Context: an optimization exercise on an open-source flow, tuned for a short achievable clock period and few clock cycles. The choices shown serve that exercise and are no tape-out recipe. In this exercise RTL edits were held to simulation tests only and were not proved equivalent to the original. Some runs may be left out. An edit can pass the tests and still lose a function that they never use. No activity file was given, so power comes from the tool's default toggle rates.

`design/flow/config.mk`:
```
export PLATFORM = sky130hd
export DESIGN_NAME = CPU
export DESIGN_NICKNAME = CPU
export VERILOG_FILES = /design/flow/design.v
export SDC_FILE = /design/flow/constraint.sdc
export NUM_CORES = 4
export LEC_CHECK = 0
export CAP_MARGIN = 20
export CORE_MARGIN = 2
export CORE_UTILIZATION = 40
export PLACE_DENSITY = 0.6
export SLEW_MARGIN = 20
```
`design/flow/run.sh`:
```
#!/bin/bash
# synth_recipe.tcl (not shown) runs the flow's synth.tcl, then flattens the netlist and writes it again
# the make line also repeats each setting of config.mk as NAME=value (left out here)
make -C /OpenROAD-flow-scripts/flow DESIGN_CONFIG=/design/flow/config.mk WORK_HOME=/design/flow/orfs CLKGATE_MAP_FILE= SYNTH_SCRIPT=/design/flow/synth_recipe.tcl finish
```
`design/flow/constraint.sdc`:
```
create_clock -name core_clock -period 8.5 [get_ports {clk}]
set_input_delay 1.7000 -clock core_clock [delete_from_list [all_inputs] [get_ports {clk}]]
set_output_delay 1.7000 -clock core_clock [all_outputs]
set_load 0.01 [all_outputs]
```
`design/flow/design.v`:
```
module ALU(
    input [31:0] rs1,
    input [31:0] rs2,
    input [3:0]  ALUControl,
    output logic [31:0] rd
);
localparam ADD  = 4'b0000;
localparam SUB  = 4'b1000;
localparam SLL  = 4'b0001;
localparam SLT  = 4'b0010;
localparam SLTU = 4'b0011;
localparam XOR  = 4'b0100;
localparam SRL  = 4'b0101;
localparam SRA  = 4'b1101;
localparam OR   = 4'b0110;
localparam AND  = 4'b0111;
always_comb begin
    unique case (ALUControl) 
        ADD: begin
            rd = rs1 + rs2;
        end
        SUB: begin
            rd = rs1 - rs2;
        end
        SLL: begin
            rd = $unsigned(rs1) << rs2[4:0];
        end
        SLT: begin
            rd = $signed(rs1) < $signed(rs2) ? 1 : 0;
        end
        SLTU: begin
            rd = $unsigned(rs1) < $unsigned(rs2) ? 1 : 0;
        end
        XOR: begin
            rd = rs1 ^ rs2;
        end
        SRL: begin
            rd = $unsigned(rs1) >> rs2[4:0];
        end
        SRA: begin
            rd = $signed(rs1) >>> rs2[4:0];
        end
        OR: begin
            rd = rs1 | rs2;
        end
        AND: begin
            rd = rs1 & rs2;
        end
        default: begin
            rd = 32'b0;
        end
    endcase
end
endmodule
module ALU_Control_Unit(
    input [1:0] ALUOp,
    input [6:0] funct7,
    input [2:0] funct3,
    output logic [3:0] ALUControl
);
localparam ADD  = 4'b0000;
localparam SUB  = 4'b1000;
localparam SLL  = 4'b0001;
localparam SLT  = 4'b0010;
localparam SLTU = 4'b0011;
localparam XOR  = 4'b0100;
localparam SRL  = 4'b0101;
localparam SRA  = 4'b1101;
localparam OR   = 4'b0110;
localparam AND  = 4'b0111;
always_comb begin
    unique case (ALUOp) 
        2'b00: begin
            ALUControl = ADD;
        end
        2'b01: begin
            ALUControl = SUB;
        end
        2'b10: begin
            ALUControl = {funct7[5], funct3};
        end
        2'b11: begin
            if (funct3 == 3'b101) begin         
                ALUControl = {funct7[5], funct3};
            end
            else begin
                ALUControl = {1'b0, funct3};
            end
        end
        default: begin
            ALUControl = ADD;
        end
    endcase
end
endmodule
module Control_Unit(
    input  logic [6:0]  opcode,
    output logic [1:0]  ALUOp,       
    output logic [1:0]  ALUSrcA,     
    output logic        ALUSrcB,            
    output logic        Branch,
    output logic        Jal,
    output logic        Jalr,
    output logic        MemWrite,
    output logic        MemRead,
    output logic [1:0]  ResultSrc,    
    output logic        RegWrite,
    output logic        FALUEnable          
);
always_comb begin
    ALUOp = 2'b00;
    ALUSrcA = 2'b00;
    ALUSrcB = 1'b0;
    Branch = 1'b0;
    Jal = 1'b0;
    Jalr = 1'b0;
    MemWrite = 1'b0;
    MemRead = 1'b0;
    ResultSrc = 2'b00;
    RegWrite = 1'b0;
    FALUEnable = 1'b0;
    case (opcode)
        7'b0110011: begin
            ALUOp = 2'b10;
            RegWrite = 1'b1;
        end
        7'b0000011: begin
            ALUSrcB = 1'b1;
            MemRead = 1'b1;
            ResultSrc = 2'b01;
            RegWrite = 1'b1;
        end
        7'b0010011: begin
            ALUOp = 2'b11;
            ALUSrcB = 1'b1;
            RegWrite = 1'b1;
        end
        7'b1100111: begin
            ALUSrcB = 1'b1;
            Jalr = 1'b1;
            ResultSrc = 2'b10;
            RegWrite = 1'b1;
        end
        7'b0100011: begin
            ALUSrcB = 1'b1;
            MemWrite = 1'b1;
        end
        7'b1100011: begin
            ALUOp = 2'b01;
            Branch = 1'b1;
        end
        7'b0010111: begin
            ALUSrcA = 2'b01;
            ALUSrcB = 1'b1;
            RegWrite = 1'b1;
        end
        7'b0110111: begin
            ALUSrcA = 2'b10;
            ALUSrcB = 1'b1;
            RegWrite = 1'b1;
        end
        7'b1101111: begin
            Jal = 1'b1;
            ResultSrc = 2'b10;
            RegWrite = 1'b1;
        end
    endcase
end
endmodule
module EX_MEM_Reg(
    input clk,
    input rst,
    input [31:0] EX_pc4,
    input [31:0] EX_alu_result,
    input [31:0] EX_rs2_data,
    input [4:0]  EX_rd,
    input [2:0]  EX_funct3,
    input        EX_MemWrite,
    input        EX_MemRead,
    input        EX_RegWrite,
    input [1:0]  EX_ResultSrc,
    output logic [31:0] MEM_pc4,
    output logic [31:0] MEM_alu_result,
    output logic [31:0] MEM_rs2_data,
    output logic [4:0]  MEM_rd,
    output logic [2:0]  MEM_funct3,
    output logic        MEM_MemWrite,
    output logic        MEM_MemRead,
    output logic        MEM_RegWrite,
    output logic [1:0]  MEM_ResultSrc
);
always_ff @(posedge clk or posedge rst) begin
    if (rst) begin
        MEM_pc4         <= 32'b0;
        MEM_alu_result  <= 32'b0;
        MEM_rs2_data    <= 32'b0;
        MEM_rd          <= 5'b0;
        MEM_funct3      <= 3'b0;
        MEM_MemWrite    <= 1'b0;
        MEM_MemRead     <= 1'b0;
        MEM_RegWrite    <= 1'b0;
        MEM_ResultSrc   <= 2'b0;
    end
    else begin
        MEM_pc4         <= EX_pc4;
        MEM_alu_result  <= EX_alu_result;
        MEM_rs2_data    <= EX_rs2_data;
        MEM_rd          <= EX_rd;
        MEM_funct3      <= EX_funct3;
        MEM_MemWrite    <= EX_MemWrite;
        MEM_MemRead     <= EX_MemRead;
        MEM_RegWrite    <= EX_RegWrite;
        MEM_ResultSrc   <= EX_ResultSrc;
    end
end
endmodule
module Forwarding_Unit(
    input [4:0] EX_rs1,
    input [4:0] EX_rs2,
    input [4:0] MEM_rd,
    input       MEM_RegWrite,
    input [4:0] WB_rd,
    input       WB_RegWrite,
    output logic [1:0] ForwardA,
    output logic [1:0] ForwardB
);
always_comb begin
    ForwardA = 2'b00;
    if (MEM_RegWrite && (MEM_rd != 5'b0) && (MEM_rd == EX_rs1)) begin
        ForwardA = 2'b01;
    end
    else if (WB_RegWrite && (WB_rd != 5'b0) && (WB_rd == EX_rs1)) begin
        ForwardA = 2'b10;
    end 
end
always_comb begin
    ForwardB = 2'b00;
    if (MEM_RegWrite && (MEM_rd != 5'b0) && (MEM_rd == EX_rs2)) begin
        ForwardB = 2'b01;
    end
    else if (WB_RegWrite && (WB_rd != 5'b0) && (WB_rd == EX_rs2)) begin
        ForwardB = 2'b10;
    end 
end
endmodule
module Hazard_Detection_Unit(
    input [4:0] ID_rs1,
    input [4:0] ID_rs2,
    input [4:0] EX_rd,
    input       EX_MemRead,
    input ID_Branch,
    input ID_take_branch,
    input ID_Jal,
    input ID_Jalr,
    input ID_Branch_Stall,
    output logic Stall,
    output logic IF_ID_flush,
    output logic ID_EX_flush
);
logic load_use_hazard;
always_comb begin
    load_use_hazard = 1'b0;
    if (EX_MemRead) begin
        if ((EX_rd == ID_rs1) || (EX_rd == ID_rs2)) begin
            if (EX_rd != 5'b0) begin
                load_use_hazard = 1'b1;
            end
        end
    end
end
logic control_hazard;
logic branch_hazard;     
logic jump_hazard;       
always_comb begin
    branch_hazard = 1'b0;
    jump_hazard = 1'b0;
    if (ID_Branch && ID_take_branch) begin
        branch_hazard = 1'b1;
    end
    if (ID_Jal || ID_Jalr) begin
        jump_hazard = 1'b1;
    end
    control_hazard = (branch_hazard || jump_hazard) && !Stall;
end
assign Stall = ID_Branch_Stall || load_use_hazard;
always_comb begin
    IF_ID_flush = 1'b0;
    if (control_hazard) begin
        IF_ID_flush = 1'b1;
    end
end
always_comb begin
    ID_EX_flush = 1'b0;
    if (Stall) begin
        ID_EX_flush = 1'b1;
    end
    if (branch_hazard && control_hazard) begin
        ID_EX_flush = 1'b1;
    end
end
endmodule
module ID_EX_Reg(
    input clk,
    input rst,
    input flush,
    input [31:0] ID_PC,
    input [31:0] ID_pc4,
    input [31:0] ID_rs1_data,
    input [31:0] ID_rs2_data,
    input [31:0] ID_imm,
    input [4:0] ID_rs1,
    input [4:0] ID_rs2,
    input [4:0] ID_rd,
    input [2:0] ID_funct3,
    input [3:0] ID_ALUControl,
    input [1:0] ID_ALUSrcA,
    input       ID_ALUSrcB,
    input       ID_MemWrite,
    input       ID_MemRead,
    input       ID_RegWrite,
    input [1:0] ID_ResultSrc,
    output logic [31:0] EX_PC,
    output logic [31:0] EX_pc4,
    output logic [31:0] EX_rs1_data,
    output logic [31:0] EX_rs2_data,
    output logic [31:0] EX_imm,
    output logic [4:0] EX_rs1,
    output logic [4:0] EX_rs2,
    output logic [4:0] EX_rd,
    output logic [2:0] EX_funct3,
    output logic [3:0] EX_ALUControl,
    output logic [1:0] EX_ALUSrcA,
    output logic       EX_ALUSrcB,
    output logic       EX_MemWrite,
    output logic       EX_MemRead,
    output logic       EX_RegWrite,
    output logic [1:0] EX_ResultSrc
);
always_ff @(posedge clk or posedge rst) begin
    if (rst) begin
        EX_PC       <= 32'b0;
        EX_pc4      <= 32'b0;
        EX_rs1_data <= 32'b0;
        EX_rs2_data <= 32'b0;
        EX_imm      <= 32'b0;
        EX_rs1      <= 5'b0;
        EX_rs2      <= 5'b0;
        EX_rd       <= 5'b0;
        EX_funct3   <= 3'b0;
        EX_ALUControl <= 4'b0;
        EX_ALUSrcA  <= 2'b0;
        EX_ALUSrcB  <= 1'b0;
        EX_MemWrite <= 1'b0;
        EX_MemRead  <= 1'b0;
        EX_RegWrite <= 1'b0;
        EX_ResultSrc <= 2'b0;
    end
    else if (flush) begin
        EX_PC       <= 32'b0;
        EX_pc4      <= 32'b0;
        EX_rs1_data <= 32'b0;
        EX_rs2_data <= 32'b0;
        EX_imm      <= 32'b0;
        EX_rs1      <= 5'b0;
        EX_rs2      <= 5'b0;
        EX_rd       <= 5'b0;
        EX_funct3   <= 3'b0;
        EX_ALUControl <= 4'b0;
        EX_ALUSrcA  <= 2'b0;
        EX_ALUSrcB  <= 1'b0;
        EX_MemWrite <= 1'b0;
        EX_MemRead  <= 1'b0;
        EX_RegWrite <= 1'b0;
        EX_ResultSrc <= 2'b0;
    end
    else begin
        EX_PC       <= ID_PC;
        EX_pc4      <= ID_pc4;
        EX_rs1_data <= ID_rs1_data;
        EX_rs2_data <= ID_rs2_data;
        EX_imm      <= ID_imm;
        EX_rs1      <= ID_rs1;
        EX_rs2      <= ID_rs2;
        EX_rd       <= ID_rd;
        EX_funct3   <= ID_funct3;
        EX_ALUControl <= ID_ALUControl;
        EX_ALUSrcA  <= ID_ALUSrcA;
        EX_ALUSrcB  <= ID_ALUSrcB;
        EX_MemWrite <= ID_MemWrite;
        EX_MemRead  <= ID_MemRead;
        EX_RegWrite <= ID_RegWrite;
        EX_ResultSrc <= ID_ResultSrc;
    end
end
endmodule
module ID_Forwarding_Unit(
    input [4:0] ID_rs1,
    input [4:0] ID_rs2,
    input       ID_Branch,       
    input       ID_Jalr,
    input [4:0] EX_rd,
    input       EX_RegWrite,
    input       EX_MemRead,
    input [4:0] MEM_rd,
    input       MEM_RegWrite,
    input       MEM_MemRead,
    input [4:0] WB_rd,
    input       WB_RegWrite,
    output logic [1:0] ID_ForwardA,
    output logic [1:0] ID_ForwardB,
    output logic ID_Branch_Stall
);
logic need_forwarding;
assign need_forwarding = ID_Branch || ID_Jalr;
always_comb begin
    ID_ForwardA = 2'b00;
    if (need_forwarding) begin
        if (MEM_RegWrite && (MEM_rd != 5'b0) && (MEM_rd == ID_rs1)) begin
            ID_ForwardA = 2'b01;
        end
        else if (WB_RegWrite && (WB_rd != 5'b0) && (WB_rd == ID_rs1)) begin
            ID_ForwardA = 2'b10;
        end
    end
end
always_comb begin
    ID_ForwardB = 2'b00;
    if (need_forwarding) begin
        if (MEM_RegWrite && (MEM_rd != 5'b0) && (MEM_rd == ID_rs2)) begin
            ID_ForwardB = 2'b01;
        end
        else if (WB_RegWrite && (WB_rd != 5'b0) && (WB_rd == ID_rs2)) begin
            ID_ForwardB = 2'b10;
        end
    end
end
always_comb begin
    ID_Branch_Stall = 1'b0;
    if (need_forwarding) begin
        if (EX_RegWrite && (EX_rd != 5'b0)) begin
            if ((EX_rd == ID_rs1) || (EX_rd == ID_rs2)) begin
                ID_Branch_Stall = 1'b1;
            end
        end
        if (MEM_MemRead && MEM_RegWrite && (MEM_rd != 5'b0)) begin
            if ((MEM_rd == ID_rs1) || (MEM_rd == ID_rs2)) begin
                ID_Branch_Stall = 1'b1;
            end
        end
    end
end
endmodule
module IF_ID_Reg(
    input clk,
    input rst,
    input stall,
    input flush,
    input [31:0] IF_PC,
    input [31:0] IF_pc4,
    input [31:0] IF_instr,
    output logic [31:0] ID_PC,
    output logic [31:0] ID_pc4,
    output logic [31:0] ID_instr
);
always_ff @(posedge clk or posedge rst) begin
    if (rst) begin
        ID_PC       <= 32'b0;
        ID_pc4      <= 32'b0;
        ID_instr    <= 32'h00000013;  
    end
    else if (flush) begin
        ID_PC       <= 32'b0;
        ID_pc4      <= 32'b0;
        ID_instr    <= 32'h00000013;
    end
    else if (!stall) begin
        ID_PC       <= IF_PC;
        ID_pc4      <= IF_pc4;
        ID_instr    <= IF_instr;
    end
end
endmodule
module MEM_WB_Reg(
    input clk,
    input rst,
    input [31:0] MEM_pc4,
    input [31:0] MEM_alu_result,
    input [31:0] MEM_load_data,
    input [4:0]  MEM_rd,
    input        MEM_RegWrite,
    input [1:0]  MEM_ResultSrc,
    output logic [31:0] WB_pc4,
    output logic [31:0] WB_alu_result,
    output logic [31:0] WB_load_data,
    output logic [4:0]  WB_rd,
    output logic        WB_RegWrite,
    output logic [1:0]  WB_ResultSrc
);
always_ff @(posedge clk or posedge rst) begin
    if (rst) begin
        WB_pc4          <= 32'b0;
        WB_alu_result   <= 32'b0;
        WB_load_data    <= 32'b0;
        WB_rd           <= 5'b0;
        WB_RegWrite     <= 1'b0;
        WB_ResultSrc    <= 2'b0;
    end
    else begin
        WB_pc4          <= MEM_pc4;
        WB_alu_result   <= MEM_alu_result;
        WB_load_data    <= MEM_load_data;
        WB_rd           <= MEM_rd;
        WB_RegWrite     <= MEM_RegWrite;
        WB_ResultSrc    <= MEM_ResultSrc;
    end
end
endmodule
module branch_decision(
    input       Branch,
    input [2:0] funct3,
    input       eq,
    input       lt,
    input       ltu,
    output logic take_branch
);
localparam BEQ  = 3'b000;
localparam BNE  = 3'b001;
localparam BLT  = 3'b100;
localparam BGE  = 3'b101;
localparam BLTU = 3'b110;
localparam BGEU = 3'b111;
always_comb begin
    if (!Branch) begin
        take_branch = 1'b0;
    end
    else begin
        case (funct3)
            BEQ: begin
                take_branch = eq;
            end
            BNE: begin
                take_branch = ~eq;
            end
            BLT: begin
                take_branch = lt;
            end
            BGE: begin
                take_branch = ~lt;
            end
            BLTU: begin
                take_branch = ltu;
            end
            BGEU: begin
                take_branch = ~ltu;
            end
            default: begin
                take_branch = 1'b0;
            end
        endcase
    end
end
endmodule
module comparator(
    input [31:0] rs1,
    input [31:0] rs2,
    output logic eq,
    output logic lt,
    output logic ltu
);
assign eq = (rs1 == rs2);
assign lt = ($signed(rs1) < $signed(rs2));
assign ltu = (rs1 < rs2);
endmodule
module imm_gen(
    input  logic [31:0] instr,
    output logic [31:0] imm
);
logic [6:0] opcode;
assign opcode = instr[6:0];
always_comb begin
    case(opcode) 
        7'b0000011, 7'b0010011, 7'b1100111: begin
            imm = {{20{instr[31]}}, instr[31:20]};
        end
        7'b0100011: begin
            imm = {{20{instr[31]}}, instr[31:25], instr[11:7]};
        end
        7'b1100011: begin
            imm = {{19{instr[31]}}, instr[31], instr[7], instr[30:25], instr[11:8], 1'b0};
        end
        7'b0010111, 7'b0110111: begin
            imm = {instr[31:12], 12'b0};
        end
        7'b1101111: begin
            imm = {{11{instr[31]}}, instr[31], instr[19:12], instr[20], instr[30:21], 1'b0};
        end
        default: begin
            imm = 32'b0;
        end
    endcase
end
endmodule
module load_data(
    input        MemRead,
    input [31:0] dm_rdata,
    input [2:0]  funct3,
    input [31:0] alu_result,
    output logic [31:0] load_data_final
);
localparam LW  = 3'b010;
localparam LB  = 3'b000;
localparam LH  = 3'b001;
localparam LBU = 3'b100;
localparam LHU = 3'b101;
always_comb begin
    load_data_final = 32'b0;
    if (MemRead) begin
        load_data_final = dm_rdata;
        case (funct3)
            LW: begin
                load_data_final = dm_rdata;
            end
            LB: begin
                case (alu_result[1:0]) 
                    2'b00: load_data_final = {{24{dm_rdata[7]}}, dm_rdata[7:0]};
                    2'b01: load_data_final = {{24{dm_rdata[15]}}, dm_rdata[15:8]};
                    2'b10: load_data_final = {{24{dm_rdata[23]}}, dm_rdata[23:16]};
                    2'b11: load_data_final = {{24{dm_rdata[31]}}, dm_rdata[31:24]};
                endcase
            end
            LH: begin
                case (alu_result[1])
                    1'b0: load_data_final = {{16{dm_rdata[15]}}, dm_rdata[15:0]};
                    1'b1: load_data_final = {{16{dm_rdata[31]}}, dm_rdata[31:16]};
                endcase
            end
            LBU: begin
                case (alu_result[1:0])
                    2'b00: load_data_final = {24'b0, dm_rdata[7:0]};
                    2'b01: load_data_final = {24'b0, dm_rdata[15:8]};
                    2'b10: load_data_final = {24'b0, dm_rdata[23:16]};
                    2'b11: load_data_final = {24'b0, dm_rdata[31:24]};
                endcase
            end 
            LHU: begin
                case(alu_result[1])
                    1'b0: load_data_final = {16'b0, dm_rdata[15:0]};
                    1'b1: load_data_final = {16'b0, dm_rdata[31:16]};
                endcase
            end
        endcase
    end
end
endmodule
module pc_mux(
    input [1:0]  PCSel,
    input [31:0] pc4,
    input [31:0] pc_imm,
    input [31:0] ALU_Result,
    output logic [31:0] pc_next
);
always_comb begin
    case (PCSel)
        2'b00: begin
            pc_next = pc4;
        end
        2'b01: begin
            pc_next = pc_imm;
        end
        2'b10: begin
            pc_next = {ALU_Result[31:1], 1'b0};
        end
        default: begin
            pc_next = pc4;
        end
    endcase
end
endmodule
module pc_select(
    input Branch,
    input take_branch,
    input Jal,
    input Jalr,
    output logic [1:0] PCSel
);
always_comb begin
    if (Jalr) begin
        PCSel = 2'b10;
    end
    else if (Jal) begin
        PCSel = 2'b01;
    end
    else if (Branch && take_branch) begin
        PCSel = 2'b01;
    end
    else begin
        PCSel = 2'b00;
    end
end
endmodule
module regfile(
    input logic clk,
    input  logic [4:0]  rs1_addr,
    input  logic [4:0]  rs2_addr,
    output logic [31:0] rs1_data,
    output logic [31:0] rs2_data,
    input  logic        we,
    input  logic [4:0]  rd_addr,
    input  logic [31:0] rd_data
);
logic [31:0] regs [31:0];
assign rs1_data = (rs1_addr == 5'b0) ? 32'b0 :
                  (we && (rd_addr == rs1_addr)) ? rd_data : regs[rs1_addr];
assign rs2_data = (rs2_addr == 5'b0) ? 32'b0 :
                  (we && (rd_addr == rs2_addr)) ? rd_data : regs[rs2_addr];
always_ff @(posedge clk) begin
    if (we && (rd_addr != 5'b0)) begin
        regs[rd_addr] <= rd_data;
    end
end
endmodule
module store_data(
    input [2:0]  funct3,
    input        MemWrite,
    input [31:0] rs2_data,
    input [31:0] alu_result,
    output logic [3:0]  dm_web,
    output logic [31:0] dm_wdata
);
localparam SW = 3'b010;
localparam SB = 3'b000;
localparam SH = 3'b001;
always_comb begin
    dm_wdata = 32'b0;
    dm_web = 4'b1111;
    if (MemWrite) begin
        case(funct3)
            SB: begin
                dm_wdata = {4{rs2_data[7:0]}};
                case (alu_result[1:0]) 
                    2'b00: dm_web = 4'b1110;
                    2'b01: dm_web = 4'b1101;
                    2'b10: dm_web = 4'b1011;
                    2'b11: dm_web = 4'b0111;
                endcase
            end
            SH: begin
                dm_wdata = {2{rs2_data[15:0]}};
                case (alu_result[1:0]) 
                    2'b00: dm_web = 4'b1100;
                    2'b10: dm_web = 4'b0011;
                    default: dm_web = 4'b1111;
                endcase
            end
            SW: begin
                dm_wdata = rs2_data;
                dm_web = 4'b0;
            end
            default: begin
                dm_wdata = rs2_data;
                dm_web = 4'b1111;
            end
        endcase
    end
end
endmodule
module CPU(
    input logic clk,
    input logic rst,
    output logic [31:0] im_addr,
    input  logic [31:0] im_rdata,     
    output logic [31:0] dm_addr,
    output logic [31:0] dm_wdata,    
    output logic [3:0]  dm_web,       
    input  logic [31:0] dm_rdata      
);
logic [31:0] IF_PC;
logic [31:0] IF_pc4;
logic [31:0] IF_PC_next;
logic [31:0] IF_instr;
logic [31:0] ID_PC;
logic [31:0] ID_pc4;
logic [31:0] ID_instr;
logic IF_ID_stall;
logic IF_ID_flush;
logic [6:0] ID_opcode;
logic [4:0] ID_rd;
logic [2:0] ID_funct3;
logic [4:0] ID_rs1;
logic [4:0] ID_rs2;
logic [6:0] ID_funct7;
logic [31:0] ID_rs1_data;
logic [31:0] ID_rs2_data;
logic [31:0] ID_imm;
logic [1:0] ID_ALUOp;
logic [1:0] ID_ALUSrcA;
logic ID_ALUSrcB;
logic ID_Branch;
logic ID_Jal;
logic ID_Jalr;
logic ID_MemWrite;
logic ID_MemRead;
logic ID_RegWrite;
logic [1:0] ID_ResultSrc;
logic [3:0] ID_ALUControl;
logic [31:0] ID_pc_imm;
logic [31:0] ID_jalr_target;
logic ID_eq;
logic ID_lt;
logic ID_ltu;
logic ID_take_branch;
logic [1:0] ID_PCSel;
logic [1:0] ID_ForwardA;
logic [1:0] ID_ForwardB;
logic [31:0] ID_forward_rs1;
logic [31:0] ID_forward_rs2;
logic ID_Branch_Stall;
logic ID_EX_flush;
logic [31:0] EX_PC;
logic [31:0] EX_pc4;
logic [31:0] EX_rs1_data;
logic [31:0] EX_rs2_data;
logic [31:0] EX_imm;
logic [4:0] EX_rs1;
logic [4:0] EX_rs2;
logic [4:0] EX_rd;
logic [2:0] EX_funct3;
logic [3:0] EX_ALUControl;
logic [1:0] EX_ALUSrcA;
logic EX_ALUSrcB;
logic EX_MemWrite;
logic EX_MemRead;
logic EX_RegWrite;
logic [1:0] EX_ResultSrc;
logic [31:0] EX_alu_in1;
logic [31:0] EX_alu_in2;
logic [31:0] EX_alu_result;
logic [1:0] ForwardA;
logic [1:0] ForwardB;
logic [31:0] EX_forward_rs1;
logic [31:0] EX_forward_rs2;
logic [31:0] MEM_pc4;
logic [31:0] MEM_alu_result;
logic [31:0] MEM_rs2_data;
logic [4:0] MEM_rd;
logic [2:0] MEM_funct3;
logic MEM_MemWrite;
logic MEM_MemRead;
logic MEM_RegWrite;
logic [1:0] MEM_ResultSrc;
logic [31:0] MEM_load_data;
logic [31:0] MEM_fwd_data;
logic [31:0] WB_pc4;
logic [31:0] WB_alu_result;
logic [31:0] WB_load_data;
logic [4:0] WB_rd;
logic WB_RegWrite;
logic [1:0] WB_ResultSrc;
logic [31:0] WB_write_data;
assign im_addr = IF_PC;
assign IF_instr = im_rdata;
assign IF_pc4 = IF_PC + 32'd4;
pc_mux u_pc_mux(
    .PCSel(ID_PCSel),
    .pc4(IF_pc4),
    .pc_imm(ID_pc_imm),
    .ALU_Result(ID_jalr_target),
    .pc_next(IF_PC_next)
);
always_ff @(posedge clk or posedge rst) begin
    if (rst) begin
        IF_PC <= 32'b0;
    end
    else if (!IF_ID_stall) begin
        IF_PC <= IF_PC_next;
    end
end
Hazard_Detection_Unit u_hazard_detection(
    .ID_rs1(ID_rs1),
    .ID_rs2(ID_rs2),
    .EX_rd(EX_rd),
    .EX_MemRead(EX_MemRead),
    .ID_Branch(ID_Branch),
    .ID_take_branch(ID_take_branch),
    .ID_Jal(ID_Jal),
    .ID_Jalr(ID_Jalr),
    .ID_Branch_Stall(ID_Branch_Stall),
    .Stall(IF_ID_stall),
    .IF_ID_flush(IF_ID_flush),
    .ID_EX_flush(ID_EX_flush)
);
IF_ID_Reg u_IF_ID_Reg(
    .clk(clk),
    .rst(rst),
    .stall(IF_ID_stall),
    .flush(IF_ID_flush),
    .IF_PC(IF_PC),
    .IF_pc4(IF_pc4),
    .IF_instr(IF_instr),
    .ID_PC(ID_PC),
    .ID_pc4(ID_pc4),
    .ID_instr(ID_instr)
);
assign ID_opcode = ID_instr[6:0];
assign ID_rd = ID_instr[11:7];
assign ID_funct3 = ID_instr[14:12];
assign ID_rs1 = ID_instr[19:15];
assign ID_rs2 = ID_instr[24:20];
assign ID_funct7 = ID_instr[31:25];
regfile u_regfile(
    .clk(clk),
    .rs1_addr(ID_rs1),
    .rs2_addr(ID_rs2),
    .rs1_data(ID_rs1_data),
    .rs2_data(ID_rs2_data),
    .we(WB_RegWrite),
    .rd_addr(WB_rd),
    .rd_data(WB_write_data)
);
imm_gen u_imm(
    .instr(ID_instr),
    .imm(ID_imm)
);
assign ID_pc_imm = ID_PC + ID_imm;
assign ID_jalr_target = ID_forward_rs1 + ID_imm;
ID_Forwarding_Unit u_id_forwarding(
    .ID_rs1(ID_rs1),
    .ID_rs2(ID_rs2),
    .ID_Branch(ID_Branch),
    .ID_Jalr(ID_Jalr),
    .EX_rd(EX_rd),
    .EX_RegWrite(EX_RegWrite),
    .EX_MemRead(EX_MemRead),
    .MEM_rd(MEM_rd),
    .MEM_RegWrite(MEM_RegWrite),
    .MEM_MemRead(MEM_MemRead),
    .WB_rd(WB_rd),
    .WB_RegWrite(WB_RegWrite),
    .ID_ForwardA(ID_ForwardA),
    .ID_ForwardB(ID_ForwardB),
    .ID_Branch_Stall(ID_Branch_Stall)
);
always_comb begin
    case (ID_ForwardA)
        2'b00: ID_forward_rs1 = ID_rs1_data;
        2'b01: ID_forward_rs1 = MEM_fwd_data;
        2'b10: ID_forward_rs1 = WB_write_data;
        default: ID_forward_rs1 = ID_rs1_data;
    endcase
end
always_comb begin
    case (ID_ForwardB)
        2'b00: ID_forward_rs2 = ID_rs2_data;
        2'b01: ID_forward_rs2 = MEM_fwd_data;
        2'b10: ID_forward_rs2 = WB_write_data;
        default: ID_forward_rs2 = ID_rs2_data;
    endcase
end
Control_Unit u_ctrl(
    .opcode(ID_opcode),
    .ALUOp(ID_ALUOp),
    .ALUSrcA(ID_ALUSrcA),
    .ALUSrcB(ID_ALUSrcB),
    .Branch(ID_Branch),
    .Jal(ID_Jal),
    .Jalr(ID_Jalr),
    .MemWrite(ID_MemWrite),
    .MemRead(ID_MemRead),
    .ResultSrc(ID_ResultSrc),
    .RegWrite(ID_RegWrite),
    .FALUEnable()
);
ALU_Control_Unit u_aluctrl(
    .ALUOp(ID_ALUOp),
    .funct7(ID_funct7),
    .funct3(ID_funct3),
    .ALUControl(ID_ALUControl)
);
comparator u_com(
    .rs1(ID_forward_rs1),
    .rs2(ID_forward_rs2),
    .eq(ID_eq),
    .lt(ID_lt),
    .ltu(ID_ltu)
);
branch_decision u_br_dec(
    .Branch(ID_Branch),
    .funct3(ID_funct3),
    .eq(ID_eq),
    .lt(ID_lt),
    .ltu(ID_ltu),
    .take_branch(ID_take_branch)
);
pc_select u_pc_sel(
    .Branch(ID_Branch),
    .take_branch(ID_take_branch),
    .Jal(ID_Jal),
    .Jalr(ID_Jalr),
    .PCSel(ID_PCSel)
);
ID_EX_Reg u_ID_EX_Reg(
    .clk(clk),
    .rst(rst),
    .flush(ID_EX_flush),
    .ID_PC(ID_PC),
    .ID_pc4(ID_pc4),
    .ID_rs1_data(ID_rs1_data),
    .ID_rs2_data(ID_rs2_data),
    .ID_imm(ID_imm),
    .ID_rs1(ID_rs1),
    .ID_rs2(ID_rs2),
    .ID_rd(ID_rd),
    .ID_funct3(ID_funct3),
    .ID_ALUControl(ID_ALUControl),
    .ID_ALUSrcA(ID_ALUSrcA),
    .ID_ALUSrcB(ID_ALUSrcB),
    .ID_MemWrite(ID_MemWrite),
    .ID_MemRead(ID_MemRead),
    .ID_RegWrite(ID_RegWrite),
    .ID_ResultSrc(ID_ResultSrc),
    .EX_PC(EX_PC),
    .EX_pc4(EX_pc4),
    .EX_rs1_data(EX_rs1_data),
    .EX_rs2_data(EX_rs2_data),
    .EX_imm(EX_imm),
    .EX_rs1(EX_rs1),
    .EX_rs2(EX_rs2),
    .EX_rd(EX_rd),
    .EX_funct3(EX_funct3),
    .EX_ALUControl(EX_ALUControl),
    .EX_ALUSrcA(EX_ALUSrcA),
    .EX_ALUSrcB(EX_ALUSrcB),
    .EX_MemWrite(EX_MemWrite),
    .EX_MemRead(EX_MemRead),
    .EX_RegWrite(EX_RegWrite),
    .EX_ResultSrc(EX_ResultSrc)
);
Forwarding_Unit u_forwarding(
    .EX_rs1(EX_rs1),
    .EX_rs2(EX_rs2),
    .MEM_rd(MEM_rd),
    .MEM_RegWrite(MEM_RegWrite),
    .WB_rd(WB_rd),
    .WB_RegWrite(WB_RegWrite),
    .ForwardA(ForwardA),
    .ForwardB(ForwardB)
);
always_comb begin
    case (ForwardA)
        2'b00: EX_forward_rs1 = EX_rs1_data;
        2'b01: EX_forward_rs1 = MEM_fwd_data;
        2'b10: EX_forward_rs1 = WB_write_data;
        default: EX_forward_rs1 = EX_rs1_data;
    endcase
end
always_comb begin
    case (ForwardB)
        2'b00: EX_forward_rs2 = EX_rs2_data;
        2'b01: EX_forward_rs2 = MEM_fwd_data;
        2'b10: EX_forward_rs2 = WB_write_data;
        default: EX_forward_rs2 = EX_rs2_data;
    endcase
end
always_comb begin
    case (EX_ALUSrcA) 
        2'b00: EX_alu_in1 = EX_forward_rs1;
        2'b01: EX_alu_in1 = EX_PC;
        2'b10: EX_alu_in1 = 32'b0;
        default: EX_alu_in1 = EX_forward_rs1;
    endcase
end
assign EX_alu_in2 = (EX_ALUSrcB) ? EX_imm : EX_forward_rs2;
ALU u_alu(
    .rs1(EX_alu_in1),
    .rs2(EX_alu_in2),
    .ALUControl(EX_ALUControl),
    .rd(EX_alu_result)
);
EX_MEM_Reg u_EX_MEM_Reg(
    .clk(clk),
    .rst(rst),
    .EX_pc4(EX_pc4),
    .EX_alu_result(EX_alu_result),
    .EX_rs2_data(EX_forward_rs2),
    .EX_rd(EX_rd),
    .EX_funct3(EX_funct3),
    .EX_MemWrite(EX_MemWrite),
    .EX_MemRead(EX_MemRead),
    .EX_RegWrite(EX_RegWrite),
    .EX_ResultSrc(EX_ResultSrc),
    .MEM_pc4(MEM_pc4),
    .MEM_alu_result(MEM_alu_result),
    .MEM_rs2_data(MEM_rs2_data),
    .MEM_rd(MEM_rd),
    .MEM_funct3(MEM_funct3),
    .MEM_MemWrite(MEM_MemWrite),
    .MEM_MemRead(MEM_MemRead),
    .MEM_RegWrite(MEM_RegWrite),
    .MEM_ResultSrc(MEM_ResultSrc)
);
assign dm_addr = MEM_alu_result;
assign MEM_fwd_data = (MEM_ResultSrc == 2'b10) ? MEM_pc4 : MEM_alu_result;
store_data u_store_data(
    .funct3(MEM_funct3),
    .MemWrite(MEM_MemWrite),
    .rs2_data(MEM_rs2_data),
    .alu_result(MEM_alu_result),
    .dm_web(dm_web),
    .dm_wdata(dm_wdata)
);
load_data u_load_data(
    .MemRead(MEM_MemRead),
    .dm_rdata(dm_rdata),
    .funct3(MEM_funct3),
    .alu_result(MEM_alu_result),
    .load_data_final(MEM_load_data)
);
MEM_WB_Reg u_MEM_WB_Reg(
    .clk(clk),
    .rst(rst),
    .MEM_pc4(MEM_pc4),
    .MEM_alu_result(MEM_alu_result),
    .MEM_load_data(MEM_load_data),
    .MEM_rd(MEM_rd),
    .MEM_RegWrite(MEM_RegWrite),
    .MEM_ResultSrc(MEM_ResultSrc),
    .WB_pc4(WB_pc4),
    .WB_alu_result(WB_alu_result),
    .WB_load_data(WB_load_data),
    .WB_rd(WB_rd),
    .WB_RegWrite(WB_RegWrite),
    .WB_ResultSrc(WB_ResultSrc)
);
always_comb begin
    case (WB_ResultSrc)
        2'b00: WB_write_data = WB_alu_result;
        2'b01: WB_write_data = WB_load_data;
        2'b10: WB_write_data = WB_pc4;
        default: WB_write_data = 32'b0;
    endcase
end
endmodule
```
### Where the registers sit, run 1

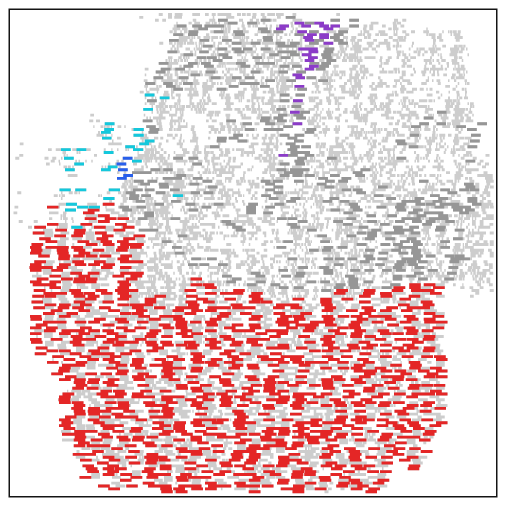
colour	netlist name	sequential cells
red	u_regfile.regs	1024
blue	u_ID_EX_Reg.EX_rd	5
purple	u_ID_EX_Reg.EX_pc4	30
cyan	u_IF_ID_Reg.ID_instr	32
not coloured	458
power drawn by the sequential cells: 10400 µW
Finished Core Util: 45.93%

### Path with the least slack, run 1

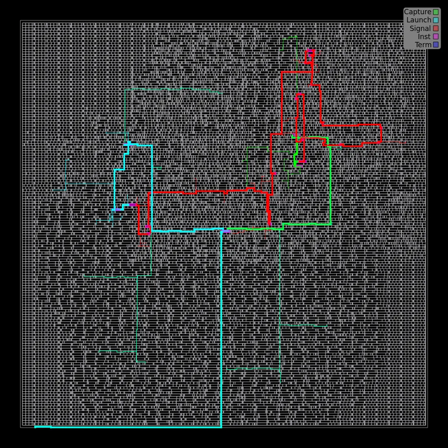
min setup slack post-route: 728.3 ps
Sum Neg Setup Slack: 0 ps
final cell count without fillers: 9318

### Routed metal per tile, run 1

Bar = 100 µm. 23 x 23 tiles, from white (low) to dark blue (high), scaled to the fullest tile. Values are wire area over tile area, all layers added.
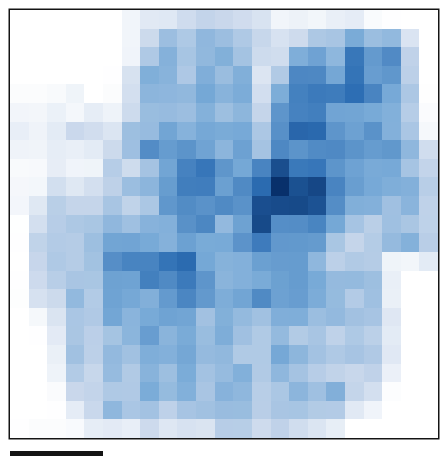
densest ninth of the die	centre
tiles over half the peak	24%
emptiest ninth of the die	north-west
total via count in the routed design: 60830
overall track demand over capacity in global routing: 30.28%
WL final: 323800 µm
average wire per standard cell: 34.75 µm

==> results.tsv, run 1 <==
stage	metric	value	unit
synthesis	distinct cell type count of the synthesized netlist	97	
synthesis	top-area cell type share of the netlist area	37.00	%
layout	inverters	151	
grt	global-route wire length before repair	454200	µm
floorplan	Initial Util	40.18	%
synthesis	flops & latches, synth	1549	
critical_path	peak per-stage delay on the critical path	870	ps
layout	area of combinational cells with multiple inputs	0.03732	mm²
grt	antenna violations before repair	21	
route	total DRC errors in the routed layout	0	
place	number of buffer cells added on primary ports	165	
synthesis	multiplexer share of the synthesized area	20.42	%
sta	final hold violation count	0	
sta	part of the cycle the worst path needs	91.43	%
critical_path	slack of the worst reg-to-reg path	730	ps
power	total power draw	24360	µW
layout	register containing the most flip-flops in the final layout	u_regfile.regs	
grt	via count of the first global-routing pass	59420	
power	sequential fraction of design power	42.7	%
layout	Fill cells	18290	
layout	share of post-route cells with drive strength above 1	20.49	%
critical_path	R2R cell count	20	
grt	routing usage on met3	7.913	%
layout	Area growth, synth to finish	14.32	%
critical_path	Top Family by Delay on Critical Path	compound AO/OA/AOI/OAI gates	
cts	CTS tree	yes	
layout	area of all placed cells without fillers	0.09501	mm²
power	portion of total power attributed to the clock network	31.8	%
cts	Clock transition at path regs	60	ps
cts	Root Buffer Master	clkbuf_16	
layout	register area	0.04393	mm²
hold_path	worst hold-check path type	reg -> reg	
sta	Final Max Tran Viols	0	
grt	met2 usage	45.33	%
power	leading power group	sequential cells	
cts	TritonCTS buffer count	169	
critical_path	CP Launch Type	flip-flop	
synthesis	leading cell type by number of instances after synthesis	edfxtp_1	
critical_path	destination of the worst register-to-register timing path	u_EX_MEM_Reg.MEM_alu_result[30]$_DFF_PP0_	
grt	total gr overflow	0	
floorplan	horizontal extent of the die	459.8	µm
place	DP Wirelength	219600	µm
sta	Max-Slew Margin vs Limit	20.40	%
sta	final number of setup-violating endpoints	0	
critical_path	critical-path maximum fanout	20	
cts	CTS Sinks	1549	
critical_path	data arrival time at the worst-slack endpoint	8390	ps
sta	Worst Max-Slew Pin Slew	1184	ps
cts	latest clock arrival within the worst-skew pair	860	ps
route	count of antenna-violating nets left after detailed routing	0	
critical_path	startpoint of the most critical register-to-register path	u_MEM_WB_Reg.WB_rd[3]$_DFF_PP0_	
sta	RSZ-0062 raised after global routing	no	
route	met3 wire length	35170	µm
synthesis	xor/xnor share of the synthesized area	1.644	%
layout	most frequent cells in the layout	edfxtp_1, mux4_2, nand2_1	
synthesis	post-synthesis compound-gate area fraction	11.10	%
hold_path	cell depth of the worst min-delay path	0	
synthesis	fraction of the yosys area taken by sequential cells	52.81	%
cts	number of hold buffers added after cts	0	
layout	max reg flops	1024	
critical_path	crit path capture type	flip-flop	
route	total routed wire length on the met1 layer	128300	µm
layout	buffer share of cell area	4.156	%
grt	highest-utilization routing layer at the global route stage	met2	
hold_path	worst hold start	u_ID_EX_Reg.EX_pc4[31]$_DFF_PP0_	
critical_path	slowest stage cell, crit path	or4_1	
cts	Max clock buf depth	3	
critical_path	start point of the critical path	u_MEM_WB_Reg.WB_rd[3]$_DFF_PP0_	
synthesis	fraction of synthesis flops using an asynchronous set or reset pin	33.89	%
place	Final GP Congestion	1.012	
place	instance count after placement with tap cells included	8998	
critical_path	library cell appearing most often on the critical path	o21ai_0	
synthesis	most used flip-flop cell after synthesis	edfxtp_1	
synthesis	cell taking the most area after synthesis	edfxtp_1	
floorplan	number of standard-cell rows in the floorplan	167	
layout	fraction of area in multi-input gates	39.28	%
sta	worst slack on hold paths	346.4	ps
layout	Max-area cell class	sequential cells	
grt	met1 Use GR	41.07	%
synthesis	Adder-Cell Fraction of Synth Area	3.017	%
synthesis	Post-Synthesis Cells	6318	
cts	Post-CTS Setup Inserts	0	
power	leakage power summed over all cells	0.03530	µW
critical_path	Critical Path End	u_EX_MEM_Reg.MEM_alu_result[30]$_DFF_PP0_	
route	DR pass1 iterations	6	
run_status	outcome	no timing/DRC/antenna violations	
power	Switching Fraction	34.16	%
synthesis	number of enable-type register cells in the synthesized netlist	1024	
route	top layer reached by signal wires	met5	
layout	number of sequential storage elements	1549	
cts	post-cts sizing count	0	
route	Met2 Routed Length	142600	µm
critical_path	Critical Path RT	9120	ps
layout	nonclk buf count	436	
power	Comb group	6210	µW
synthesis	Syn. warnings	18	
sta	Setup Skew	45.00	ps
floorplan	full die area	0.2114	mm²
layout	number of clock buffers in the layout	203	
layout	most common cell after layout, fill and taps aside	edfxtp_1	
power	clock-net power	7750	µW
layout	# nets final	6729	
route	Initial DRC Count	8002	
Testbench counts for the RTL of run 1, summed over its fixed seeds: cycles 127,668.
--- run 2 (changed files replaced; the others as in run 1) ---
==> design/flow/design.v <==
module CPU(
    input  logic        clk,
    input  logic        rst,
    output logic [31:0] im_addr,
    input  logic [31:0] im_rdata,
    output logic [31:0] dm_addr,
    output logic [31:0] dm_wdata,
    output logic [3:0]  dm_web,
    input  logic [31:0] dm_rdata
);
localparam int BI   = 5;             
localparam int BN   = 1 << BI;       
localparam int TL   = BI + 2;        
logic [31:0] pc;
logic [31:0] pc_next;
logic [31:0] if_pc4;
logic        if_hit;
logic [31:1] if_tgt;
logic [BN-1:0]   btb_v;
logic [31:TL]    btb_tag [BN];
logic [31:1]     btb_tgt [BN];
logic        id_valid;
logic [31:0] id_pc;
logic [31:0] id_instr;
logic        id_ptk;
logic [31:1] id_ptgt;
logic [6:0]  id_op;
logic [4:0]  id_rd, id_rs1, id_rs2;
logic [2:0]  id_f3;
logic        id_f7b5;
logic        id_lui, id_auipc, id_jal, id_jalr, id_br, id_load, id_store, id_opimm, id_oprr;
logic        id_ctrl;
logic        id_use1, id_use2;
logic        id_regwrite;
logic [31:0] id_imm;
logic [31:0] id_pc4;
logic [31:0] id_btgt;
logic [31:0] id_rs1v, id_rs2v;
logic        id_ret, id_call;
logic        stall;
logic        id_redir;
logic [31:0] id_rtgt;
logic        id_new_ptk;
logic [31:1] id_new_ptgt;
logic        id_new_match;
logic [31:0] ras [4];
logic [1:0]  ras_sp;
logic [2:0]  ras_cnt;
logic        ex_valid;
logic [31:0] ex_pc;
logic [31:0] ex_pc4;
logic [31:0] ex_btgt;
logic [31:0] ex_a, ex_b, ex_s;
logic        ex_fa_m, ex_fa_w, ex_fb_m, ex_fb_w, ex_fs_m, ex_fs_w;
logic [4:0]  ex_rd;
logic [2:0]  ex_f3;
logic        ex_jal, ex_jalr, ex_br, ex_load, ex_store, ex_regwrite;
logic        ex_ptk, ex_match;
logic [31:1] ex_ptgt;
logic        ex_r_sum, ex_r_slt, ex_r_sltu, ex_r_xor, ex_r_or, ex_r_and, ex_r_sll, ex_r_srl, ex_r_pc4;
logic        ex_sub, ex_sra;
logic [31:0] a, b, s;
logic [31:0] sum;
logic [31:0] ex_result;
logic        cond, ex_taken;
logic        ex_redir;
logic [31:0] ex_tgt;
logic [3:0]  ex_web;
logic [31:0] ex_wdata;
logic [31:0] mem_result;
logic [4:0]  mem_rd;
logic        mem_regwrite;
logic        mem_load;
logic [2:0]  mem_f3;
logic [3:0]  mem_web;
logic [31:0] mem_wdata;
logic        mem_bwe;
logic [31:0] mem_bpc;
logic [31:1] mem_btgt;
logic [31:0] mem_ld;
logic [31:0] mem_wbdata;
logic [31:0] wb_data;
logic [4:0]  wb_rd;
logic        wb_we;
logic [31:0] regs [32];
assign im_addr = pc;
assign if_pc4  = pc + 32'd4;
always_comb begin
    if_hit = btb_v[pc[TL-1:2]] && (btb_tag[pc[TL-1:2]] == pc[31:TL]);
    if_tgt = btb_tgt[pc[TL-1:2]];
end
always_comb begin
    if (ex_redir)       pc_next = ex_tgt;
    else if (stall)     pc_next = pc;
    else if (id_redir)  pc_next = id_rtgt;
    else if (if_hit)    pc_next = {if_tgt, 1'b0};
    else                pc_next = if_pc4;
end
always_ff @(posedge clk or posedge rst) begin
    if (rst) pc <= 32'b0;
    else     pc <= pc_next;
end
always_ff @(posedge clk or posedge rst) begin
    if (rst) btb_v <= '0;
    else if (mem_bwe) btb_v[mem_bpc[TL-1:2]] <= 1'b1;
end
always_ff @(posedge clk) begin
    if (mem_bwe) begin
        btb_tag[mem_bpc[TL-1:2]] <= mem_bpc[31:TL];
        btb_tgt[mem_bpc[TL-1:2]] <= mem_btgt;
    end
end
always_ff @(posedge clk or posedge rst) begin
    if (rst)                              id_valid <= 1'b0;
    else if (ex_redir || (id_redir && !stall)) id_valid <= 1'b0;
    else if (!stall)                      id_valid <= 1'b1;
end
always_ff @(posedge clk) begin
    if (!stall) begin
        id_pc    <= pc;
        id_instr <= im_rdata;
        id_ptk   <= if_hit;
        id_ptgt  <= if_tgt;
    end
end
assign id_op   = id_instr[6:0];
assign id_rd   = id_instr[11:7];
assign id_f3   = id_instr[14:12];
assign id_rs1  = id_instr[19:15];
assign id_rs2  = id_instr[24:20];
assign id_f7b5 = id_instr[30];
assign id_lui   = (id_op == 7'b0110111);
assign id_auipc = (id_op == 7'b0010111);
assign id_jal   = (id_op == 7'b1101111);
assign id_jalr  = (id_op == 7'b1100111);
assign id_br    = (id_op == 7'b1100011);
assign id_load  = (id_op == 7'b0000011);
assign id_store = (id_op == 7'b0100011);
assign id_opimm = (id_op == 7'b0010011);
assign id_oprr  = (id_op == 7'b0110011);
assign id_ctrl  = id_jal || id_jalr || id_br;
assign id_use1 = id_jalr || id_br || id_load || id_store || id_opimm || id_oprr;
assign id_use2 = id_br || id_store || id_oprr;
assign id_regwrite = (id_lui || id_auipc || id_jal || id_jalr || id_load || id_opimm || id_oprr)
                     && (id_rd != 5'b0);
always_comb begin
    case (1'b1)
        id_store:          id_imm = {{20{id_instr[31]}}, id_instr[31:25], id_instr[11:7]};
        id_br:             id_imm = {{19{id_instr[31]}}, id_instr[31], id_instr[7], id_instr[30:25], id_instr[11:8], 1'b0};
        id_lui, id_auipc:  id_imm = {id_instr[31:12], 12'b0};
        id_jal:            id_imm = {{11{id_instr[31]}}, id_instr[31], id_instr[19:12], id_instr[20], id_instr[30:21], 1'b0};
        default:           id_imm = {{20{id_instr[31]}}, id_instr[31:20]};
    endcase
end
assign id_pc4  = id_pc + 32'd4;
assign id_btgt = id_pc + id_imm;
assign id_rs1v = (id_rs1 == 5'b0) ? 32'b0 : (wb_we && (wb_rd == id_rs1)) ? wb_data : regs[id_rs1];
assign id_rs2v = (id_rs2 == 5'b0) ? 32'b0 : (wb_we && (wb_rd == id_rs2)) ? wb_data : regs[id_rs2];
always_ff @(posedge clk) begin
    if (wb_we) regs[wb_rd] <= wb_data;
end
assign stall = id_valid && ex_valid && ex_load && (ex_rd != 5'b0) &&
               ((id_use1 && (ex_rd == id_rs1)) || (id_use2 && (ex_rd == id_rs2)));
assign id_call = (id_jal || id_jalr) && (id_rd == 5'd1 || id_rd == 5'd5);
assign id_ret  = id_jalr && (id_rs1 == 5'd1 || id_rs1 == 5'd5) && !(id_rd == 5'd1 || id_rd == 5'd5);
always_comb begin
    id_redir     = 1'b0;
    id_rtgt      = id_btgt;
    id_new_ptk   = id_ptk;
    id_new_ptgt  = id_ptgt;
    id_new_match = (id_ptgt == id_btgt[31:1]);
    if (id_valid) begin
        if (!id_ctrl && id_ptk) begin
            id_redir   = 1'b1;
            id_rtgt    = id_pc4;
            id_new_ptk = 1'b0;
        end
        else if ((id_jal || (id_br && id_instr[31])) && !id_ptk) begin
            id_redir     = 1'b1;
            id_rtgt      = id_btgt;
            id_new_ptk   = 1'b1;
            id_new_match = 1'b1;
        end
        else if (id_ret && (ras_cnt != 3'd0) && (!id_ptk || (id_ptgt != ras[ras_sp][31:1]))) begin
            id_redir    = 1'b1;
            id_rtgt     = {ras[ras_sp][31:1], 1'b0};
            id_new_ptk  = 1'b1;
            id_new_ptgt = ras[ras_sp][31:1];
        end
    end
end
logic id_adv;
assign id_adv = id_valid && !stall && !ex_redir;
always_ff @(posedge clk or posedge rst) begin
    if (rst) begin
        ras_sp  <= 2'd0;
        ras_cnt <= 3'd0;
    end
    else if (id_adv) begin
        if (id_call && !id_ret) begin
            ras_sp  <= ras_sp + 2'd1;
            ras_cnt <= (ras_cnt == 3'd4) ? 3'd4 : ras_cnt + 3'd1;
        end
        else if (id_ret && !id_call) begin
            ras_sp  <= ras_sp - 2'd1;
            ras_cnt <= (ras_cnt == 3'd0) ? 3'd0 : ras_cnt - 3'd1;
        end
    end
end
always_ff @(posedge clk) begin
    if (id_adv && id_call) begin
        if (id_ret) ras[ras_sp] <= id_pc4;
        else        ras[ras_sp + 2'd1] <= id_pc4;
    end
end
logic fwd1_m, fwd1_w, fwd2_m, fwd2_w;
assign fwd1_m = ex_valid && ex_regwrite && (ex_rd == id_rs1);
assign fwd1_w = mem_regwrite && (mem_rd == id_rs1);
assign fwd2_m = ex_valid && ex_regwrite && (ex_rd == id_rs2);
assign fwd2_w = mem_regwrite && (mem_rd == id_rs2);
always_ff @(posedge clk or posedge rst) begin
    if (rst)                    ex_valid <= 1'b0;
    else if (ex_redir || stall) ex_valid <= 1'b0;
    else                        ex_valid <= id_valid;
end
always_ff @(posedge clk) begin
    ex_pc   <= id_pc;
    ex_pc4  <= id_pc4;
    ex_btgt <= id_btgt;
    ex_a    <= (id_lui) ? 32'b0 : (id_auipc || id_jal) ? id_pc : id_rs1v;
    ex_b    <= id_oprr ? id_rs2v : id_imm;
    ex_s    <= id_rs2v;
    ex_fa_m <= id_use1 && fwd1_m;
    ex_fa_w <= id_use1 && !fwd1_m && fwd1_w;
    ex_fb_m <= id_oprr && fwd2_m;
    ex_fb_w <= id_oprr && !fwd2_m && fwd2_w;
    ex_fs_m <= id_use2 && fwd2_m;
    ex_fs_w <= id_use2 && !fwd2_m && fwd2_w;
    ex_rd   <= id_rd;
    ex_f3   <= id_f3;
    ex_jal  <= id_jal;
    ex_jalr <= id_jalr;
    ex_br   <= id_br;
    ex_load <= id_load;
    ex_store <= id_store;
    ex_regwrite <= id_regwrite;
    ex_ptk   <= id_new_ptk;
    ex_ptgt  <= id_new_ptgt;
    ex_match <= id_new_match;
    ex_r_sum  <= (id_oprr && (id_f3 == 3'b000)) || (id_opimm && id_f3 == 3'b000) ||
                 id_lui || id_auipc || id_load || id_store || id_jalr || id_br;
    ex_sub    <= id_oprr && (id_f3 == 3'b000) && id_f7b5;
    ex_r_slt  <= (id_oprr || id_opimm) && (id_f3 == 3'b010) && !(id_oprr && id_f7b5);
    ex_r_sltu <= (id_oprr || id_opimm) && (id_f3 == 3'b011) && !(id_oprr && id_f7b5);
    ex_r_xor  <= (id_oprr || id_opimm) && (id_f3 == 3'b100) && !(id_oprr && id_f7b5);
    ex_r_or   <= (id_oprr || id_opimm) && (id_f3 == 3'b110) && !(id_oprr && id_f7b5);
    ex_r_and  <= (id_oprr || id_opimm) && (id_f3 == 3'b111) && !(id_oprr && id_f7b5);
    ex_r_sll  <= (id_oprr || id_opimm) && (id_f3 == 3'b001) && !(id_oprr && id_f7b5);
    ex_r_srl  <= (id_oprr || id_opimm) && (id_f3 == 3'b101);
    ex_sra    <= id_f7b5;
    ex_r_pc4  <= id_jal || id_jalr;
end
assign a = ex_fa_m ? mem_result : ex_fa_w ? wb_data : ex_a;
assign b = ex_fb_m ? mem_result : ex_fb_w ? wb_data : ex_b;
assign s = ex_fs_m ? mem_result : ex_fs_w ? wb_data : ex_s;
assign sum = ex_sub ? (a - b) : (a + b);
always_comb begin
    ex_result = 32'b0;
    if (ex_r_sum)  ex_result = ex_result | sum;
    if (ex_r_slt)  ex_result = ex_result | {31'b0, $signed(a) < $signed(b)};
    if (ex_r_sltu) ex_result = ex_result | {31'b0, a < b};
    if (ex_r_xor)  ex_result = ex_result | (a ^ b);
    if (ex_r_or)   ex_result = ex_result | (a | b);
    if (ex_r_and)  ex_result = ex_result | (a & b);
    if (ex_r_sll)  ex_result = ex_result | (a << b[4:0]);
    if (ex_r_srl)  ex_result = ex_result | 32'($signed({ex_sra & a[31], a}) >>> b[4:0]);
    if (ex_r_pc4)  ex_result = ex_pc4;
end
always_comb begin
    case (ex_f3)
        3'b000:  cond = (a == s);
        3'b001:  cond = (a != s);
        3'b100:  cond = ($signed(a) < $signed(s));
        3'b101:  cond = !($signed(a) < $signed(s));
        3'b110:  cond = (a < s);
        3'b111:  cond = !(a < s);
        default: cond = 1'b0;
    endcase
end
assign ex_taken = ex_jal || (ex_br && cond);
always_comb begin
    ex_redir = 1'b0;
    if (ex_valid) begin
        if (ex_jal || ex_br)
            ex_redir = (ex_taken != ex_ptk) || (ex_taken && !ex_match);
        else if (ex_jalr)
            ex_redir = !ex_ptk || (ex_ptgt != sum[31:1]);
    end
end
always_comb begin
    if (ex_jalr)       ex_tgt = {sum[31:1], 1'b0};
    else if (ex_taken) ex_tgt = ex_btgt;
    else               ex_tgt = ex_pc4;
end
always_comb begin
    ex_web   = 4'b1111;
    ex_wdata = s;
    case (ex_f3)
        3'b000: begin
            ex_wdata = {4{s[7:0]}};
            case (sum[1:0])
                2'b00: ex_web = 4'b1110;
                2'b01: ex_web = 4'b1101;
                2'b10: ex_web = 4'b1011;
                2'b11: ex_web = 4'b0111;
            endcase
        end
        3'b001: begin
            ex_wdata = {2{s[15:0]}};
            case (sum[1:0])
                2'b00: ex_web = 4'b1100;
                2'b10: ex_web = 4'b0011;
                default: ex_web = 4'b1111;
            endcase
        end
        3'b010: ex_web = 4'b0000;
        default: ex_web = 4'b1111;
    endcase
end
always_ff @(posedge clk or posedge rst) begin
    if (rst) begin
        mem_regwrite <= 1'b0;
        mem_web      <= 4'b1111;
        mem_bwe      <= 1'b0;
    end
    else begin
        mem_regwrite <= ex_valid && ex_regwrite;
        mem_web      <= (ex_valid && ex_store) ? ex_web : 4'b1111;
        mem_bwe      <= ex_valid && (ex_taken || ex_jalr);
    end
end
always_ff @(posedge clk) begin
    mem_result <= ex_result;
    mem_rd     <= ex_rd;
    mem_load   <= ex_load;
    mem_f3     <= ex_f3;
    mem_wdata  <= ex_wdata;
    mem_bpc    <= ex_pc;
    mem_btgt   <= ex_tgt[31:1];
end
assign dm_addr  = mem_result;
assign dm_wdata = mem_wdata;
assign dm_web   = mem_web;
always_comb begin
    case (mem_f3)
        3'b000: case (mem_result[1:0])
                    2'b00: mem_ld = {{24{dm_rdata[7]}},  dm_rdata[7:0]};
                    2'b01: mem_ld = {{24{dm_rdata[15]}}, dm_rdata[15:8]};
                    2'b10: mem_ld = {{24{dm_rdata[23]}}, dm_rdata[23:16]};
                    2'b11: mem_ld = {{24{dm_rdata[31]}}, dm_rdata[31:24]};
                endcase
        3'b001: mem_ld = mem_result[1] ? {{16{dm_rdata[31]}}, dm_rdata[31:16]}
                                       : {{16{dm_rdata[15]}}, dm_rdata[15:0]};
        3'b100: case (mem_result[1:0])
                    2'b00: mem_ld = {24'b0, dm_rdata[7:0]};
                    2'b01: mem_ld = {24'b0, dm_rdata[15:8]};
                    2'b10: mem_ld = {24'b0, dm_rdata[23:16]};
                    2'b11: mem_ld = {24'b0, dm_rdata[31:24]};
                endcase
        3'b101: mem_ld = mem_result[1] ? {16'b0, dm_rdata[31:16]} : {16'b0, dm_rdata[15:0]};
        default: mem_ld = dm_rdata;
    endcase
end
assign mem_wbdata = mem_load ? mem_ld : mem_result;
always_ff @(posedge clk or posedge rst) begin
    if (rst) wb_we <= 1'b0;
    else     wb_we <= mem_regwrite;
end
always_ff @(posedge clk) begin
    wb_data <= mem_wbdata;
    wb_rd   <= mem_rd;
end
endmodule
==> design/flow/config.mk <==
export PLATFORM = sky130hd
export DESIGN_NAME = CPU
export DESIGN_NICKNAME = CPU
export VERILOG_FILES = /design/flow/design.v
export SDC_FILE = /design/flow/constraint.sdc
export NUM_CORES = 4
export LEC_CHECK = 0
export ABC_CLOCK_PERIOD_IN_PS = 3000
export CAP_MARGIN = 20
export CORE_MARGIN = 2
export CORE_UTILIZATION = 40
export PLACE_DENSITY = 0.6
export SETUP_SLACK_MARGIN = 5
export SLEW_MARGIN = 20
### Routed metal per tile, run 2

Bar = 200 µm. 32 x 32 tiles, from white (low) to dark blue (high), scaled to the fullest tile. Values are wire area over tile area, all layers added.
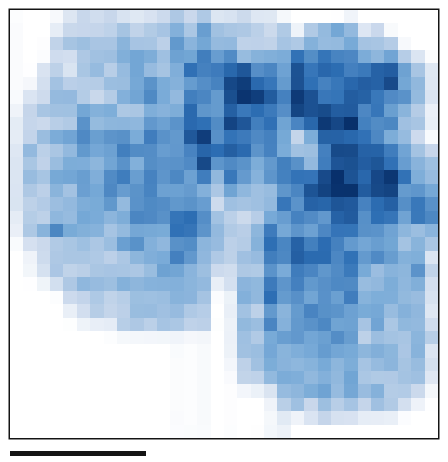
mean over tiles	0.25
tiles over half the peak	34%
emptiest ninth of the die	south-west
total via count in the routed design: 99500
WL final: 583100 µm

### Where the registers sit, run 2

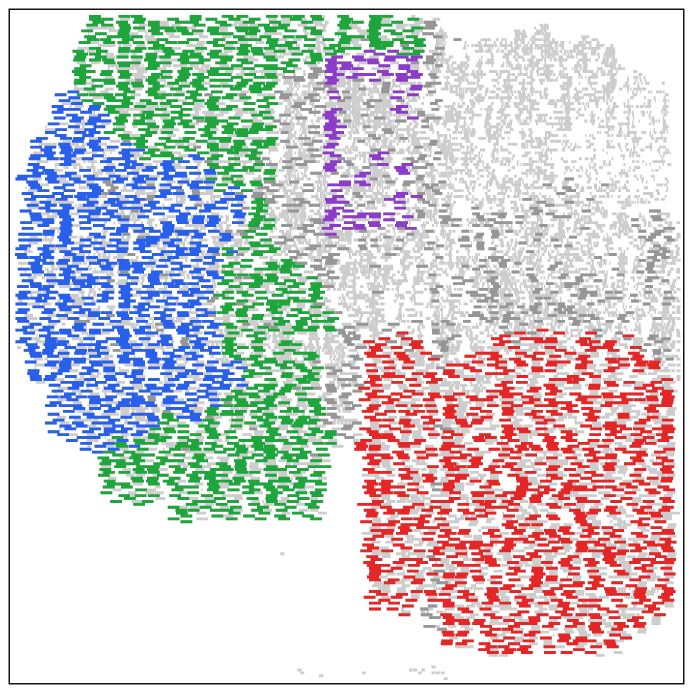
colour	netlist name	sequential cells
green	btb_tgt	992
red	regs	1024
purple	ras	124
blue	btb_tag	800

==> results.tsv, run 2 <==
stage	metric	value	unit	change
grt	global-route wire length before repair	792800	µm	+75%
cts	CTS tree	yes		
synthesis	multiplexer share of the synthesized area	20.25	%	-0.16 points
layout	Area growth, synth to finish	20.64	%	
route	total routed wire length on the met1 layer	220500	µm	+72%
synthesis	post-synthesis compound-gate area fraction	5.553	%	-5.5 points
place	instance count after placement with tap cells included	14380		+60%
layout	register area	0.1021	mm²	+130%
place	DP Wirelength	355100	µm	+62%
sta	RSZ-0062 raised after global routing	yes		
synthesis	cell taking the most area after synthesis	edfxtp_1		
synthesis	flops & latches, synth	3549		+130%
route	DR pass1 iterations	6		unchanged
layout	area of combinational cells with multiple inputs	0.05701	mm²	+53%
power	total power draw	55340	µW	+130%
sta	final hold violation count	0		unchanged
power	sequential fraction of design power	41.6	%	-1.1 points
layout	max reg flops	1024		unchanged
synthesis	Post-Synthesis Cells	9300		+47%
power	clock-net power	16300	µW	+110%
layout	# nets final	10310		+53%
critical_path	crit path capture type	flip-flop		
layout	inverters	176		+17%
place	number of buffer cells added on primary ports	165		unchanged
power	leading power group	sequential cells		
sta	Sum Neg Setup Slack	0	ps	unchanged
route	Initial DRC Count	14170		+77%
grt	via count of the first global-routing pass	96080		+62%
layout	number of clock buffers in the layout	477		+130%
synthesis	top-area cell type share of the netlist area	58.12	%	+21 points
floorplan	number of standard-cell rows in the floorplan	229		+37%
layout	Fill cells	32500		+78%
layout	fraction of area in multi-input gates	30.13	%	-9.2 points
grt	overall track demand over capacity in global routing	28.59	%	-1.7 points
synthesis	distinct cell type count of the synthesized netlist	108		+11%
run_status	outcome	no timing/DRC/antenna violations		
cts	post-cts sizing count	1105		+1105
layout	number of sequential storage elements	3549		+130%
hold_path	cell depth of the worst min-delay path	0		unchanged
power	Comb group	16000	µW	+160%
critical_path	Critical Path RT	9120	ps	about the same
Testbench counts for the RTL of run 2, summed over its fixed seeds: cycles 112,258.
### Path with the least slack, run 2

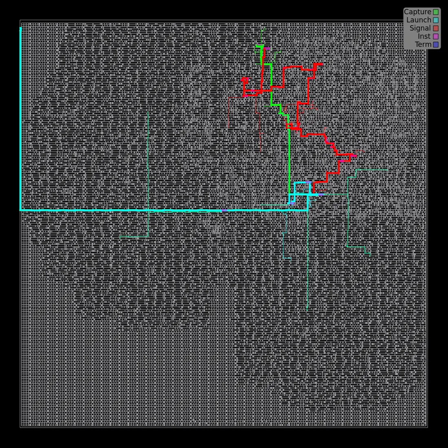
min setup slack post-route: 3138 ps
Finished Core Util: 48.56%

==> run 3: a larger rewrite; changed files in full <==
==> design/flow/design.v <==
module CPU(
    input  logic        clk,
    input  logic        rst,
    output logic [31:0] im_addr,
    input  logic [31:0] im_rdata,
    output logic [31:0] dm_addr,
    output logic [31:0] dm_wdata,
    output logic [3:0]  dm_web,
    input  logic [31:0] dm_rdata
);
localparam int BI   = 5;             
localparam int BN   = 1 << BI;       
localparam int TL   = BI + 2;        
logic [31:0] pc;
logic [31:0] pc_next;
logic [31:0] if_pc4;
logic        if_hit;
logic [31:1] if_tgt;
logic [BN-1:0]   btb_v;
logic [31:TL-1]  btb_tag [BN];       
logic [31:1]     btb_tgt [BN];
logic        id_valid;
logic [31:0] id_pc;
logic [31:0] id_instr;
logic        id_ptk;
logic [31:1] id_ptgt;
logic [6:0]  id_op;
logic [4:0]  id_rd, id_rs1, id_rs2;
logic [2:0]  id_f3;
logic        id_f7b5;
logic        id_lui, id_auipc, id_jal, id_jalr, id_br, id_load, id_store, id_opimm, id_oprr;
logic        id_ctrl;
logic        id_use1, id_use2;
logic        id_regwrite;
logic [31:0] id_imm;
logic [31:0] id_pc4;
logic [31:0] id_btgt;
logic [31:0] id_rs1v, id_rs2v;
logic        id_ret, id_call;
logic        stall;
logic        id_redir;
logic [31:0] id_rtgt;
logic        id_new_ptk;
logic [31:1] id_new_ptgt;
logic [31:0] ras [4];
logic [1:0]  ras_sp;
logic [2:0]  ras_cnt;
logic        ex_valid;
logic [31:0] ex_pc;
logic [31:0] ex_pc4;
logic [31:0] ex_btgt;
logic [31:0] ex_a, ex_b, ex_s;
logic        ex_fa_m, ex_fb_m, ex_fs_m;
logic [4:0]  ex_rd;
logic [2:0]  ex_f3;
logic        ex_jal, ex_jalr, ex_br, ex_load, ex_store, ex_regwrite;
logic        ex_ptk;
logic        ex_rt, ex_rn;           
logic [5:0]  ex_cs;                  
logic        ex_call, ex_ret;
logic [31:0] ex_imm;
logic        jalr_ok;
logic [31:1] ex_ptgt;
logic        ex_r_sum, ex_r_slt, ex_r_sltu, ex_r_xor, ex_r_or, ex_r_and, ex_r_sll, ex_r_srl, ex_r_pc4;
logic        ex_sub, ex_sra;
logic        ex_isadd;               
logic [31:0] a, b, s;
logic [31:0] sum;
logic [31:0] ex_result;
logic        cond, ex_taken;
logic        ex_redir;
logic [31:0] ex_tgt;
logic [3:0]  ex_web;
logic [31:0] ex_wdata;
logic [31:0] mem_result;
logic [4:0]  mem_rd;
logic        mem_regwrite;
logic        mem_load;
logic [2:0]  mem_f3;
logic [3:0]  mem_web;
logic [31:0] mem_wdata;
logic        mem_bwe;
logic [31:0] mem_bpc;
logic [31:1] mem_btgt;
logic [31:0] mem_ld;
logic [31:0] mem_wbdata;
logic [31:0] wb_data;
logic [4:0]  wb_rd;
logic        wb_we;
logic [31:0] regs [32];
assign im_addr = pc;
assign if_pc4  = pc + 32'd4;
always_comb begin
    if_hit = btb_v[pc[TL-1:2]] && (btb_tag[pc[TL-1:2]] == {pc[31:TL], pc[1]});
    if_tgt = btb_tgt[pc[TL-1:2]];
end
logic [31:0] pc_norm;
always_comb begin
    if (stall)          pc_norm = pc;
    else if (if_hit)    pc_norm = {if_tgt, 1'b0};
    else                pc_norm = if_pc4;
    if (ex_redir)       pc_next = ex_tgt;
    else if (id_redir)  pc_next = id_rtgt;
    else                pc_next = pc_norm;
end
always_ff @(posedge clk or posedge rst) begin
    if (rst) pc <= 32'b0;
    else     pc <= pc_next;
end
always_ff @(posedge clk or posedge rst) begin
    if (rst) btb_v <= '0;
    else if (mem_bwe) btb_v[mem_bpc[TL-1:2]] <= 1'b1;
end
always_ff @(posedge clk) begin
    if (mem_bwe) begin
        btb_tag[mem_bpc[TL-1:2]] <= {mem_bpc[31:TL], mem_bpc[1]};
        btb_tgt[mem_bpc[TL-1:2]] <= mem_btgt;
    end
end
always_ff @(posedge clk or posedge rst) begin
    if (rst)                              id_valid <= 1'b0;
    else if (ex_redir || id_redir)             id_valid <= 1'b0;
    else if (!stall)                      id_valid <= 1'b1;
end
always_ff @(posedge clk) begin
    if (!stall) begin
        id_pc    <= pc;
        id_instr <= im_rdata;
        id_ptk   <= if_hit;
        id_ptgt  <= if_tgt;
    end
end
assign id_op   = id_instr[6:0];
assign id_rd   = id_instr[11:7];
assign id_f3   = id_instr[14:12];
assign id_rs1  = id_instr[19:15];
assign id_rs2  = id_instr[24:20];
assign id_f7b5 = id_instr[30];
assign id_lui   = (id_op == 7'b0110111);
assign id_auipc = (id_op == 7'b0010111);
assign id_jal   = (id_op == 7'b1101111);
assign id_jalr  = (id_op == 7'b1100111);
assign id_br    = (id_op == 7'b1100011);
assign id_load  = (id_op == 7'b0000011);
assign id_store = (id_op == 7'b0100011);
assign id_opimm = (id_op == 7'b0010011);
assign id_oprr  = (id_op == 7'b0110011);
assign id_ctrl  = id_jal || id_jalr || id_br;
assign id_use1 = id_jalr || id_br || id_load || id_store || id_opimm || id_oprr;
assign id_use2 = id_br || id_store || id_oprr;
assign id_regwrite = (id_lui || id_auipc || id_jal || id_jalr || id_load || id_opimm || id_oprr)
                     && (id_rd != 5'b0);
always_comb begin
    case (1'b1)
        id_store:          id_imm = {{20{id_instr[31]}}, id_instr[31:25], id_instr[11:7]};
        id_br:             id_imm = {{19{id_instr[31]}}, id_instr[31], id_instr[7], id_instr[30:25], id_instr[11:8], 1'b0};
        id_lui, id_auipc:  id_imm = {id_instr[31:12], 12'b0};
        id_jal:            id_imm = {{11{id_instr[31]}}, id_instr[31], id_instr[19:12], id_instr[20], id_instr[30:21], 1'b0};
        default:           id_imm = {{20{id_instr[31]}}, id_instr[31:20]};
    endcase
end
assign id_pc4  = id_pc + 32'd4;
assign id_btgt = id_pc + id_imm;
logic [4:0]  rf_a1, rf_a2;
logic [31:0] rf_v1, rf_v2;
logic [31:0] id_r1, id_r2;
assign rf_a1 = stall ? id_rs1 : im_rdata[19:15];
assign rf_a2 = stall ? id_rs2 : im_rdata[24:20];
assign rf_v1 = (rf_a1 == 5'b0) ? 32'b0 : (wb_we && (wb_rd == rf_a1)) ? wb_data : regs[rf_a1];
assign rf_v2 = (rf_a2 == 5'b0) ? 32'b0 : (wb_we && (wb_rd == rf_a2)) ? wb_data : regs[rf_a2];
always_ff @(posedge clk) begin
    id_r1 <= rf_v1;
    id_r2 <= rf_v2;
end
always_ff @(posedge clk) begin
    if (wb_we) regs[wb_rd] <= wb_data;
end
logic ex_lnk;
logic id_e1, id_e2, id_m1, id_m2, id_w1, id_w2;
logic id_rdy1, id_rdy2;
logic [31:0] id_p1, id_p2;           
logic n_e1, n_m1, n_w1, n_e2, n_m2, n_w2;    
assign n_e1 = id_valid && id_regwrite && (id_rd == im_rdata[19:15]);
assign n_m1 = ex_valid && ex_regwrite && (ex_rd == im_rdata[19:15]);
assign n_w1 = mem_regwrite && (mem_rd == im_rdata[19:15]);
assign n_e2 = id_valid && id_regwrite && (id_rd == im_rdata[24:20]);
assign n_m2 = ex_valid && ex_regwrite && (ex_rd == im_rdata[24:20]);
assign n_w2 = mem_regwrite && (mem_rd == im_rdata[24:20]);
assign ex_lnk = ex_jal || ex_jalr;
logic id_x1, id_x2, id_r1s, id_r2s;    
always_ff @(posedge clk) begin
    if (stall) begin
        id_e1 <= 1'b0; id_x1 <= 1'b0; id_m1 <= id_e1; id_w1 <= !id_e1 && id_m1; id_r1s <= !id_e1 && !id_m1;
        id_e2 <= 1'b0; id_x2 <= 1'b0; id_m2 <= id_e2; id_w2 <= !id_e2 && id_m2; id_r2s <= !id_e2 && !id_m2;
    end
    else begin
        id_e1  <= n_e1;
        id_x1  <= n_e1 && (id_jal || id_jalr);
        id_m1  <= !n_e1 && n_m1;
        id_w1  <= !n_e1 && !n_m1 && n_w1;
        id_r1s <= !(n_e1 && (id_jal || id_jalr)) && !(!n_e1 && n_m1) && !(!n_e1 && !n_m1 && n_w1);
        id_e2  <= n_e2;
        id_x2  <= n_e2 && (id_jal || id_jalr);
        id_m2  <= !n_e2 && n_m2;
        id_w2  <= !n_e2 && !n_m2 && n_w2;
        id_r2s <= !(n_e2 && (id_jal || id_jalr)) && !(!n_e2 && n_m2) && !(!n_e2 && !n_m2 && n_w2);
    end
end
assign id_rs1v = ({32{id_x1}} & ex_pc4) | ({32{id_m1}} & mem_result) | ({32{id_w1}} & wb_data) | ({32{id_r1s}} & id_r1);
assign id_rs2v = ({32{id_x2}} & ex_pc4) | ({32{id_m2}} & mem_result) | ({32{id_w2}} & wb_data) | ({32{id_r2s}} & id_r2);
assign id_p1   = ({32{id_x1}} & ex_pc4) | ({32{id_m1}} & mem_wbdata) | ({32{id_w1}} & wb_data) | ({32{id_r1s}} & id_r1);
assign id_p2   = ({32{id_x2}} & ex_pc4) | ({32{id_m2}} & mem_wbdata) | ({32{id_w2}} & wb_data) | ({32{id_r2s}} & id_r2);
assign id_rdy1 = !(id_e1 && !id_x1) && !(id_m1 && mem_load);
assign id_rdy2 = !(id_e2 && !id_x2) && !(id_m2 && mem_load);
logic        id_cond;
logic [31:0] id_jt;
logic        id_jok;
logic [31:1] ijk, ijc;
always_comb begin
    case (id_f3)
        3'b000:  id_cond = (id_rs1v == id_rs2v);
        3'b001:  id_cond = (id_rs1v != id_rs2v);
        3'b100:  id_cond = ($signed(id_rs1v) < $signed(id_rs2v));
        3'b101:  id_cond = !($signed(id_rs1v) < $signed(id_rs2v));
        3'b110:  id_cond = (id_rs1v < id_rs2v);
        3'b111:  id_cond = !(id_rs1v < id_rs2v);
        default: id_cond = 1'b0;
    endcase
    id_jt = id_rs1v + id_imm;
    ijk = id_rs1v[31:1] ^ id_imm[31:1] ^ id_ptgt[31:1];
    ijc[1] = id_rs1v[0] & id_imm[0];
    for (int i = 2; i < 32; i++)
        ijc[i] = (id_rs1v[i-1] & id_imm[i-1]) | (id_rs1v[i-1] & ijk[i-1]) | (id_imm[i-1] & ijk[i-1]);
    id_jok = id_ptk && (ijk == ijc);
end
logic        fz1, fz2, fz_ok, fz_eq;
logic [31:0] fz_z, fz_k, fz_c;
always_comb begin
    fz1 = id_e1 && ex_isadd && !id_e2 && id_rdy2;
    fz2 = id_e2 && ex_isadd && !id_e1 && id_rdy1;
    fz_ok = (id_f3[2:1] == 2'b00) && (fz1 || fz2);
    fz_z = fz1 ? id_rs2v : id_rs1v;
    fz_k = a ^ b ^ fz_z;
    fz_c[0] = 1'b0;
    for (int i = 1; i < 32; i++)
        fz_c[i] = (a[i-1] & b[i-1]) | (a[i-1] & fz_k[i-1]) | (b[i-1] & fz_k[i-1]);
    fz_eq = (fz_k == fz_c);
end
assign stall = id_valid && ex_load && ((id_use1 && id_e1) || (id_use2 && id_e2));
assign id_call = (id_jal || id_jalr) && (id_rd == 5'd1 || id_rd == 5'd5);
assign id_ret  = id_jalr && (id_rs1 == 5'd1 || id_rs1 == 5'd5) && !(id_rd == 5'd1 || id_rd == 5'd5);
logic c_nc, c_jal, c_brr, c_brf, c_brb, c_jr, c_ret;
logic [31:1] ras_top;
assign ras_top = ras[ras_sp][31:1];
always_comb begin
    c_nc  = !id_ctrl && id_ptk;
    c_jal = id_jal && !id_ptk;
    c_brr = id_br && id_rdy1 && id_rdy2;
    c_brf = id_br && !c_brr && fz_ok;
    c_brb = id_br && !c_brr && !fz_ok && id_instr[31] && !id_ptk;
    c_jr  = id_jalr && id_rdy1;
    c_ret = id_jalr && !id_rdy1 && id_ret && (ras_cnt != 3'd0) && (!id_ptk || (id_ptgt != ras_top));
    if (c_nc)           id_rtgt = id_pc4;
    else if (id_br)     id_rtgt = id_ptk ? id_pc4 : id_btgt;
    else if (c_jr)      id_rtgt = {id_jt[31:1], 1'b0};
    else if (c_ret)     id_rtgt = {ras_top, 1'b0};
    else                id_rtgt = id_btgt;
    id_redir = id_valid && !stall &&
               (c_nc || c_jal || c_brb || c_ret ||
                (c_brr && (id_cond ^ id_ptk)) ||
                (c_brf && (fz_eq ^ id_f3[0] ^ id_ptk)) ||
                (c_jr && !id_jok));
    if (c_nc)                            id_new_ptk = 1'b0;
    else if (c_jal || c_brb || c_jr || c_ret) id_new_ptk = 1'b1;
    else if (c_brr)                      id_new_ptk = id_cond;
    else if (c_brf)                      id_new_ptk = fz_eq ^ id_f3[0];
    else                                 id_new_ptk = id_ptk;
    if (c_jr)           id_new_ptgt = id_jt[31:1];
    else if (c_ret)     id_new_ptgt = ras_top;
    else                id_new_ptgt = id_ptgt;
end
always_ff @(posedge clk or posedge rst) begin
    if (rst) begin
        ras_sp  <= 2'd0;
        ras_cnt <= 3'd0;
    end
    else if (ex_valid) begin
        if (ex_call && !ex_ret) begin
            ras_sp  <= ras_sp + 2'd1;
            ras_cnt <= (ras_cnt == 3'd4) ? 3'd4 : ras_cnt + 3'd1;
        end
        else if (ex_ret && !ex_call) begin
            ras_sp  <= ras_sp - 2'd1;
            ras_cnt <= (ras_cnt == 3'd0) ? 3'd0 : ras_cnt - 3'd1;
        end
    end
end
always_ff @(posedge clk) begin
    if (ex_valid && ex_call) begin
        if (ex_ret) ras[ras_sp] <= ex_pc4;
        else        ras[ras_sp + 2'd1] <= ex_pc4;
    end
end
always_ff @(posedge clk or posedge rst) begin
    if (rst)                    ex_valid <= 1'b0;
    else if (ex_redir || stall) ex_valid <= 1'b0;
    else                        ex_valid <= id_valid;
end
always_ff @(posedge clk) begin
    ex_pc   <= id_pc;
    ex_pc4  <= id_pc4;
    ex_btgt <= id_btgt;
    ex_a    <= (id_lui) ? 32'b0 : (id_auipc || id_jal) ? id_pc : id_p1;
    ex_b    <= id_oprr ? id_p2 : id_imm;
    ex_s    <= id_p2;
    ex_fa_m <= id_use1 && id_e1 && !ex_lnk;
    ex_fb_m <= id_oprr && id_e2 && !ex_lnk;
    ex_fs_m <= id_use2 && id_e2 && !ex_lnk;
    ex_rd   <= id_rd;
    ex_f3   <= id_f3;
    ex_jal  <= id_jal;
    ex_call <= id_call;
    ex_ret  <= id_ret;
    ex_imm  <= id_imm;
    ex_jalr <= id_jalr;
    ex_br   <= id_br;
    ex_load <= id_load;
    ex_store <= id_store;
    ex_regwrite <= id_regwrite;
    ex_ptk   <= id_new_ptk;
    ex_ptgt  <= id_new_ptgt;
    ex_rt    <= id_br && !id_new_ptk;
    ex_rn    <= id_br && id_new_ptk;
    ex_cs    <= {id_f3 == 3'b111, id_f3 == 3'b110, id_f3 == 3'b101, id_f3 == 3'b100, id_f3 == 3'b001, id_f3 == 3'b000};
    ex_r_sum  <= (id_oprr && (id_f3 == 3'b000)) || (id_opimm && id_f3 == 3'b000) ||
                 id_lui || id_auipc || id_load || id_store || id_jalr || id_br;
    ex_sub    <= id_oprr && (id_f3 == 3'b000) && id_f7b5;
    ex_r_slt  <= (id_oprr || id_opimm) && (id_f3 == 3'b010) && !(id_oprr && id_f7b5);
    ex_r_sltu <= (id_oprr || id_opimm) && (id_f3 == 3'b011) && !(id_oprr && id_f7b5);
    ex_r_xor  <= (id_oprr || id_opimm) && (id_f3 == 3'b100) && !(id_oprr && id_f7b5);
    ex_r_or   <= (id_oprr || id_opimm) && (id_f3 == 3'b110) && !(id_oprr && id_f7b5);
    ex_r_and  <= (id_oprr || id_opimm) && (id_f3 == 3'b111) && !(id_oprr && id_f7b5);
    ex_r_sll  <= (id_oprr || id_opimm) && (id_f3 == 3'b001) && !(id_oprr && id_f7b5);
    ex_r_srl  <= (id_oprr || id_opimm) && (id_f3 == 3'b101);
    ex_sra    <= id_f7b5;
    ex_r_pc4  <= id_jal || id_jalr;
    ex_isadd  <= (id_oprr && (id_f3 == 3'b000) && !id_f7b5) || (id_opimm && (id_f3 == 3'b000)) || id_lui || id_auipc;
end
assign a = ex_fa_m ? mem_result : ex_a;
assign b = ex_fb_m ? mem_result : ex_b;
assign s = ex_fs_m ? mem_result : ex_s;
assign sum = ex_sub ? (a - b) : (a + b);
always_comb begin
    ex_result = 32'b0;
    if (ex_r_sum)  ex_result = ex_result | sum;
    if (ex_r_slt)  ex_result = ex_result | {31'b0, $signed(a) < $signed(b)};
    if (ex_r_sltu) ex_result = ex_result | {31'b0, a < b};
    if (ex_r_xor)  ex_result = ex_result | (a ^ b);
    if (ex_r_or)   ex_result = ex_result | (a | b);
    if (ex_r_and)  ex_result = ex_result | (a & b);
    if (ex_r_sll)  ex_result = ex_result | (a << b[4:0]);
    if (ex_r_srl)  ex_result = ex_result | 32'($signed({ex_sra & a[31], a}) >>> b[4:0]);
    if (ex_r_pc4)  ex_result = ex_pc4;
end
logic ex_eq, ex_lt, ex_ltu;
assign ex_eq  = (a == s);
assign ex_lt  = ($signed(a) < $signed(s));
assign ex_ltu = (a < s);
assign cond = (ex_cs[0] & ex_eq) | (ex_cs[1] & !ex_eq) | (ex_cs[2] & ex_lt) | (ex_cs[3] & !ex_lt) |
              (ex_cs[4] & ex_ltu) | (ex_cs[5] & !ex_ltu);
assign ex_taken = ex_jal || (ex_br && cond);
assign ex_redir = ex_valid && ((cond ? ex_rt : ex_rn) || (ex_jalr && !(ex_ptk && jalr_ok)));
logic [31:1] jk;
logic [31:1] jc;
always_comb begin
    jk = a[31:1] ^ ex_imm[31:1] ^ ex_ptgt[31:1];
    jc[1] = a[0] & ex_imm[0];
    for (int i = 2; i < 32; i++)
        jc[i] = (a[i-1] & ex_imm[i-1]) | (a[i-1] & jk[i-1]) | (ex_imm[i-1] & jk[i-1]);
    jalr_ok = (jk == jc);
end
always_comb begin
    if (ex_jalr)       ex_tgt = {sum[31:1], 1'b0};
    else if (ex_ptk)   ex_tgt = ex_pc4;
    else               ex_tgt = ex_btgt;
end
always_comb begin
    ex_web   = 4'b1111;
    ex_wdata = s;
    case (ex_f3)
        3'b000: begin
            ex_wdata = {4{s[7:0]}};
            case (sum[1:0])
                2'b00: ex_web = 4'b1110;
                2'b01: ex_web = 4'b1101;
                2'b10: ex_web = 4'b1011;
                2'b11: ex_web = 4'b0111;
            endcase
        end
        3'b001: begin
            ex_wdata = {2{s[15:0]}};
            case (sum[1:0])
                2'b00: ex_web = 4'b1100;
                2'b10: ex_web = 4'b0011;
                default: ex_web = 4'b1111;
            endcase
        end
        3'b010: ex_web = 4'b0000;
        default: ex_web = 4'b1111;
    endcase
end
always_ff @(posedge clk or posedge rst) begin
    if (rst) begin
        mem_regwrite <= 1'b0;
        mem_web      <= 4'b1111;
        mem_bwe      <= 1'b0;
    end
    else begin
        mem_regwrite <= ex_valid && ex_regwrite;
        mem_web      <= (ex_valid && ex_store) ? ex_web : 4'b1111;
        mem_bwe      <= ex_valid && (ex_taken || ex_jalr);
    end
end
always_ff @(posedge clk) begin
    mem_result <= ex_result;
    mem_rd     <= ex_rd;
    mem_load   <= ex_load;
    mem_f3     <= ex_f3;
    mem_wdata  <= ex_wdata;
    mem_bpc    <= ex_pc;
    mem_btgt   <= ex_jalr ? sum[31:1] : ex_btgt[31:1];
end
assign dm_addr  = mem_result;
assign dm_wdata = mem_wdata;
assign dm_web   = mem_web;
always_comb begin
    case (mem_f3)
        3'b000: case (mem_result[1:0])
                    2'b00: mem_ld = {{24{dm_rdata[7]}},  dm_rdata[7:0]};
                    2'b01: mem_ld = {{24{dm_rdata[15]}}, dm_rdata[15:8]};
                    2'b10: mem_ld = {{24{dm_rdata[23]}}, dm_rdata[23:16]};
                    2'b11: mem_ld = {{24{dm_rdata[31]}}, dm_rdata[31:24]};
                endcase
        3'b001: mem_ld = mem_result[1] ? {{16{dm_rdata[31]}}, dm_rdata[31:16]}
                                       : {{16{dm_rdata[15]}}, dm_rdata[15:0]};
        3'b100: case (mem_result[1:0])
                    2'b00: mem_ld = {24'b0, dm_rdata[7:0]};
                    2'b01: mem_ld = {24'b0, dm_rdata[15:8]};
                    2'b10: mem_ld = {24'b0, dm_rdata[23:16]};
                    2'b11: mem_ld = {24'b0, dm_rdata[31:24]};
                endcase
        3'b101: mem_ld = mem_result[1] ? {16'b0, dm_rdata[31:16]} : {16'b0, dm_rdata[15:0]};
        default: mem_ld = dm_rdata;
    endcase
end
assign mem_wbdata = mem_load ? mem_ld : mem_result;
always_ff @(posedge clk or posedge rst) begin
    if (rst) wb_we <= 1'b0;
    else     wb_we <= mem_regwrite;
end
always_ff @(posedge clk) begin
    wb_data <= mem_wbdata;
    wb_rd   <= mem_rd;
end
endmodule
==> design/flow/config.mk <==
export PLATFORM = sky130hd
export DESIGN_NAME = CPU
export DESIGN_NICKNAME = CPU
export VERILOG_FILES = /design/flow/design.v
export SDC_FILE = /design/flow/constraint.sdc
export NUM_CORES = 4
export LEC_CHECK = 0
export ABC_CLOCK_PERIOD_IN_PS = 1000
export CAP_MARGIN = 20
export CORE_MARGIN = 2
export CORE_UTILIZATION = 40
export PLACE_DENSITY = 0.6
export SETUP_SLACK_MARGIN = 5
export SLEW_MARGIN = 20
### Routed metal per tile, run 3

Bar = 200 µm. 33 x 33 tiles, from white (low) to dark blue (high), scaled to the fullest tile. Values are wire area over tile area, all layers added.
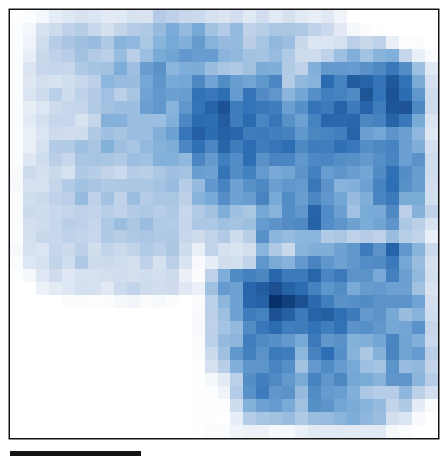
emptiest ninth of the die	south-west
nearly empty tiles	18%
mean over tiles	0.32
WL final: 765900 µm
average wire per standard cell: 38.83 µm
total via count in the routed design: 130300
overall track demand over capacity in global routing: 33.93%

### Where the registers sit, run 3

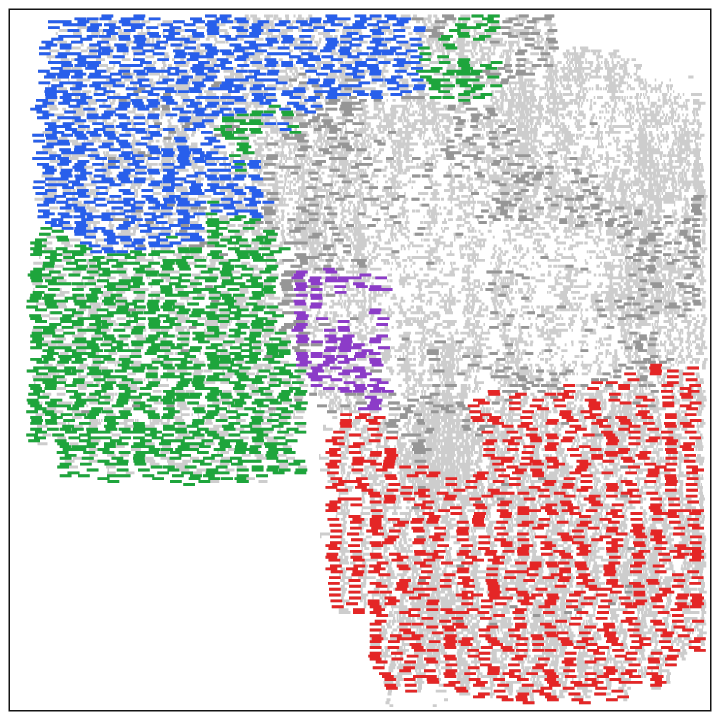
colour	netlist name	sequential cells
green	btb_tgt	992
red	regs	1024
blue	btb_tag	832
purple	ras	124
not coloured	713
power drawn by the sequential cells: 24700 µW
register area: 0.1052 mm²
share of cell area taken by flip-flops and latches: 48.36%
Finished Core Util: 51.69%

==> results.tsv, run 3 <==
stage	metric	value	unit	change
grt	antenna violations before repair	113		
grt	via count of the first global-routing pass	119800		+25%
synthesis	Synth top cells by count	edfxtp_1, nand2_1, clkbuf_1		
critical_path	Worst Path Class, Setup	reg -> reg		
route	DR pass1 iterations	9		+3
synthesis	post-synthesis compound-gate area fraction	10.95	%	+5.4 points
synthesis	Post-Synthesis Cells	12480		+34%
power	Switching Fraction	35.46	%	
floorplan	number of standard-cell rows in the floorplan	238		+3.9%
critical_path	data arrival time at the worst-slack endpoint	5880	ps	
power	Comb group	20000	µW	+25%
place	Placement Setup Slack	1971	ps	
hold_path	cell depth of the worst min-delay path	0		unchanged
synthesis	distinct cell type count of the synthesized netlist	101		-6.5%
sta	part of the cycle the worst path needs	58.98	%	
synthesis	Adder-Cell Fraction of Synth Area	2.863	%	
power	leading power group	sequential cells		
layout	number of clock buffers in the layout	524		+9.9%
synthesis	fraction of the yosys area taken by sequential cells	62.00	%	
power	portion of total power attributed to the clock network	28.1	%	
run_status	outcome	no timing/DRC/antenna violations		
floorplan	full die area	0.4281	mm²	
cts	TritonCTS buffer count	386		
power	areal power density over the cells	285.9	mW/mm²	
floorplan	Initial Util	40.20	%	
layout	Fill cells	34540		+6.3%
place	number of buffer cells added on primary ports	165		unchanged
critical_path	crit path capture type	flip-flop		
layout	fraction of area in multi-input gates	32.56	%	+2.4 points
critical_path	peak per-stage delay on the critical path	860	ps	
synthesis	cell taking the most area after synthesis	edfxtp_1		
place	DP Wirelength	430500	µm	+21%
layout	buffer share of cell area	9.138	%	
place	Placed Area	0.1795	mm²	
layout	# nets final	14080		+37%
critical_path	Critical Path End	pc[25]$_DFFE_PP0P_		
cts	Max clock buf depth	4		
route	Initial DRC Count	22840		+61%
power	total internal power	40130	µW	
cts	CTS tree	yes		
layout	nonclk buf count	1622		
critical_path	Critical Path RT	9370	ps	+250 ps
power	clock-net power	17400	µW	+7%
layout	number of sequential storage elements	3685		+3.8%
synthesis	multiplexer share of the synthesized area	11.40	%	-8.9 points
floorplan	horizontal extent of the die	654.3	µm	
critical_path	Top Family by Delay on Critical Path	simple AND/OR/NAND/NOR gates		
power	combinational share of power	32.2	%	
layout	Layout clock area frac	5.952	%	
cts	H-tree lvl count	5		
critical_path	slowest stage cell, crit path	dfxtp_2		
layout	most frequent cells in the layout	edfxtp_1, nand2_1, buf_4		
synthesis	top-area cell type share of the netlist area	54.46	%	-3.7 points
sta	RSZ-0062 raised after global routing	yes		
layout	area of combinational cells with multiple inputs	0.07081	mm²	+24%
synthesis	flops & latches, synth	3685		+3.8%
layout	inverters	318		+81%
critical_path	CP Launch Type	flip-flop		
layout	Area growth, synth to finish	28.57	%	
power	sequential fraction of design power	39.7	%	-1.9 points
layout	Max-area cell class	sequential cells		
place	instance count after placement with tap cells included	17810		+24%
grt	global-route wire length before repair	1003000	µm	+27%
sta	Sum Neg Setup Slack	0	ps	unchanged
synthesis	leading post-synthesis cells by cell area	edfxtp_1, mux4_2, dfxtp_1		
floorplan	tapcells inserted	5640		
cts	post-cts sizing count	1876		+70%
sta	final hold violation count	0		unchanged
power	total power draw	62170	µW	+12%
sta	Setup Skew	174.0	ps	
layout	max reg flops	1024		unchanged
cts	CTS Sinks	3685		
synthesis	xor/xnor share of the synthesized area	1.593	%	
route	total routed wire length on the met1 layer	279300	µm	+27%
Testbench counts for the RTL of run 3, summed over its fixed seeds: cycles 108,823.
### Path with the least slack, run 3

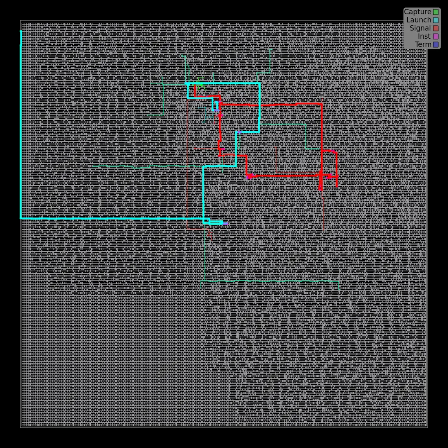
min setup slack post-route: 3487 ps
shortest period the worst path allows: 5014 ps
final cell count without fillers: 19730

--- run 4: outline of the changes from run 3 ---
design/flow/design.v: 465 -> 546 lines; modules unchanged: 0
  ks_add32: new, 35 lines
  cmp32: new, 29 lines
  CPU: edited, 465 -> 482 lines
==> module cmp32 as of run 4 <==
module cmp32(
    input  logic [31:0] x,
    input  logic [31:0] y,
    output logic        eq,
    output logic        ltu,
    output logic        lt
);
logic [31:0] e0, l0;
logic [15:0] e1, l1;
logic [7:0]  e2, l2;
logic [3:0]  e3, l3;
logic [1:0]  e4, l4;
logic        e5, l5;
always_comb begin
    e0 = ~(x ^ y);
    l0 = ~x & y;
    e0[31] = 1'b1;
    l0[31] = 1'b0;
    for (int i = 0; i < 16; i++) begin e1[i] = e0[2*i+1] & e0[2*i]; l1[i] = l0[2*i+1] | (e0[2*i+1] & l0[2*i]); end
    for (int i = 0; i < 8; i++)  begin e2[i] = e1[2*i+1] & e1[2*i]; l2[i] = l1[2*i+1] | (e1[2*i+1] & l1[2*i]); end
    for (int i = 0; i < 4; i++)  begin e3[i] = e2[2*i+1] & e2[2*i]; l3[i] = l2[2*i+1] | (e2[2*i+1] & l2[2*i]); end
    for (int i = 0; i < 2; i++)  begin e4[i] = e3[2*i+1] & e3[2*i]; l4[i] = l3[2*i+1] | (e3[2*i+1] & l3[2*i]); end
    e5 = e4[1] & e4[0];
    l5 = l4[1] | (e4[1] & l4[0]);
    eq  = e5 & (x[31] == y[31]);
    ltu = (~x[31] & y[31]) | ((x[31] == y[31]) & l5);
    lt  = (x[31] & ~y[31]) | ((x[31] == y[31]) & l5);
end
endmodule
==> module ks_add32 as of run 4 <==
module ks_add32(
    input  logic [31:0] x,
    input  logic [31:0] y,
    input  logic        cin,
    output logic [31:0] s
);
logic [31:0] g0, p0, g1, p1, g2, p2, g3, p3, g4, p4, g5;
always_comb begin
    g0 = x & y;
    p0 = x ^ y;
    g0[0] = (x[0] & y[0]) | ((x[0] ^ y[0]) & cin);
    for (int i = 0; i < 32; i++) begin
        if (i >= 1) begin g1[i] = g0[i] | (p0[i] & g0[i-1]); p1[i] = p0[i] & p0[i-1]; end
        else        begin g1[i] = g0[i]; p1[i] = p0[i]; end
    end
    for (int i = 0; i < 32; i++) begin
        if (i >= 2) begin g2[i] = g1[i] | (p1[i] & g1[i-2]); p2[i] = p1[i] & p1[i-2]; end
        else        begin g2[i] = g1[i]; p2[i] = p1[i]; end
    end
    for (int i = 0; i < 32; i++) begin
        if (i >= 4) begin g3[i] = g2[i] | (p2[i] & g2[i-4]); p3[i] = p2[i] & p2[i-4]; end
        else        begin g3[i] = g2[i]; p3[i] = p2[i]; end
    end
    for (int i = 0; i < 32; i++) begin
        if (i >= 8) begin g4[i] = g3[i] | (p3[i] & g3[i-8]); p4[i] = p3[i] & p3[i-8]; end
        else        begin g4[i] = g3[i]; p4[i] = p3[i]; end
    end
    for (int i = 0; i < 32; i++) begin
        if (i >= 16) g5[i] = g4[i] | (p4[i] & g4[i-16]);
        else         g5[i] = g4[i];
    end
    s[0] = p0[0] ^ cin;
    for (int i = 1; i < 32; i++) s[i] = p0[i] ^ g5[i-1];
end
endmodule
### Routed metal per tile, run 4

Bar = 200 µm. 33 x 33 tiles, from white (low) to dark blue (high), scaled to the fullest tile. Values are wire area over tile area, all layers added.
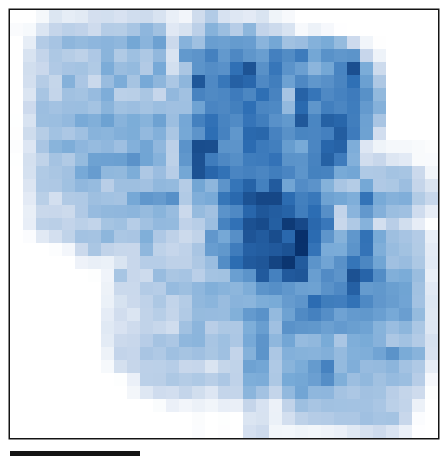
nearly empty tiles	19%
densest ninth of the die	centre
fullest tile	0.76
emptiest ninth of the die	south-west
mean over tiles	0.26
tiles over half the peak	28%

### Path with the least slack, run 4

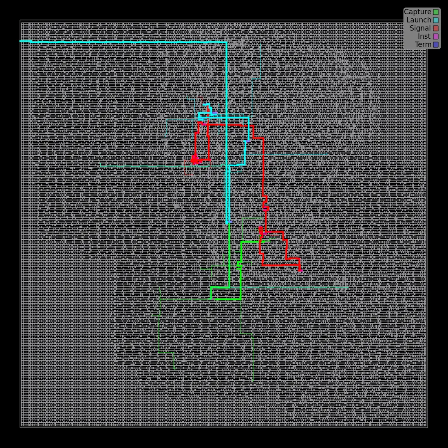
min setup slack post-route: 4188 ps
final cell count without fillers: 17960
Finished Core Util: 48.68%

==> results.tsv, run 4 <==
stage	metric	value	unit	change
synthesis	xor/xnor share of the synthesized area	6.056	%	+4.5 points
sta	shortest period the worst path allows	4312	ps	-701.3 ps
layout	buffer share of cell area	5.556	%	-3.6 points
sta	Final Max Tran Viols	0		
layout	Fill cells	35680		+3.3%
place	Placement Setup Slack	2812	ps	+840.7 ps
floorplan	DIE HEIGHT	660.1	µm	
cts	CTS tree	yes		
cts	Max clock buf depth	4		unchanged
route	WL final	664200	µm	-13%
synthesis	post-synthesis compound-gate area fraction	5.960	%	-5.0 points
route	total DRC errors in the routed layout	0		
critical_path	CP Launch Type	flip-flop		
sta	Sum Neg Setup Slack	0	ps	unchanged
cts	Root Buffer Master	clkbuf_16		
sta	worst slack on hold paths	277.7	ps	
critical_path	Top Family by Delay on Critical Path	compound AO/OA/AOI/OAI gates		
synthesis	fraction of the yosys area taken by sequential cells	63.14	%	+1.1 points
place	number of buffer cells added on primary ports	165		unchanged
synthesis	Adder-Cell Fraction of Synth Area	2.181	%	-0.68 points
synthesis	Post-Synthesis Cells	11080		-11%
layout	# nets final	12270		-13%
critical_path	Worst Path Class, Setup	reg -> reg		
layout	area of all placed cells without fillers	0.2083	mm²	
route	total via count in the routed design	112600		-14%
place	instance count after placement with tap cells included	16630		-6.6%
critical_path	startpoint of the most critical register-to-register path	id_x1$_SDFF_PP0_		
synthesis	leading cell type by number of instances after synthesis	edfxtp_1		
layout	most frequent cells in the layout	edfxtp_1, mux4_2, xnor2_1		
sta	final hold violation count	0		unchanged
place	Placed Area	0.1827	mm²	+1.8%
layout	register area	0.1092	mm²	+3.8%
layout	Multi-input comb cells	6197		
critical_path	Critical Path RT	9340	ps	-30 ps
power	sequential fraction of design power	40.2	%	+0.5 points
synthesis	distinct cell type count of the synthesized netlist	101		unchanged
layout	share of cell area taken by flip-flops and latches	52.40	%	+4.0 points
floorplan	tapcells inserted	5687		+0.83%
cts	H-tree lvl count	5		unchanged
hold_path	cell depth of the worst min-delay path	0		unchanged
layout	inverters	386		+21%
layout	nonclk buf count	1079		-33%
power	clock-net power	17500	µW	about the same
hold_path	worst hold start	ex_pc[22]$_DFF_P_		
layout	max reg flops	1024		unchanged
route	total routed wire length on the met1 layer	252300	µm	-9.6%
route	detailed-route vias per instance	6.269		
cts	Clock transition at path regs	60	ps	
sta	highest attainable clock frequency	231.9	MHz	
critical_path	Stages on worst setup path	20		
route	Met2 Routed Length	294300	µm	
layout	Max-area cell class	sequential cells		
route	average wire per standard cell	36.99	µm	-4.7%
synthesis	top-area cell type share of the netlist area	54.95	%	+0.49 points
power	areal power density over the cells	305.2	mW/mm²	+6.8%
sta	Setup Skew	107.5	ps	-66.49 ps
layout	number of sequential storage elements	3836		+4.1%
power	sw power	22770	µW	
route	count of antenna-violating nets left after detailed routing	0		
floorplan	Initial Util	40.24	%	about the same
floorplan	placeable core area	0.4279	mm²	
power	worst IR drop on VDD	0.3004	mV	
power	total power draw	63590	µW	+2.3%
power	Switching Fraction	35.81	%	+0.36 points
floorplan	horizontal extent of the die	660.1	µm	+0.89%
cts	number of hold buffers added after cts	0		
route	DR pass1 iterations	7		-2
synthesis	cell taking the most area after synthesis	edfxtp_1		
power	portion of total power attributed to the clock network	27.6	%	-0.5 points
power	combinational share of power	32.3	%	about the same
grt	total gr overflow	0		
critical_path	slowest stage cell, crit path	dfxtp_4		
grt	via count of the first global-routing pass	109300		-8.7%
synthesis	leading post-synthesis cells by cell area	edfxtp_1, mux4_2, dfxtp_1		
cts	TritonCTS buffer count	400		+3.6%
grt	antenna violations before repair	48		-58%
layout	share of post-route cells with drive strength above 1	30.67	%	
floorplan	full die area	0.4358	mm²	+1.8%
layout	number of clock buffers in the layout	548		+4.6%
sta	part of the cycle the worst path needs	50.73	%	-8.3 points
cts	post-cts sizing count	1270		-32%
critical_path	Critical Path End	pc[27]$_DFF_PP0_		
power	Comb group	20500	µW	+3%
layout	fraction of area in multi-input gates	31.60	%	-0.96 points
synthesis	number of enable-type register cells in the synthesized netlist	3151		
hold_path	worst hold-check path type	reg -> reg		
run_status	outcome	no timing/DRC/antenna violations		
grt	global-route wire length before repair	898100	µm	-10%
grt	overall track demand over capacity in global routing	29.61	%	-4.3 points
power	power drawn by the sequential cells	25500	µW	+3%
sta	RSZ-0062 raised after global routing	yes		
critical_path	crit path capture type	flip-flop		
power	total internal power	40820	µW	+1.7%
place	DP Wirelength	410000	µm	-4.8%
critical_path	peak per-stage delay on the critical path	410	ps	-450 ps
route	Initial DRC Count	17060		-25%
synthesis	Synth top cells by count	edfxtp_1, xnor2_1, mux4_2		
layout	Area growth, synth to finish	20.98	%	
power	leading power group	sequential cells		
synthesis	multiplexer share of the synthesized area	15.22	%	+3.8 points
floorplan	number of standard-cell rows in the floorplan	240		+0.84%
critical_path	data arrival time at the worst-slack endpoint	5150	ps	-730 ps
layout	area of combinational cells with multiple inputs	0.06583	mm²	-7.0%
critical_path	start point of the critical path	id_x1$_SDFF_PP0_		
synthesis	flops & latches, synth	3836		+4.1%
layout	Layout clock area frac	6.240	%	+0.29 points
cts	CTS Sinks	3836		+4.1%
layout	final antenna diode count	31		
Testbench counts for the RTL of run 4, summed over its fixed seeds: cycles 108,884.
### Where the registers sit, run 4

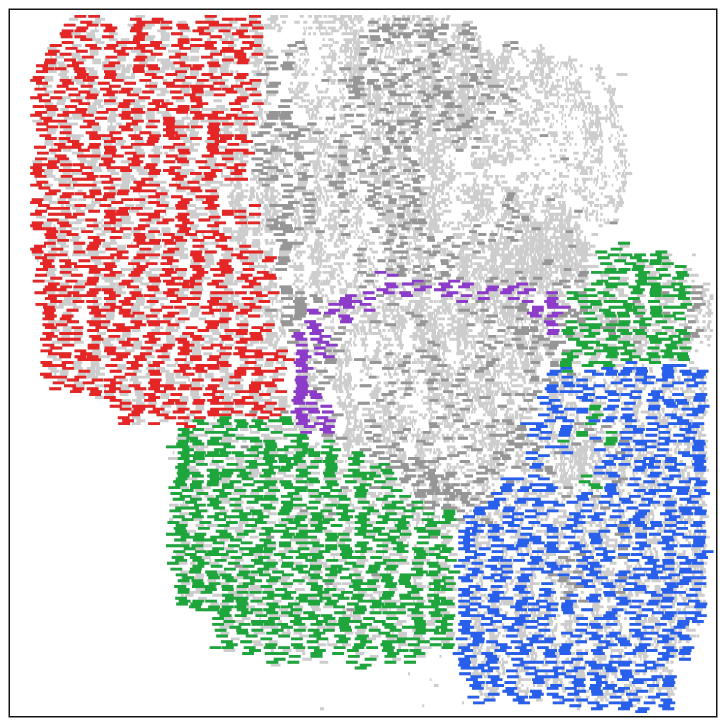
colour	netlist name	sequential cells
purple	ras	124
blue	btb_tag	832
green	btb_tgt	992
red	regs	1024
not coloured	864

==> inputs of run 5 (changes only) <==
--- a/design/flow/design.v
+++ b/design/flow/design.v
@@ -143,2 +143,3 @@
 logic [31:0] mem_addr;
+logic [31:0] mem_resn;                
 logic [4:0]  mem_rd;
@@ -172,2 +173,18 @@
 logic [31:0] pc_norm;
+logic        xr_pend, ir_pend;
+logic [31:0] xr_tgt, ir_tgt;
+always_ff @(posedge clk or posedge rst) begin
+    if (rst) begin
+        xr_pend <= 1'b0;
+        ir_pend <= 1'b0;
+    end
+    else begin
+        xr_pend <= ex_redir;
+        ir_pend <= id_late;        
+    end
+end
+always_ff @(posedge clk) begin
+    xr_tgt <= ex_tgt;
+    ir_tgt <= id_ptk ? id_pc4 : id_btgt;
+end
 always_comb begin
@@ -177,4 +194,4 @@
     else                pc_norm = if_pc4;
-    if (ex_redir)       pc_next = ex_tgt;
-    else if (id_late)   pc_next = id_ltgt;
+    if (xr_pend)        pc_next = xr_tgt;
+    else if (ir_pend)   pc_next = ir_tgt;
     else                pc_next = pc_norm;
@@ -197,3 +214,3 @@
     if (rst)                              id_valid <= 1'b0;
-    else if (ex_redir || id_redir)             id_valid <= 1'b0;
+    else if (ex_redir || id_redir || xr_pend || ir_pend) id_valid <= 1'b0;
     else if (!stall)                      id_valid <= 1'b1;
@@ -328,3 +345,4 @@
 logic id_early, id_late;
-logic [31:0] id_etgt, id_ltgt;
+logic id_res, id_out;                 
+logic [31:0] id_etgt;
 logic [31:1] ras_top;
@@ -341,6 +359,6 @@
     else                id_etgt = id_btgt;
-    id_ltgt = id_ptk ? id_pc4 : id_btgt;
     id_early = id_valid && !stall && (c_nc || c_jal || c_brb || c_ret);
-    id_late  = id_valid && !stall &&
-               ((c_brr && (id_cond ^ id_ptk)) || (c_brf && (fz_eq ^ id_f3[0] ^ id_ptk)));
+    id_res   = id_valid && !stall && (c_brr || c_brf);
+    id_out   = c_brr ? id_cond : (fz_eq ^ id_f3[0]);
+    id_late  = id_res && (id_out ^ id_ptk);
     id_redir = id_early || id_late;
@@ -348,4 +366,3 @@
     else if (c_jal || c_brb || c_ret)    id_new_ptk = 1'b1;
-    else if (c_brr)                      id_new_ptk = id_cond;
-    else if (c_brf)                      id_new_ptk = fz_eq ^ id_f3[0];
+    else if (c_brr || c_brf)             id_new_ptk = id_out;
     else                                 id_new_ptk = id_ptk;
@@ -429,3 +446,3 @@
 logic [31:0] a_add, b_add;
-assign a_add = ex_fa_mn ? ex_ax : (mem_result ^ {32{ex_sub}});
+assign a_add = ex_fa_mn ? ex_ax : ex_sub ? mem_resn : mem_result;
 assign b_add = ex_fb_m ? mem_result : ex_b;
@@ -451,3 +468,7 @@
 assign ex_taken = ex_jal || (ex_br && cond);
-assign ex_redir = ex_valid && ((cond ? ex_rt : ex_rn) || (ex_jalr && !(ex_ptk && jalr_ok)));
+logic ex_out, ex_r1, ex_r0;
+assign ex_out   = ex_jalr ? !jalr_ok : cond;
+assign ex_r1    = ex_valid && (ex_rt || ex_jalr);
+assign ex_r0    = ex_valid && (ex_rn || (ex_jalr && !ex_ptk));
+assign ex_redir = ex_out ? ex_r1 : ex_r0;
 logic [31:1] jk;
@@ -505,2 +526,3 @@
     mem_result <= ex_result;
+    mem_resn   <= ~ex_result;
     mem_addr   <= sum;
### Routed metal per tile, run 5

Bar = 200 µm. 33 x 33 tiles, from white (low) to dark blue (high), scaled to the fullest tile. Values are wire area over tile area, all layers added.
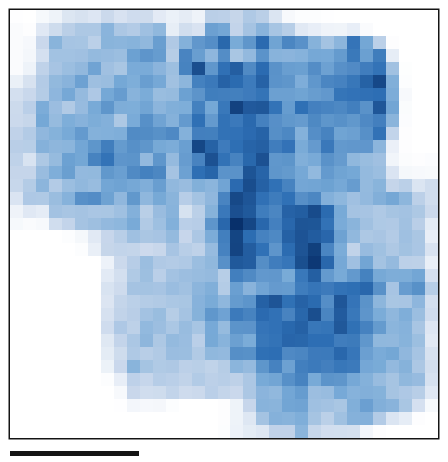
fullest tile	0.68
nearly empty tiles	18%
mean over tiles	0.26
tiles over half the peak	35%

### Where the registers sit, run 5

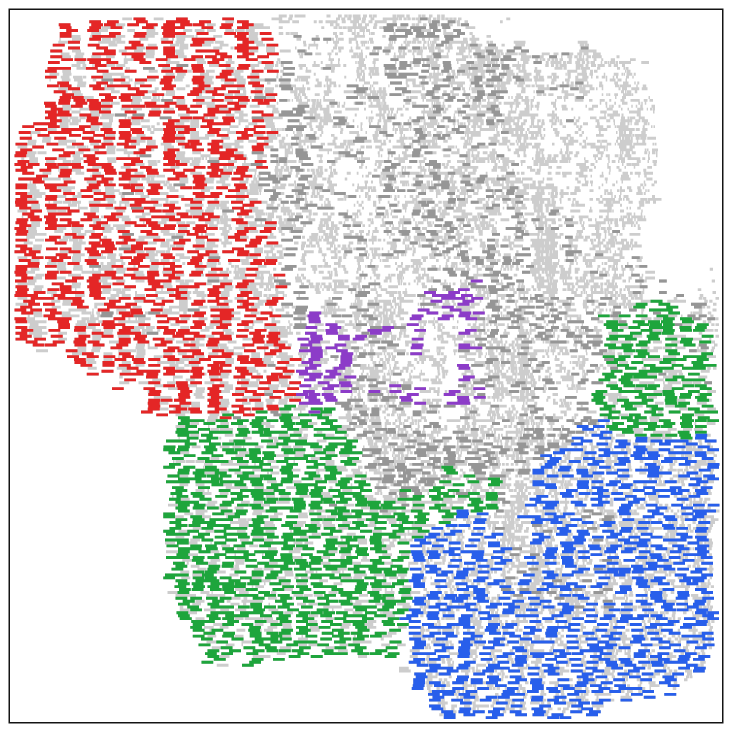
colour	netlist name	sequential cells
blue	btb_tag	832
green	btb_tgt	992
red	regs	1024
purple	ras	124
register area: 0.1110 mm²
share of cell area taken by flip-flops and latches: 53.10%
power drawn by the sequential cells: 26300 µW
Finished Core Util: 48.09%

==> results.tsv, run 5 <==
stage	metric	value	unit	change
run_status	outcome	no timing/DRC/antenna violations		
power	leading power group	sequential cells		
critical_path	start point of the critical path	ex_fb_m$_DFF_P_		
sta	Final Max Tran Viols	0		unchanged
route	total routed wire length on the met1 layer	261100	µm	+3.5%
power	worst IR drop on VDD	0.2651	mV	-12%
sta	Max-Slew Margin vs Limit	20.42	%	
layout	Layout clock area frac	6.438	%	+0.20 points
layout	final antenna diode count	24		-23%
power	total internal power	42240	µW	+3.5%
floorplan	full die area	0.4425	mm²	+1.5%
critical_path	Top Family by Delay on Critical Path	compound AO/OA/AOI/OAI gates		
power	leakage power summed over all cells	0.07145	µW	
route	average wire per standard cell	37.33	µm	+0.93%
layout	# nets final	12340		+0.57%
layout	Fill cells	36690		+2.8%
critical_path	slowest stage cell, crit path	fa_2		
hold_path	worst hold-check path type	reg -> reg		
layout	inverters	410		+6.2%
synthesis	flops & latches, synth	3933		+2.5%
critical_path	startpoint of the most critical register-to-register path	ex_fb_m$_DFF_P_		
sta	final hold violation count	0		unchanged
power	total power draw	65610	µW	+3.2%
sta	worst slack on hold paths	276.7	ps	-1.012 ps
route	WL final	674900	µm	+1.6%
cts	number of hold buffers added after cts	0		unchanged
layout	area of all placed cells without fillers	0.2091	mm²	+0.37%
sta	highest attainable clock frequency	263.1	MHz	+13%
layout	most frequent cells in the layout	edfxtp_1, mux4_2, xnor2_1		
route	total via count in the routed design	113000		+0.41%
layout	max reg flops	1024		unchanged
grt	met1 Use GR	40.45	%	
layout	buffer share of cell area	5.309	%	-0.25 points
synthesis	leading cell type by number of instances after synthesis	edfxtp_1		
grt	antenna violations before repair	50		+4.2%
synthesis	top-area cell type share of the netlist area	54.11	%	-0.84 points
layout	Multi-input comb cells	6199		+0.032%
layout	Area growth, synth to finish	19.57	%	
route	Met2 Routed Length	301200	µm	+2.3%
cts	Clock transition at path regs	60	ps	about the same
place	instance count after placement with tap cells included	16810		+1.1%
cts	CTS tree	yes		
layout	Max-area cell class	sequential cells		
synthesis	Synth top cells by count	edfxtp_1, mux4_2, xnor2_1		
cts	post-cts sizing count	1232		-3.0%
cts	Root Buffer Master	clkbuf_16		
critical_path	CP Launch Type	flip-flop		
hold_path	worst hold start	ex_pc[17]$_DFF_P_		
critical_path	data arrival time at the worst-slack endpoint	4650	ps	-500 ps
sta	part of the cycle the worst path needs	44.71	%	-6.0 points
synthesis	distinct cell type count of the synthesized netlist	104		+3.0%
floorplan	number of standard-cell rows in the floorplan	242		+0.83%
synthesis	xor/xnor share of the synthesized area	5.915	%	-0.14 points
sta	Sum Neg Setup Slack	0	ps	unchanged
place	DP Wirelength	414600	µm	+1.1%
power	combinational share of power	32.2	%	about the same
power	sequential fraction of design power	40.1	%	about the same
synthesis	post-synthesis compound-gate area fraction	5.605	%	-0.36 points
floorplan	Initial Util	40.22	%	about the same
route	DR pass1 iterations	10		+3
place	Placement Setup Slack	2928	ps	+116.9 ps
route	count of antenna-violating nets left after detailed routing	0		unchanged
sta	RSZ-0062 raised after global routing	yes		
layout	number of clock buffers in the layout	547		-0.18%
hold_path	cell depth of the worst min-delay path	0		unchanged
critical_path	Stages on worst setup path	16		-20%
synthesis	multiplexer share of the synthesized area	15.39	%	+0.17 points
floorplan	horizontal extent of the die	665.2	µm	+0.77%
layout	share of post-route cells with drive strength above 1	28.32	%	-2.4 points
route	detailed-route vias per instance	6.253		-0.26%
synthesis	Syn. warnings	3		
cts	Max clock buf depth	4		unchanged
layout	final cell count without fillers	18080		+0.67%
synthesis	Adder-Cell Fraction of Synth Area	2.148	%	-0.033 points
grt	overall track demand over capacity in global routing	29.78	%	+0.18 points
power	areal power density over the cells	313.8	mW/mm²	+2.8%
cts	H-tree lvl count	5		unchanged
critical_path	Critical Path RT	9350	ps	about the same
synthesis	cell taking the most area after synthesis	edfxtp_1		
synthesis	leading post-synthesis cells by cell area	edfxtp_1, mux4_2, dfxtp_1		
cts	TritonCTS buffer count	411		+2.8%
power	portion of total power attributed to the clock network	27.7	%	about the same
floorplan	placeable core area	0.4348	mm²	+1.6%
layout	area of combinational cells with multiple inputs	0.06459	mm²	-1.9%
layout	fraction of area in multi-input gates	30.89	%	-0.71 points
floorplan	DIE HEIGHT	665.2	µm	+0.77%
layout	number of sequential storage elements	3933		+2.5%
power	Switching Fraction	35.61	%	-0.20 points
cts	CTS Sinks	3933		+2.5%
place	Placed Area	0.1848	mm²	+1.1%
route	Initial DRC Count	16500		-3.3%
place	number of buffer cells added on primary ports	165		unchanged
critical_path	peak per-stage delay on the critical path	410	ps	about the same
critical_path	Critical Path End	mem_result[24]$_DFF_P_		
route	total DRC errors in the routed layout	0		unchanged
power	Comb group	21200	µW	+3%
power	clock-net power	18200	µW	+4%
layout	nonclk buf count	1015		-5.9%
grt	total gr overflow	0		unchanged
critical_path	crit path capture type	flip-flop		
grt	global-route wire length before repair	915600	µm	+1.9%
grt	pin count of the biggest net entering global routing	108		
critical_path	Worst Path Class, Setup	reg -> reg		
Testbench counts for the RTL of run 5, summed over its fixed seeds: cycles 114,600.
### Path with the least slack, run 5

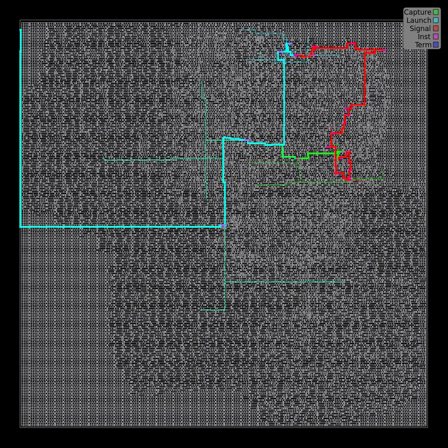
shortest period the worst path allows: 3800 ps
min setup slack post-route: 4700 ps

==> inputs of run 6 (changes only) <==
--- a/design/flow/config.mk
+++ b/design/flow/config.mk
@@ -10,4 +10,4 @@
 export CORE_MARGIN = 2
-export CORE_UTILIZATION = 40
-export PLACE_DENSITY = 0.6
+export CORE_UTILIZATION = 55
+export PLACE_DENSITY = 0.75
 export SETUP_SLACK_MARGIN = 5
### Routed metal per tile, run 6

Bar = 200 µm. 28 x 28 tiles, from white (low) to dark blue (high), scaled to the fullest tile. Values are wire area over tile area, all layers added.
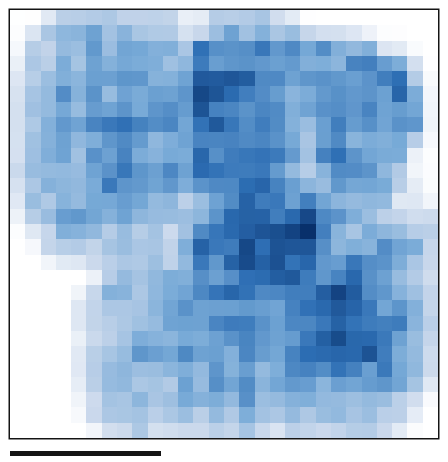
tiles over half the peak	43%
densest ninth of the die	centre
fullest tile	0.85
nearly empty tiles	9.3%

### Path with the least slack, run 6

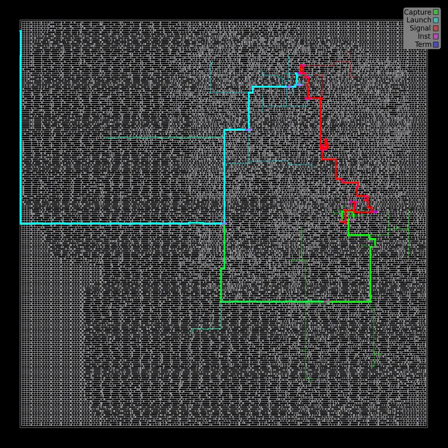
Finished Core Util: 65.75%
final cell count without fillers: 16650
min setup slack post-route: 4643 ps

==> results.tsv, run 6 <==
stage	metric	value	unit	change
sta	Max-Slew Margin vs Limit	11.20	%	-9.2 points
synthesis	flops & latches, synth	3933		unchanged
cts	post-cts sizing count	1053		-15%
place	number of buffer cells added on primary ports	165		unchanged
layout	Fill cells	20940		-43%
route	total via count in the routed design	117500		+3.9%
hold_path	cell depth of the worst min-delay path	0		unchanged
route	total DRC errors in the routed layout	0		unchanged
floorplan	horizontal extent of the die	567.9	µm	-15%
layout	area of combinational cells with multiple inputs	0.06508	mm²	+0.76%
synthesis	Syn. warnings	3		unchanged
layout	Area growth, synth to finish	19.29	%	
floorplan	placeable core area	0.3173	mm²	-27%
floorplan	Initial Util	55.12	%	+15 points
critical_path	data arrival time at the worst-slack endpoint	4760	ps	+110 ps
critical_path	crit path capture type	flip-flop		
run_status	outcome	no timing/DRC/antenna violations		
power	areal power density over the cells	316.5	mW/mm²	+0.85%
sta	shortest period the worst path allows	3857	ps	+56.45 ps
layout	share of cell area taken by flip-flops and latches	53.21	%	+0.11 points
power	Comb group	22200	µW	+5%
layout	area of all placed cells without fillers	0.2086	mm²	-0.24%
layout	nonclk buf count	1168		+15%
sta	highest attainable clock frequency	259.3	MHz	-1.5%
power	combinational share of power	33.6	%	+1.4 points
layout	buffer share of cell area	6.157	%	+0.85 points
layout	share of post-route cells with drive strength above 1	29.34	%	+1.0 points
power	clock-net power	17500	µW	-4%
power	power drawn by the sequential cells	26300	µW	about the same
synthesis	top-area cell type share of the netlist area	54.11	%	unchanged
power	sequential fraction of design power	39.9	%	-0.2 points
grt	pin count of the biggest net entering global routing	109		+0.93%
hold_path	worst hold-check path type	reg -> reg		
place	Placement Setup Slack	3170	ps	+241.5 ps
critical_path	slowest stage cell, crit path	dfxtp_4		
critical_path	startpoint of the most critical register-to-register path	ex_fb_m$_DFF_P_		
cts	Root Buffer Master	clkbuf_16		
cts	CTS Sinks	3933		unchanged
cts	H-tree lvl count	5		unchanged
sta	Final Max Tran Viols	0		unchanged
route	Met2 Routed Length	290600	µm	-3.5%
power	leakage power summed over all cells	0.07233	µW	+1.2%
power	Switching Fraction	35.82	%	+0.21 points
cts	CTS tree	yes		
hold_path	worst hold start	ex_pc[11]$_DFF_P_		
synthesis	cell taking the most area after synthesis	edfxtp_1		
place	instance count after placement with tap cells included	15210		-9.5%
floorplan	full die area	0.3225	mm²	-27%
route	total routed wire length on the met1 layer	222100	µm	-15%
layout	Max-area cell class	sequential cells		
layout	Layout clock area frac	6.107	%	-0.33 points
place	Placed Area	0.1822	mm²	-1.4%
cts	TritonCTS buffer count	394		-4.1%
route	WL final	661800	µm	-1.9%
sta	RSZ-0062 raised after global routing	yes		
critical_path	peak per-stage delay on the critical path	410	ps	about the same
critical_path	Stages on worst setup path	18		+2
cts	Max clock buf depth	4		unchanged
critical_path	Top Family by Delay on Critical Path	compound AO/OA/AOI/OAI gates		
critical_path	Worst Path Class, Setup	reg -> reg		
place	DP Wirelength	383500	µm	-7.5%
layout	inverters	409		-0.24%
route	Initial DRC Count	21880		+33%
layout	Multi-input comb cells	6199		unchanged
### Where the registers sit, run 6

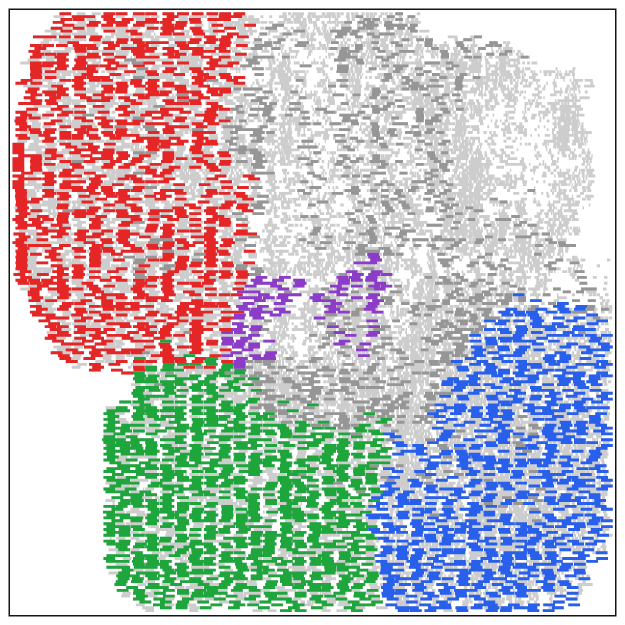
colour	netlist name	sequential cells
purple	ras	124
blue	btb_tag	832
red	regs	1024
green	btb_tgt	992

==> inputs of run 7 (changes only) <==
--- a/design/flow/design.v
+++ b/design/flow/design.v
@@ -130,4 +130,5 @@
 logic [31:0] ex_jd, ex_ju, ex_jv;      
-logic        ex_r_sum, ex_r_slt, ex_r_sltu, ex_r_xor, ex_r_or, ex_r_and, ex_r_sll, ex_r_srl, ex_r_pc4;
+logic        ex_r_slt, ex_r_sltu, ex_r_xor, ex_r_or, ex_r_and, ex_r_sll, ex_r_srl, ex_r_pc4;
 logic        ex_sub, ex_sra;
+logic        ex_r_add;               
 logic        ex_isadd;               
@@ -428,5 +429,6 @@
     ex_cs    <= {id_f3 == 3'b111, id_f3 == 3'b110, id_f3 == 3'b101, id_f3 == 3'b100, id_f3 == 3'b001, id_f3 == 3'b000};
-    ex_r_sum  <= (id_oprr && (id_f3 == 3'b000)) || (id_opimm && id_f3 == 3'b000) ||
-                 id_lui || id_auipc || id_load || id_store || id_jalr || id_br;
     ex_sub    <= id_oprr && (id_f3 == 3'b000) && id_f7b5;
+    ex_r_add  <= ((id_oprr && (id_f3 == 3'b000)) || (id_opimm && id_f3 == 3'b000) ||
+                  id_lui || id_auipc || id_load || id_store || id_jalr || id_br) &&
+                 !(id_oprr && (id_f3 == 3'b000) && id_f7b5);
     ex_r_slt  <= (id_oprr || id_opimm) && (id_f3 == 3'b010) && !(id_oprr && id_f7b5);
@@ -453,3 +455,4 @@
     ex_result = 32'b0;
-    if (ex_r_sum)  ex_result = ex_result | (sum ^ {32{ex_sub}});    
+    if (ex_r_add)  ex_result = ex_result | sum;
+    if (ex_sub)    ex_result = ex_result | ~sum;                     
     if (ex_r_slt)  ex_result = ex_result | {31'b0, slt_lt};
--- a/design/flow/config.mk
+++ b/design/flow/config.mk
@@ -10,4 +10,4 @@
 export CORE_MARGIN = 2
-export CORE_UTILIZATION = 55
-export PLACE_DENSITY = 0.75
+export CORE_UTILIZATION = 40
+export PLACE_DENSITY = 0.6
 export SETUP_SLACK_MARGIN = 5
### Where the registers sit, run 7

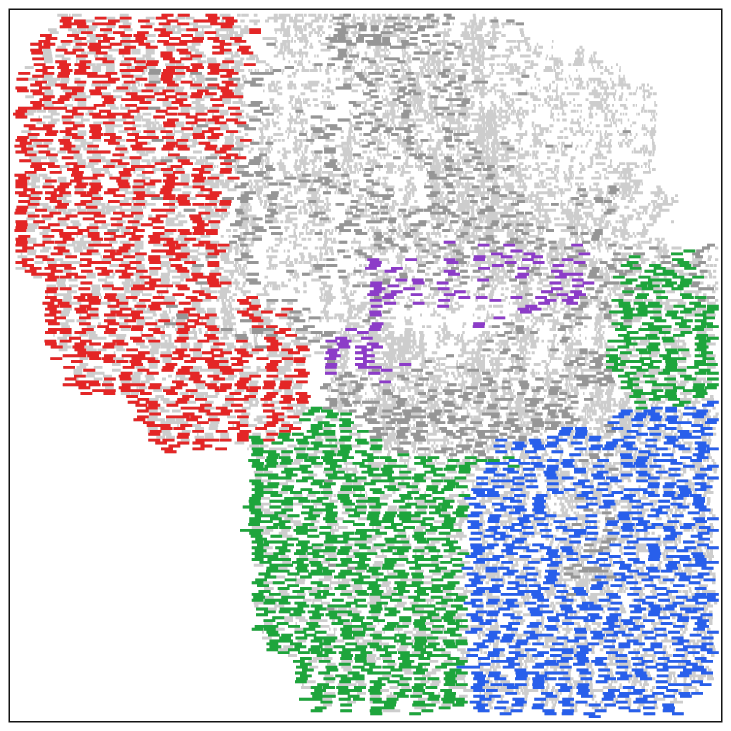
colour	netlist name	sequential cells
purple	ras	124
red	regs	1024
green	btb_tgt	992
blue	btb_tag	832
not coloured	961
share of cell area taken by flip-flops and latches: 52.93%
register area: 0.1110 mm²
power drawn by the sequential cells: 26100 µW
Finished Core Util: 48.27%

### Path with the least slack, run 7

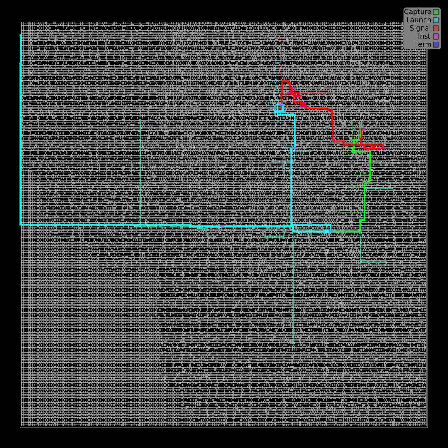
shortest period the worst path allows: 3971 ps
min setup slack post-route: 4529 ps
final cell count without fillers: 18080

==> results.tsv, run 7 <==
stage	metric	value	unit	change
run_status	outcome	no timing/DRC/antenna violations		
layout	inverters	402		-1.7%
sta	Final Max Tran Viols	0		unchanged
power	areal power density over the cells	310.9	mW/mm²	-1.7%
floorplan	Initial Util	40.15	%	-15 points
hold_path	cell depth of the worst min-delay path	0		unchanged
critical_path	destination of the worst register-to-register timing path	mem_result[31]$_DFF_P_		
cts	post-cts sizing count	1225		+16%
cts	H-tree lvl count	5		unchanged
route	count of antenna-violating nets left after detailed routing	0		
place	Placement Setup Slack	2840	ps	-330.1 ps
power	combinational share of power	32.5	%	-1.1 points
layout	Multi-input comb cells	6234		+0.56%
hold_path	worst hold-check path type	reg -> reg		
place	DP Wirelength	414400	µm	+8.0%
place	instance count after placement with tap cells included	16820		+11%
sta	RSZ-0062 raised after global routing	yes		
layout	nonclk buf count	1011		-13%
power	leakage power summed over all cells	0.07125	µW	-1.5%
critical_path	crit path capture type	flip-flop		
power	clock-net power	17900	µW	+2%
grt	pin count of the biggest net entering global routing	106		-2.8%
critical_path	Stages on worst setup path	16		-2
hold_path	worst hold start	ex_pc[9]$_DFF_P_		
critical_path	Worst Path Class, Setup	reg -> reg		
floorplan	placeable core area	0.4345	mm²	+37%
grt	antenna violations before repair	41		
sta	Max-Slew Margin vs Limit	18.10	%	+6.9 points
floorplan	horizontal extent of the die	664.4	µm	+17%
layout	Layout clock area frac	6.307	%	+0.20 points
place	Final GP Congestion	1.006		
route	Met2 Routed Length	304600	µm	+4.8%
layout	share of post-route cells with drive strength above 1	28.82	%	-0.52 points
synthesis	main combinational cell family by area after synthesis	multiplexers		
floorplan	full die area	0.4415	mm²	+37%
critical_path	Top Family by Delay on Critical Path	compound AO/OA/AOI/OAI gates		
layout	Fill cells	36350		+74%
layout	area of all placed cells without fillers	0.2097	mm²	+0.54%
cts	TritonCTS buffer count	408		+3.6%
power	Comb group	21200	µW	-5%
synthesis	share of synthesized cell area in and, or, nand and nor gates	4.907	%	
critical_path	slowest stage cell, crit path	a221o_2		
power	Switching Fraction	35.65	%	-0.17 points
cts	Max clock buf depth	4		unchanged
cts	Root Buffer Master	clkbuf_16		
layout	number of clock buffers in the layout	508		
synthesis	cell taking the most area after synthesis	edfxtp_1		
route	total routed wire length on the met1 layer	257900	µm	+16%
grt	highest-utilization routing layer at the global route stage	met2		
critical_path	peak per-stage delay on the critical path	460	ps	+50 ps
place	number of buffer cells added on primary ports	165		unchanged
cts	CTS Sinks	3933		unchanged
synthesis	top-area cell type share of the netlist area	54.23	%	+0.12 points
layout	Max-area cell class	sequential cells		
layout	register containing the most flip-flops in the final layout	regs		
place	Placed Area	0.1844	mm²	+1.2%
sta	highest attainable clock frequency	251.8	MHz	-2.9%
critical_path	startpoint of the most critical register-to-register path	ex_fb_m$_DFF_P_		
layout	buffer share of cell area	5.344	%	-0.81 points
synthesis	flops & latches, synth	3933		unchanged
Testbench counts for the RTL of run 7, summed over its fixed seeds: cycles 114,600.
### Routed metal per tile, run 7

Bar = 200 µm. 33 x 33 tiles, from white (low) to dark blue (high), scaled to the fullest tile. Values are wire area over tile area, all layers added.
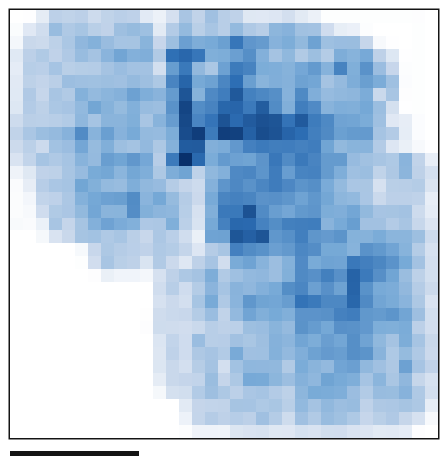
fullest tile	0.76
mean over tiles	0.26
nearly empty tiles	19%
tiles over half the peak	24%
emptiest ninth of the die	south-west
total via count in the routed design: 112700
average wire per standard cell: 37.01 µm
WL final: 669100 µm
overall track demand over capacity in global routing: 29.41%

-- re-timing with driven ports --
The flow's constraints put no driver on any port. The routed layouts listed below were extracted and timed again, unchanged, in two steps. Step 1: set_driving_cell puts a clkbuf_16 on clk and a buf_2 on each other input, an assumption about the parent block. Step 2 moves the port delays by t, midway between the first and last clock arrival at a register: inputs arrive t later, outputs are due t later. That takes back most of the time a late clock gives input paths. Slacks: ideal / step 1 / step 2; pairs: ideal / step 1.
run	t, ns	slack for setup (ns)	hold WS [ns]	cell pins on the clock port's net
run 1	0.918	0.728 / 0.728 / 0.728	0.346 / 0.346 / 0.346	1
run 2	1.048	3.138 / 3.138 / 3.138	0.328 / 0.328 / 0.328	1
run 3	1.064	3.487 / 3.487 / 3.140	0.324 / 0.324 / 0.324	1
run 4	1.107	4.188 / 4.188 / 3.836	0.278 / 0.278 / 0.278	1
run 5	1.091	4.700 / 4.700 / 3.960	0.277 / 0.277 / 0.277	1
run 6	1.053	4.643 / 4.643 / 3.938	0.304 / 0.304 / 0.304	1
run 7	1.054	4.529 / 4.529 / 3.932	0.326 / 0.326 / 0.326	1
After both steps every run listed still meets setup and hold. For run 5, which loses most, drivers alone change the setup slack by 0.000 ns; drivers and shift together by -0.740 ns.
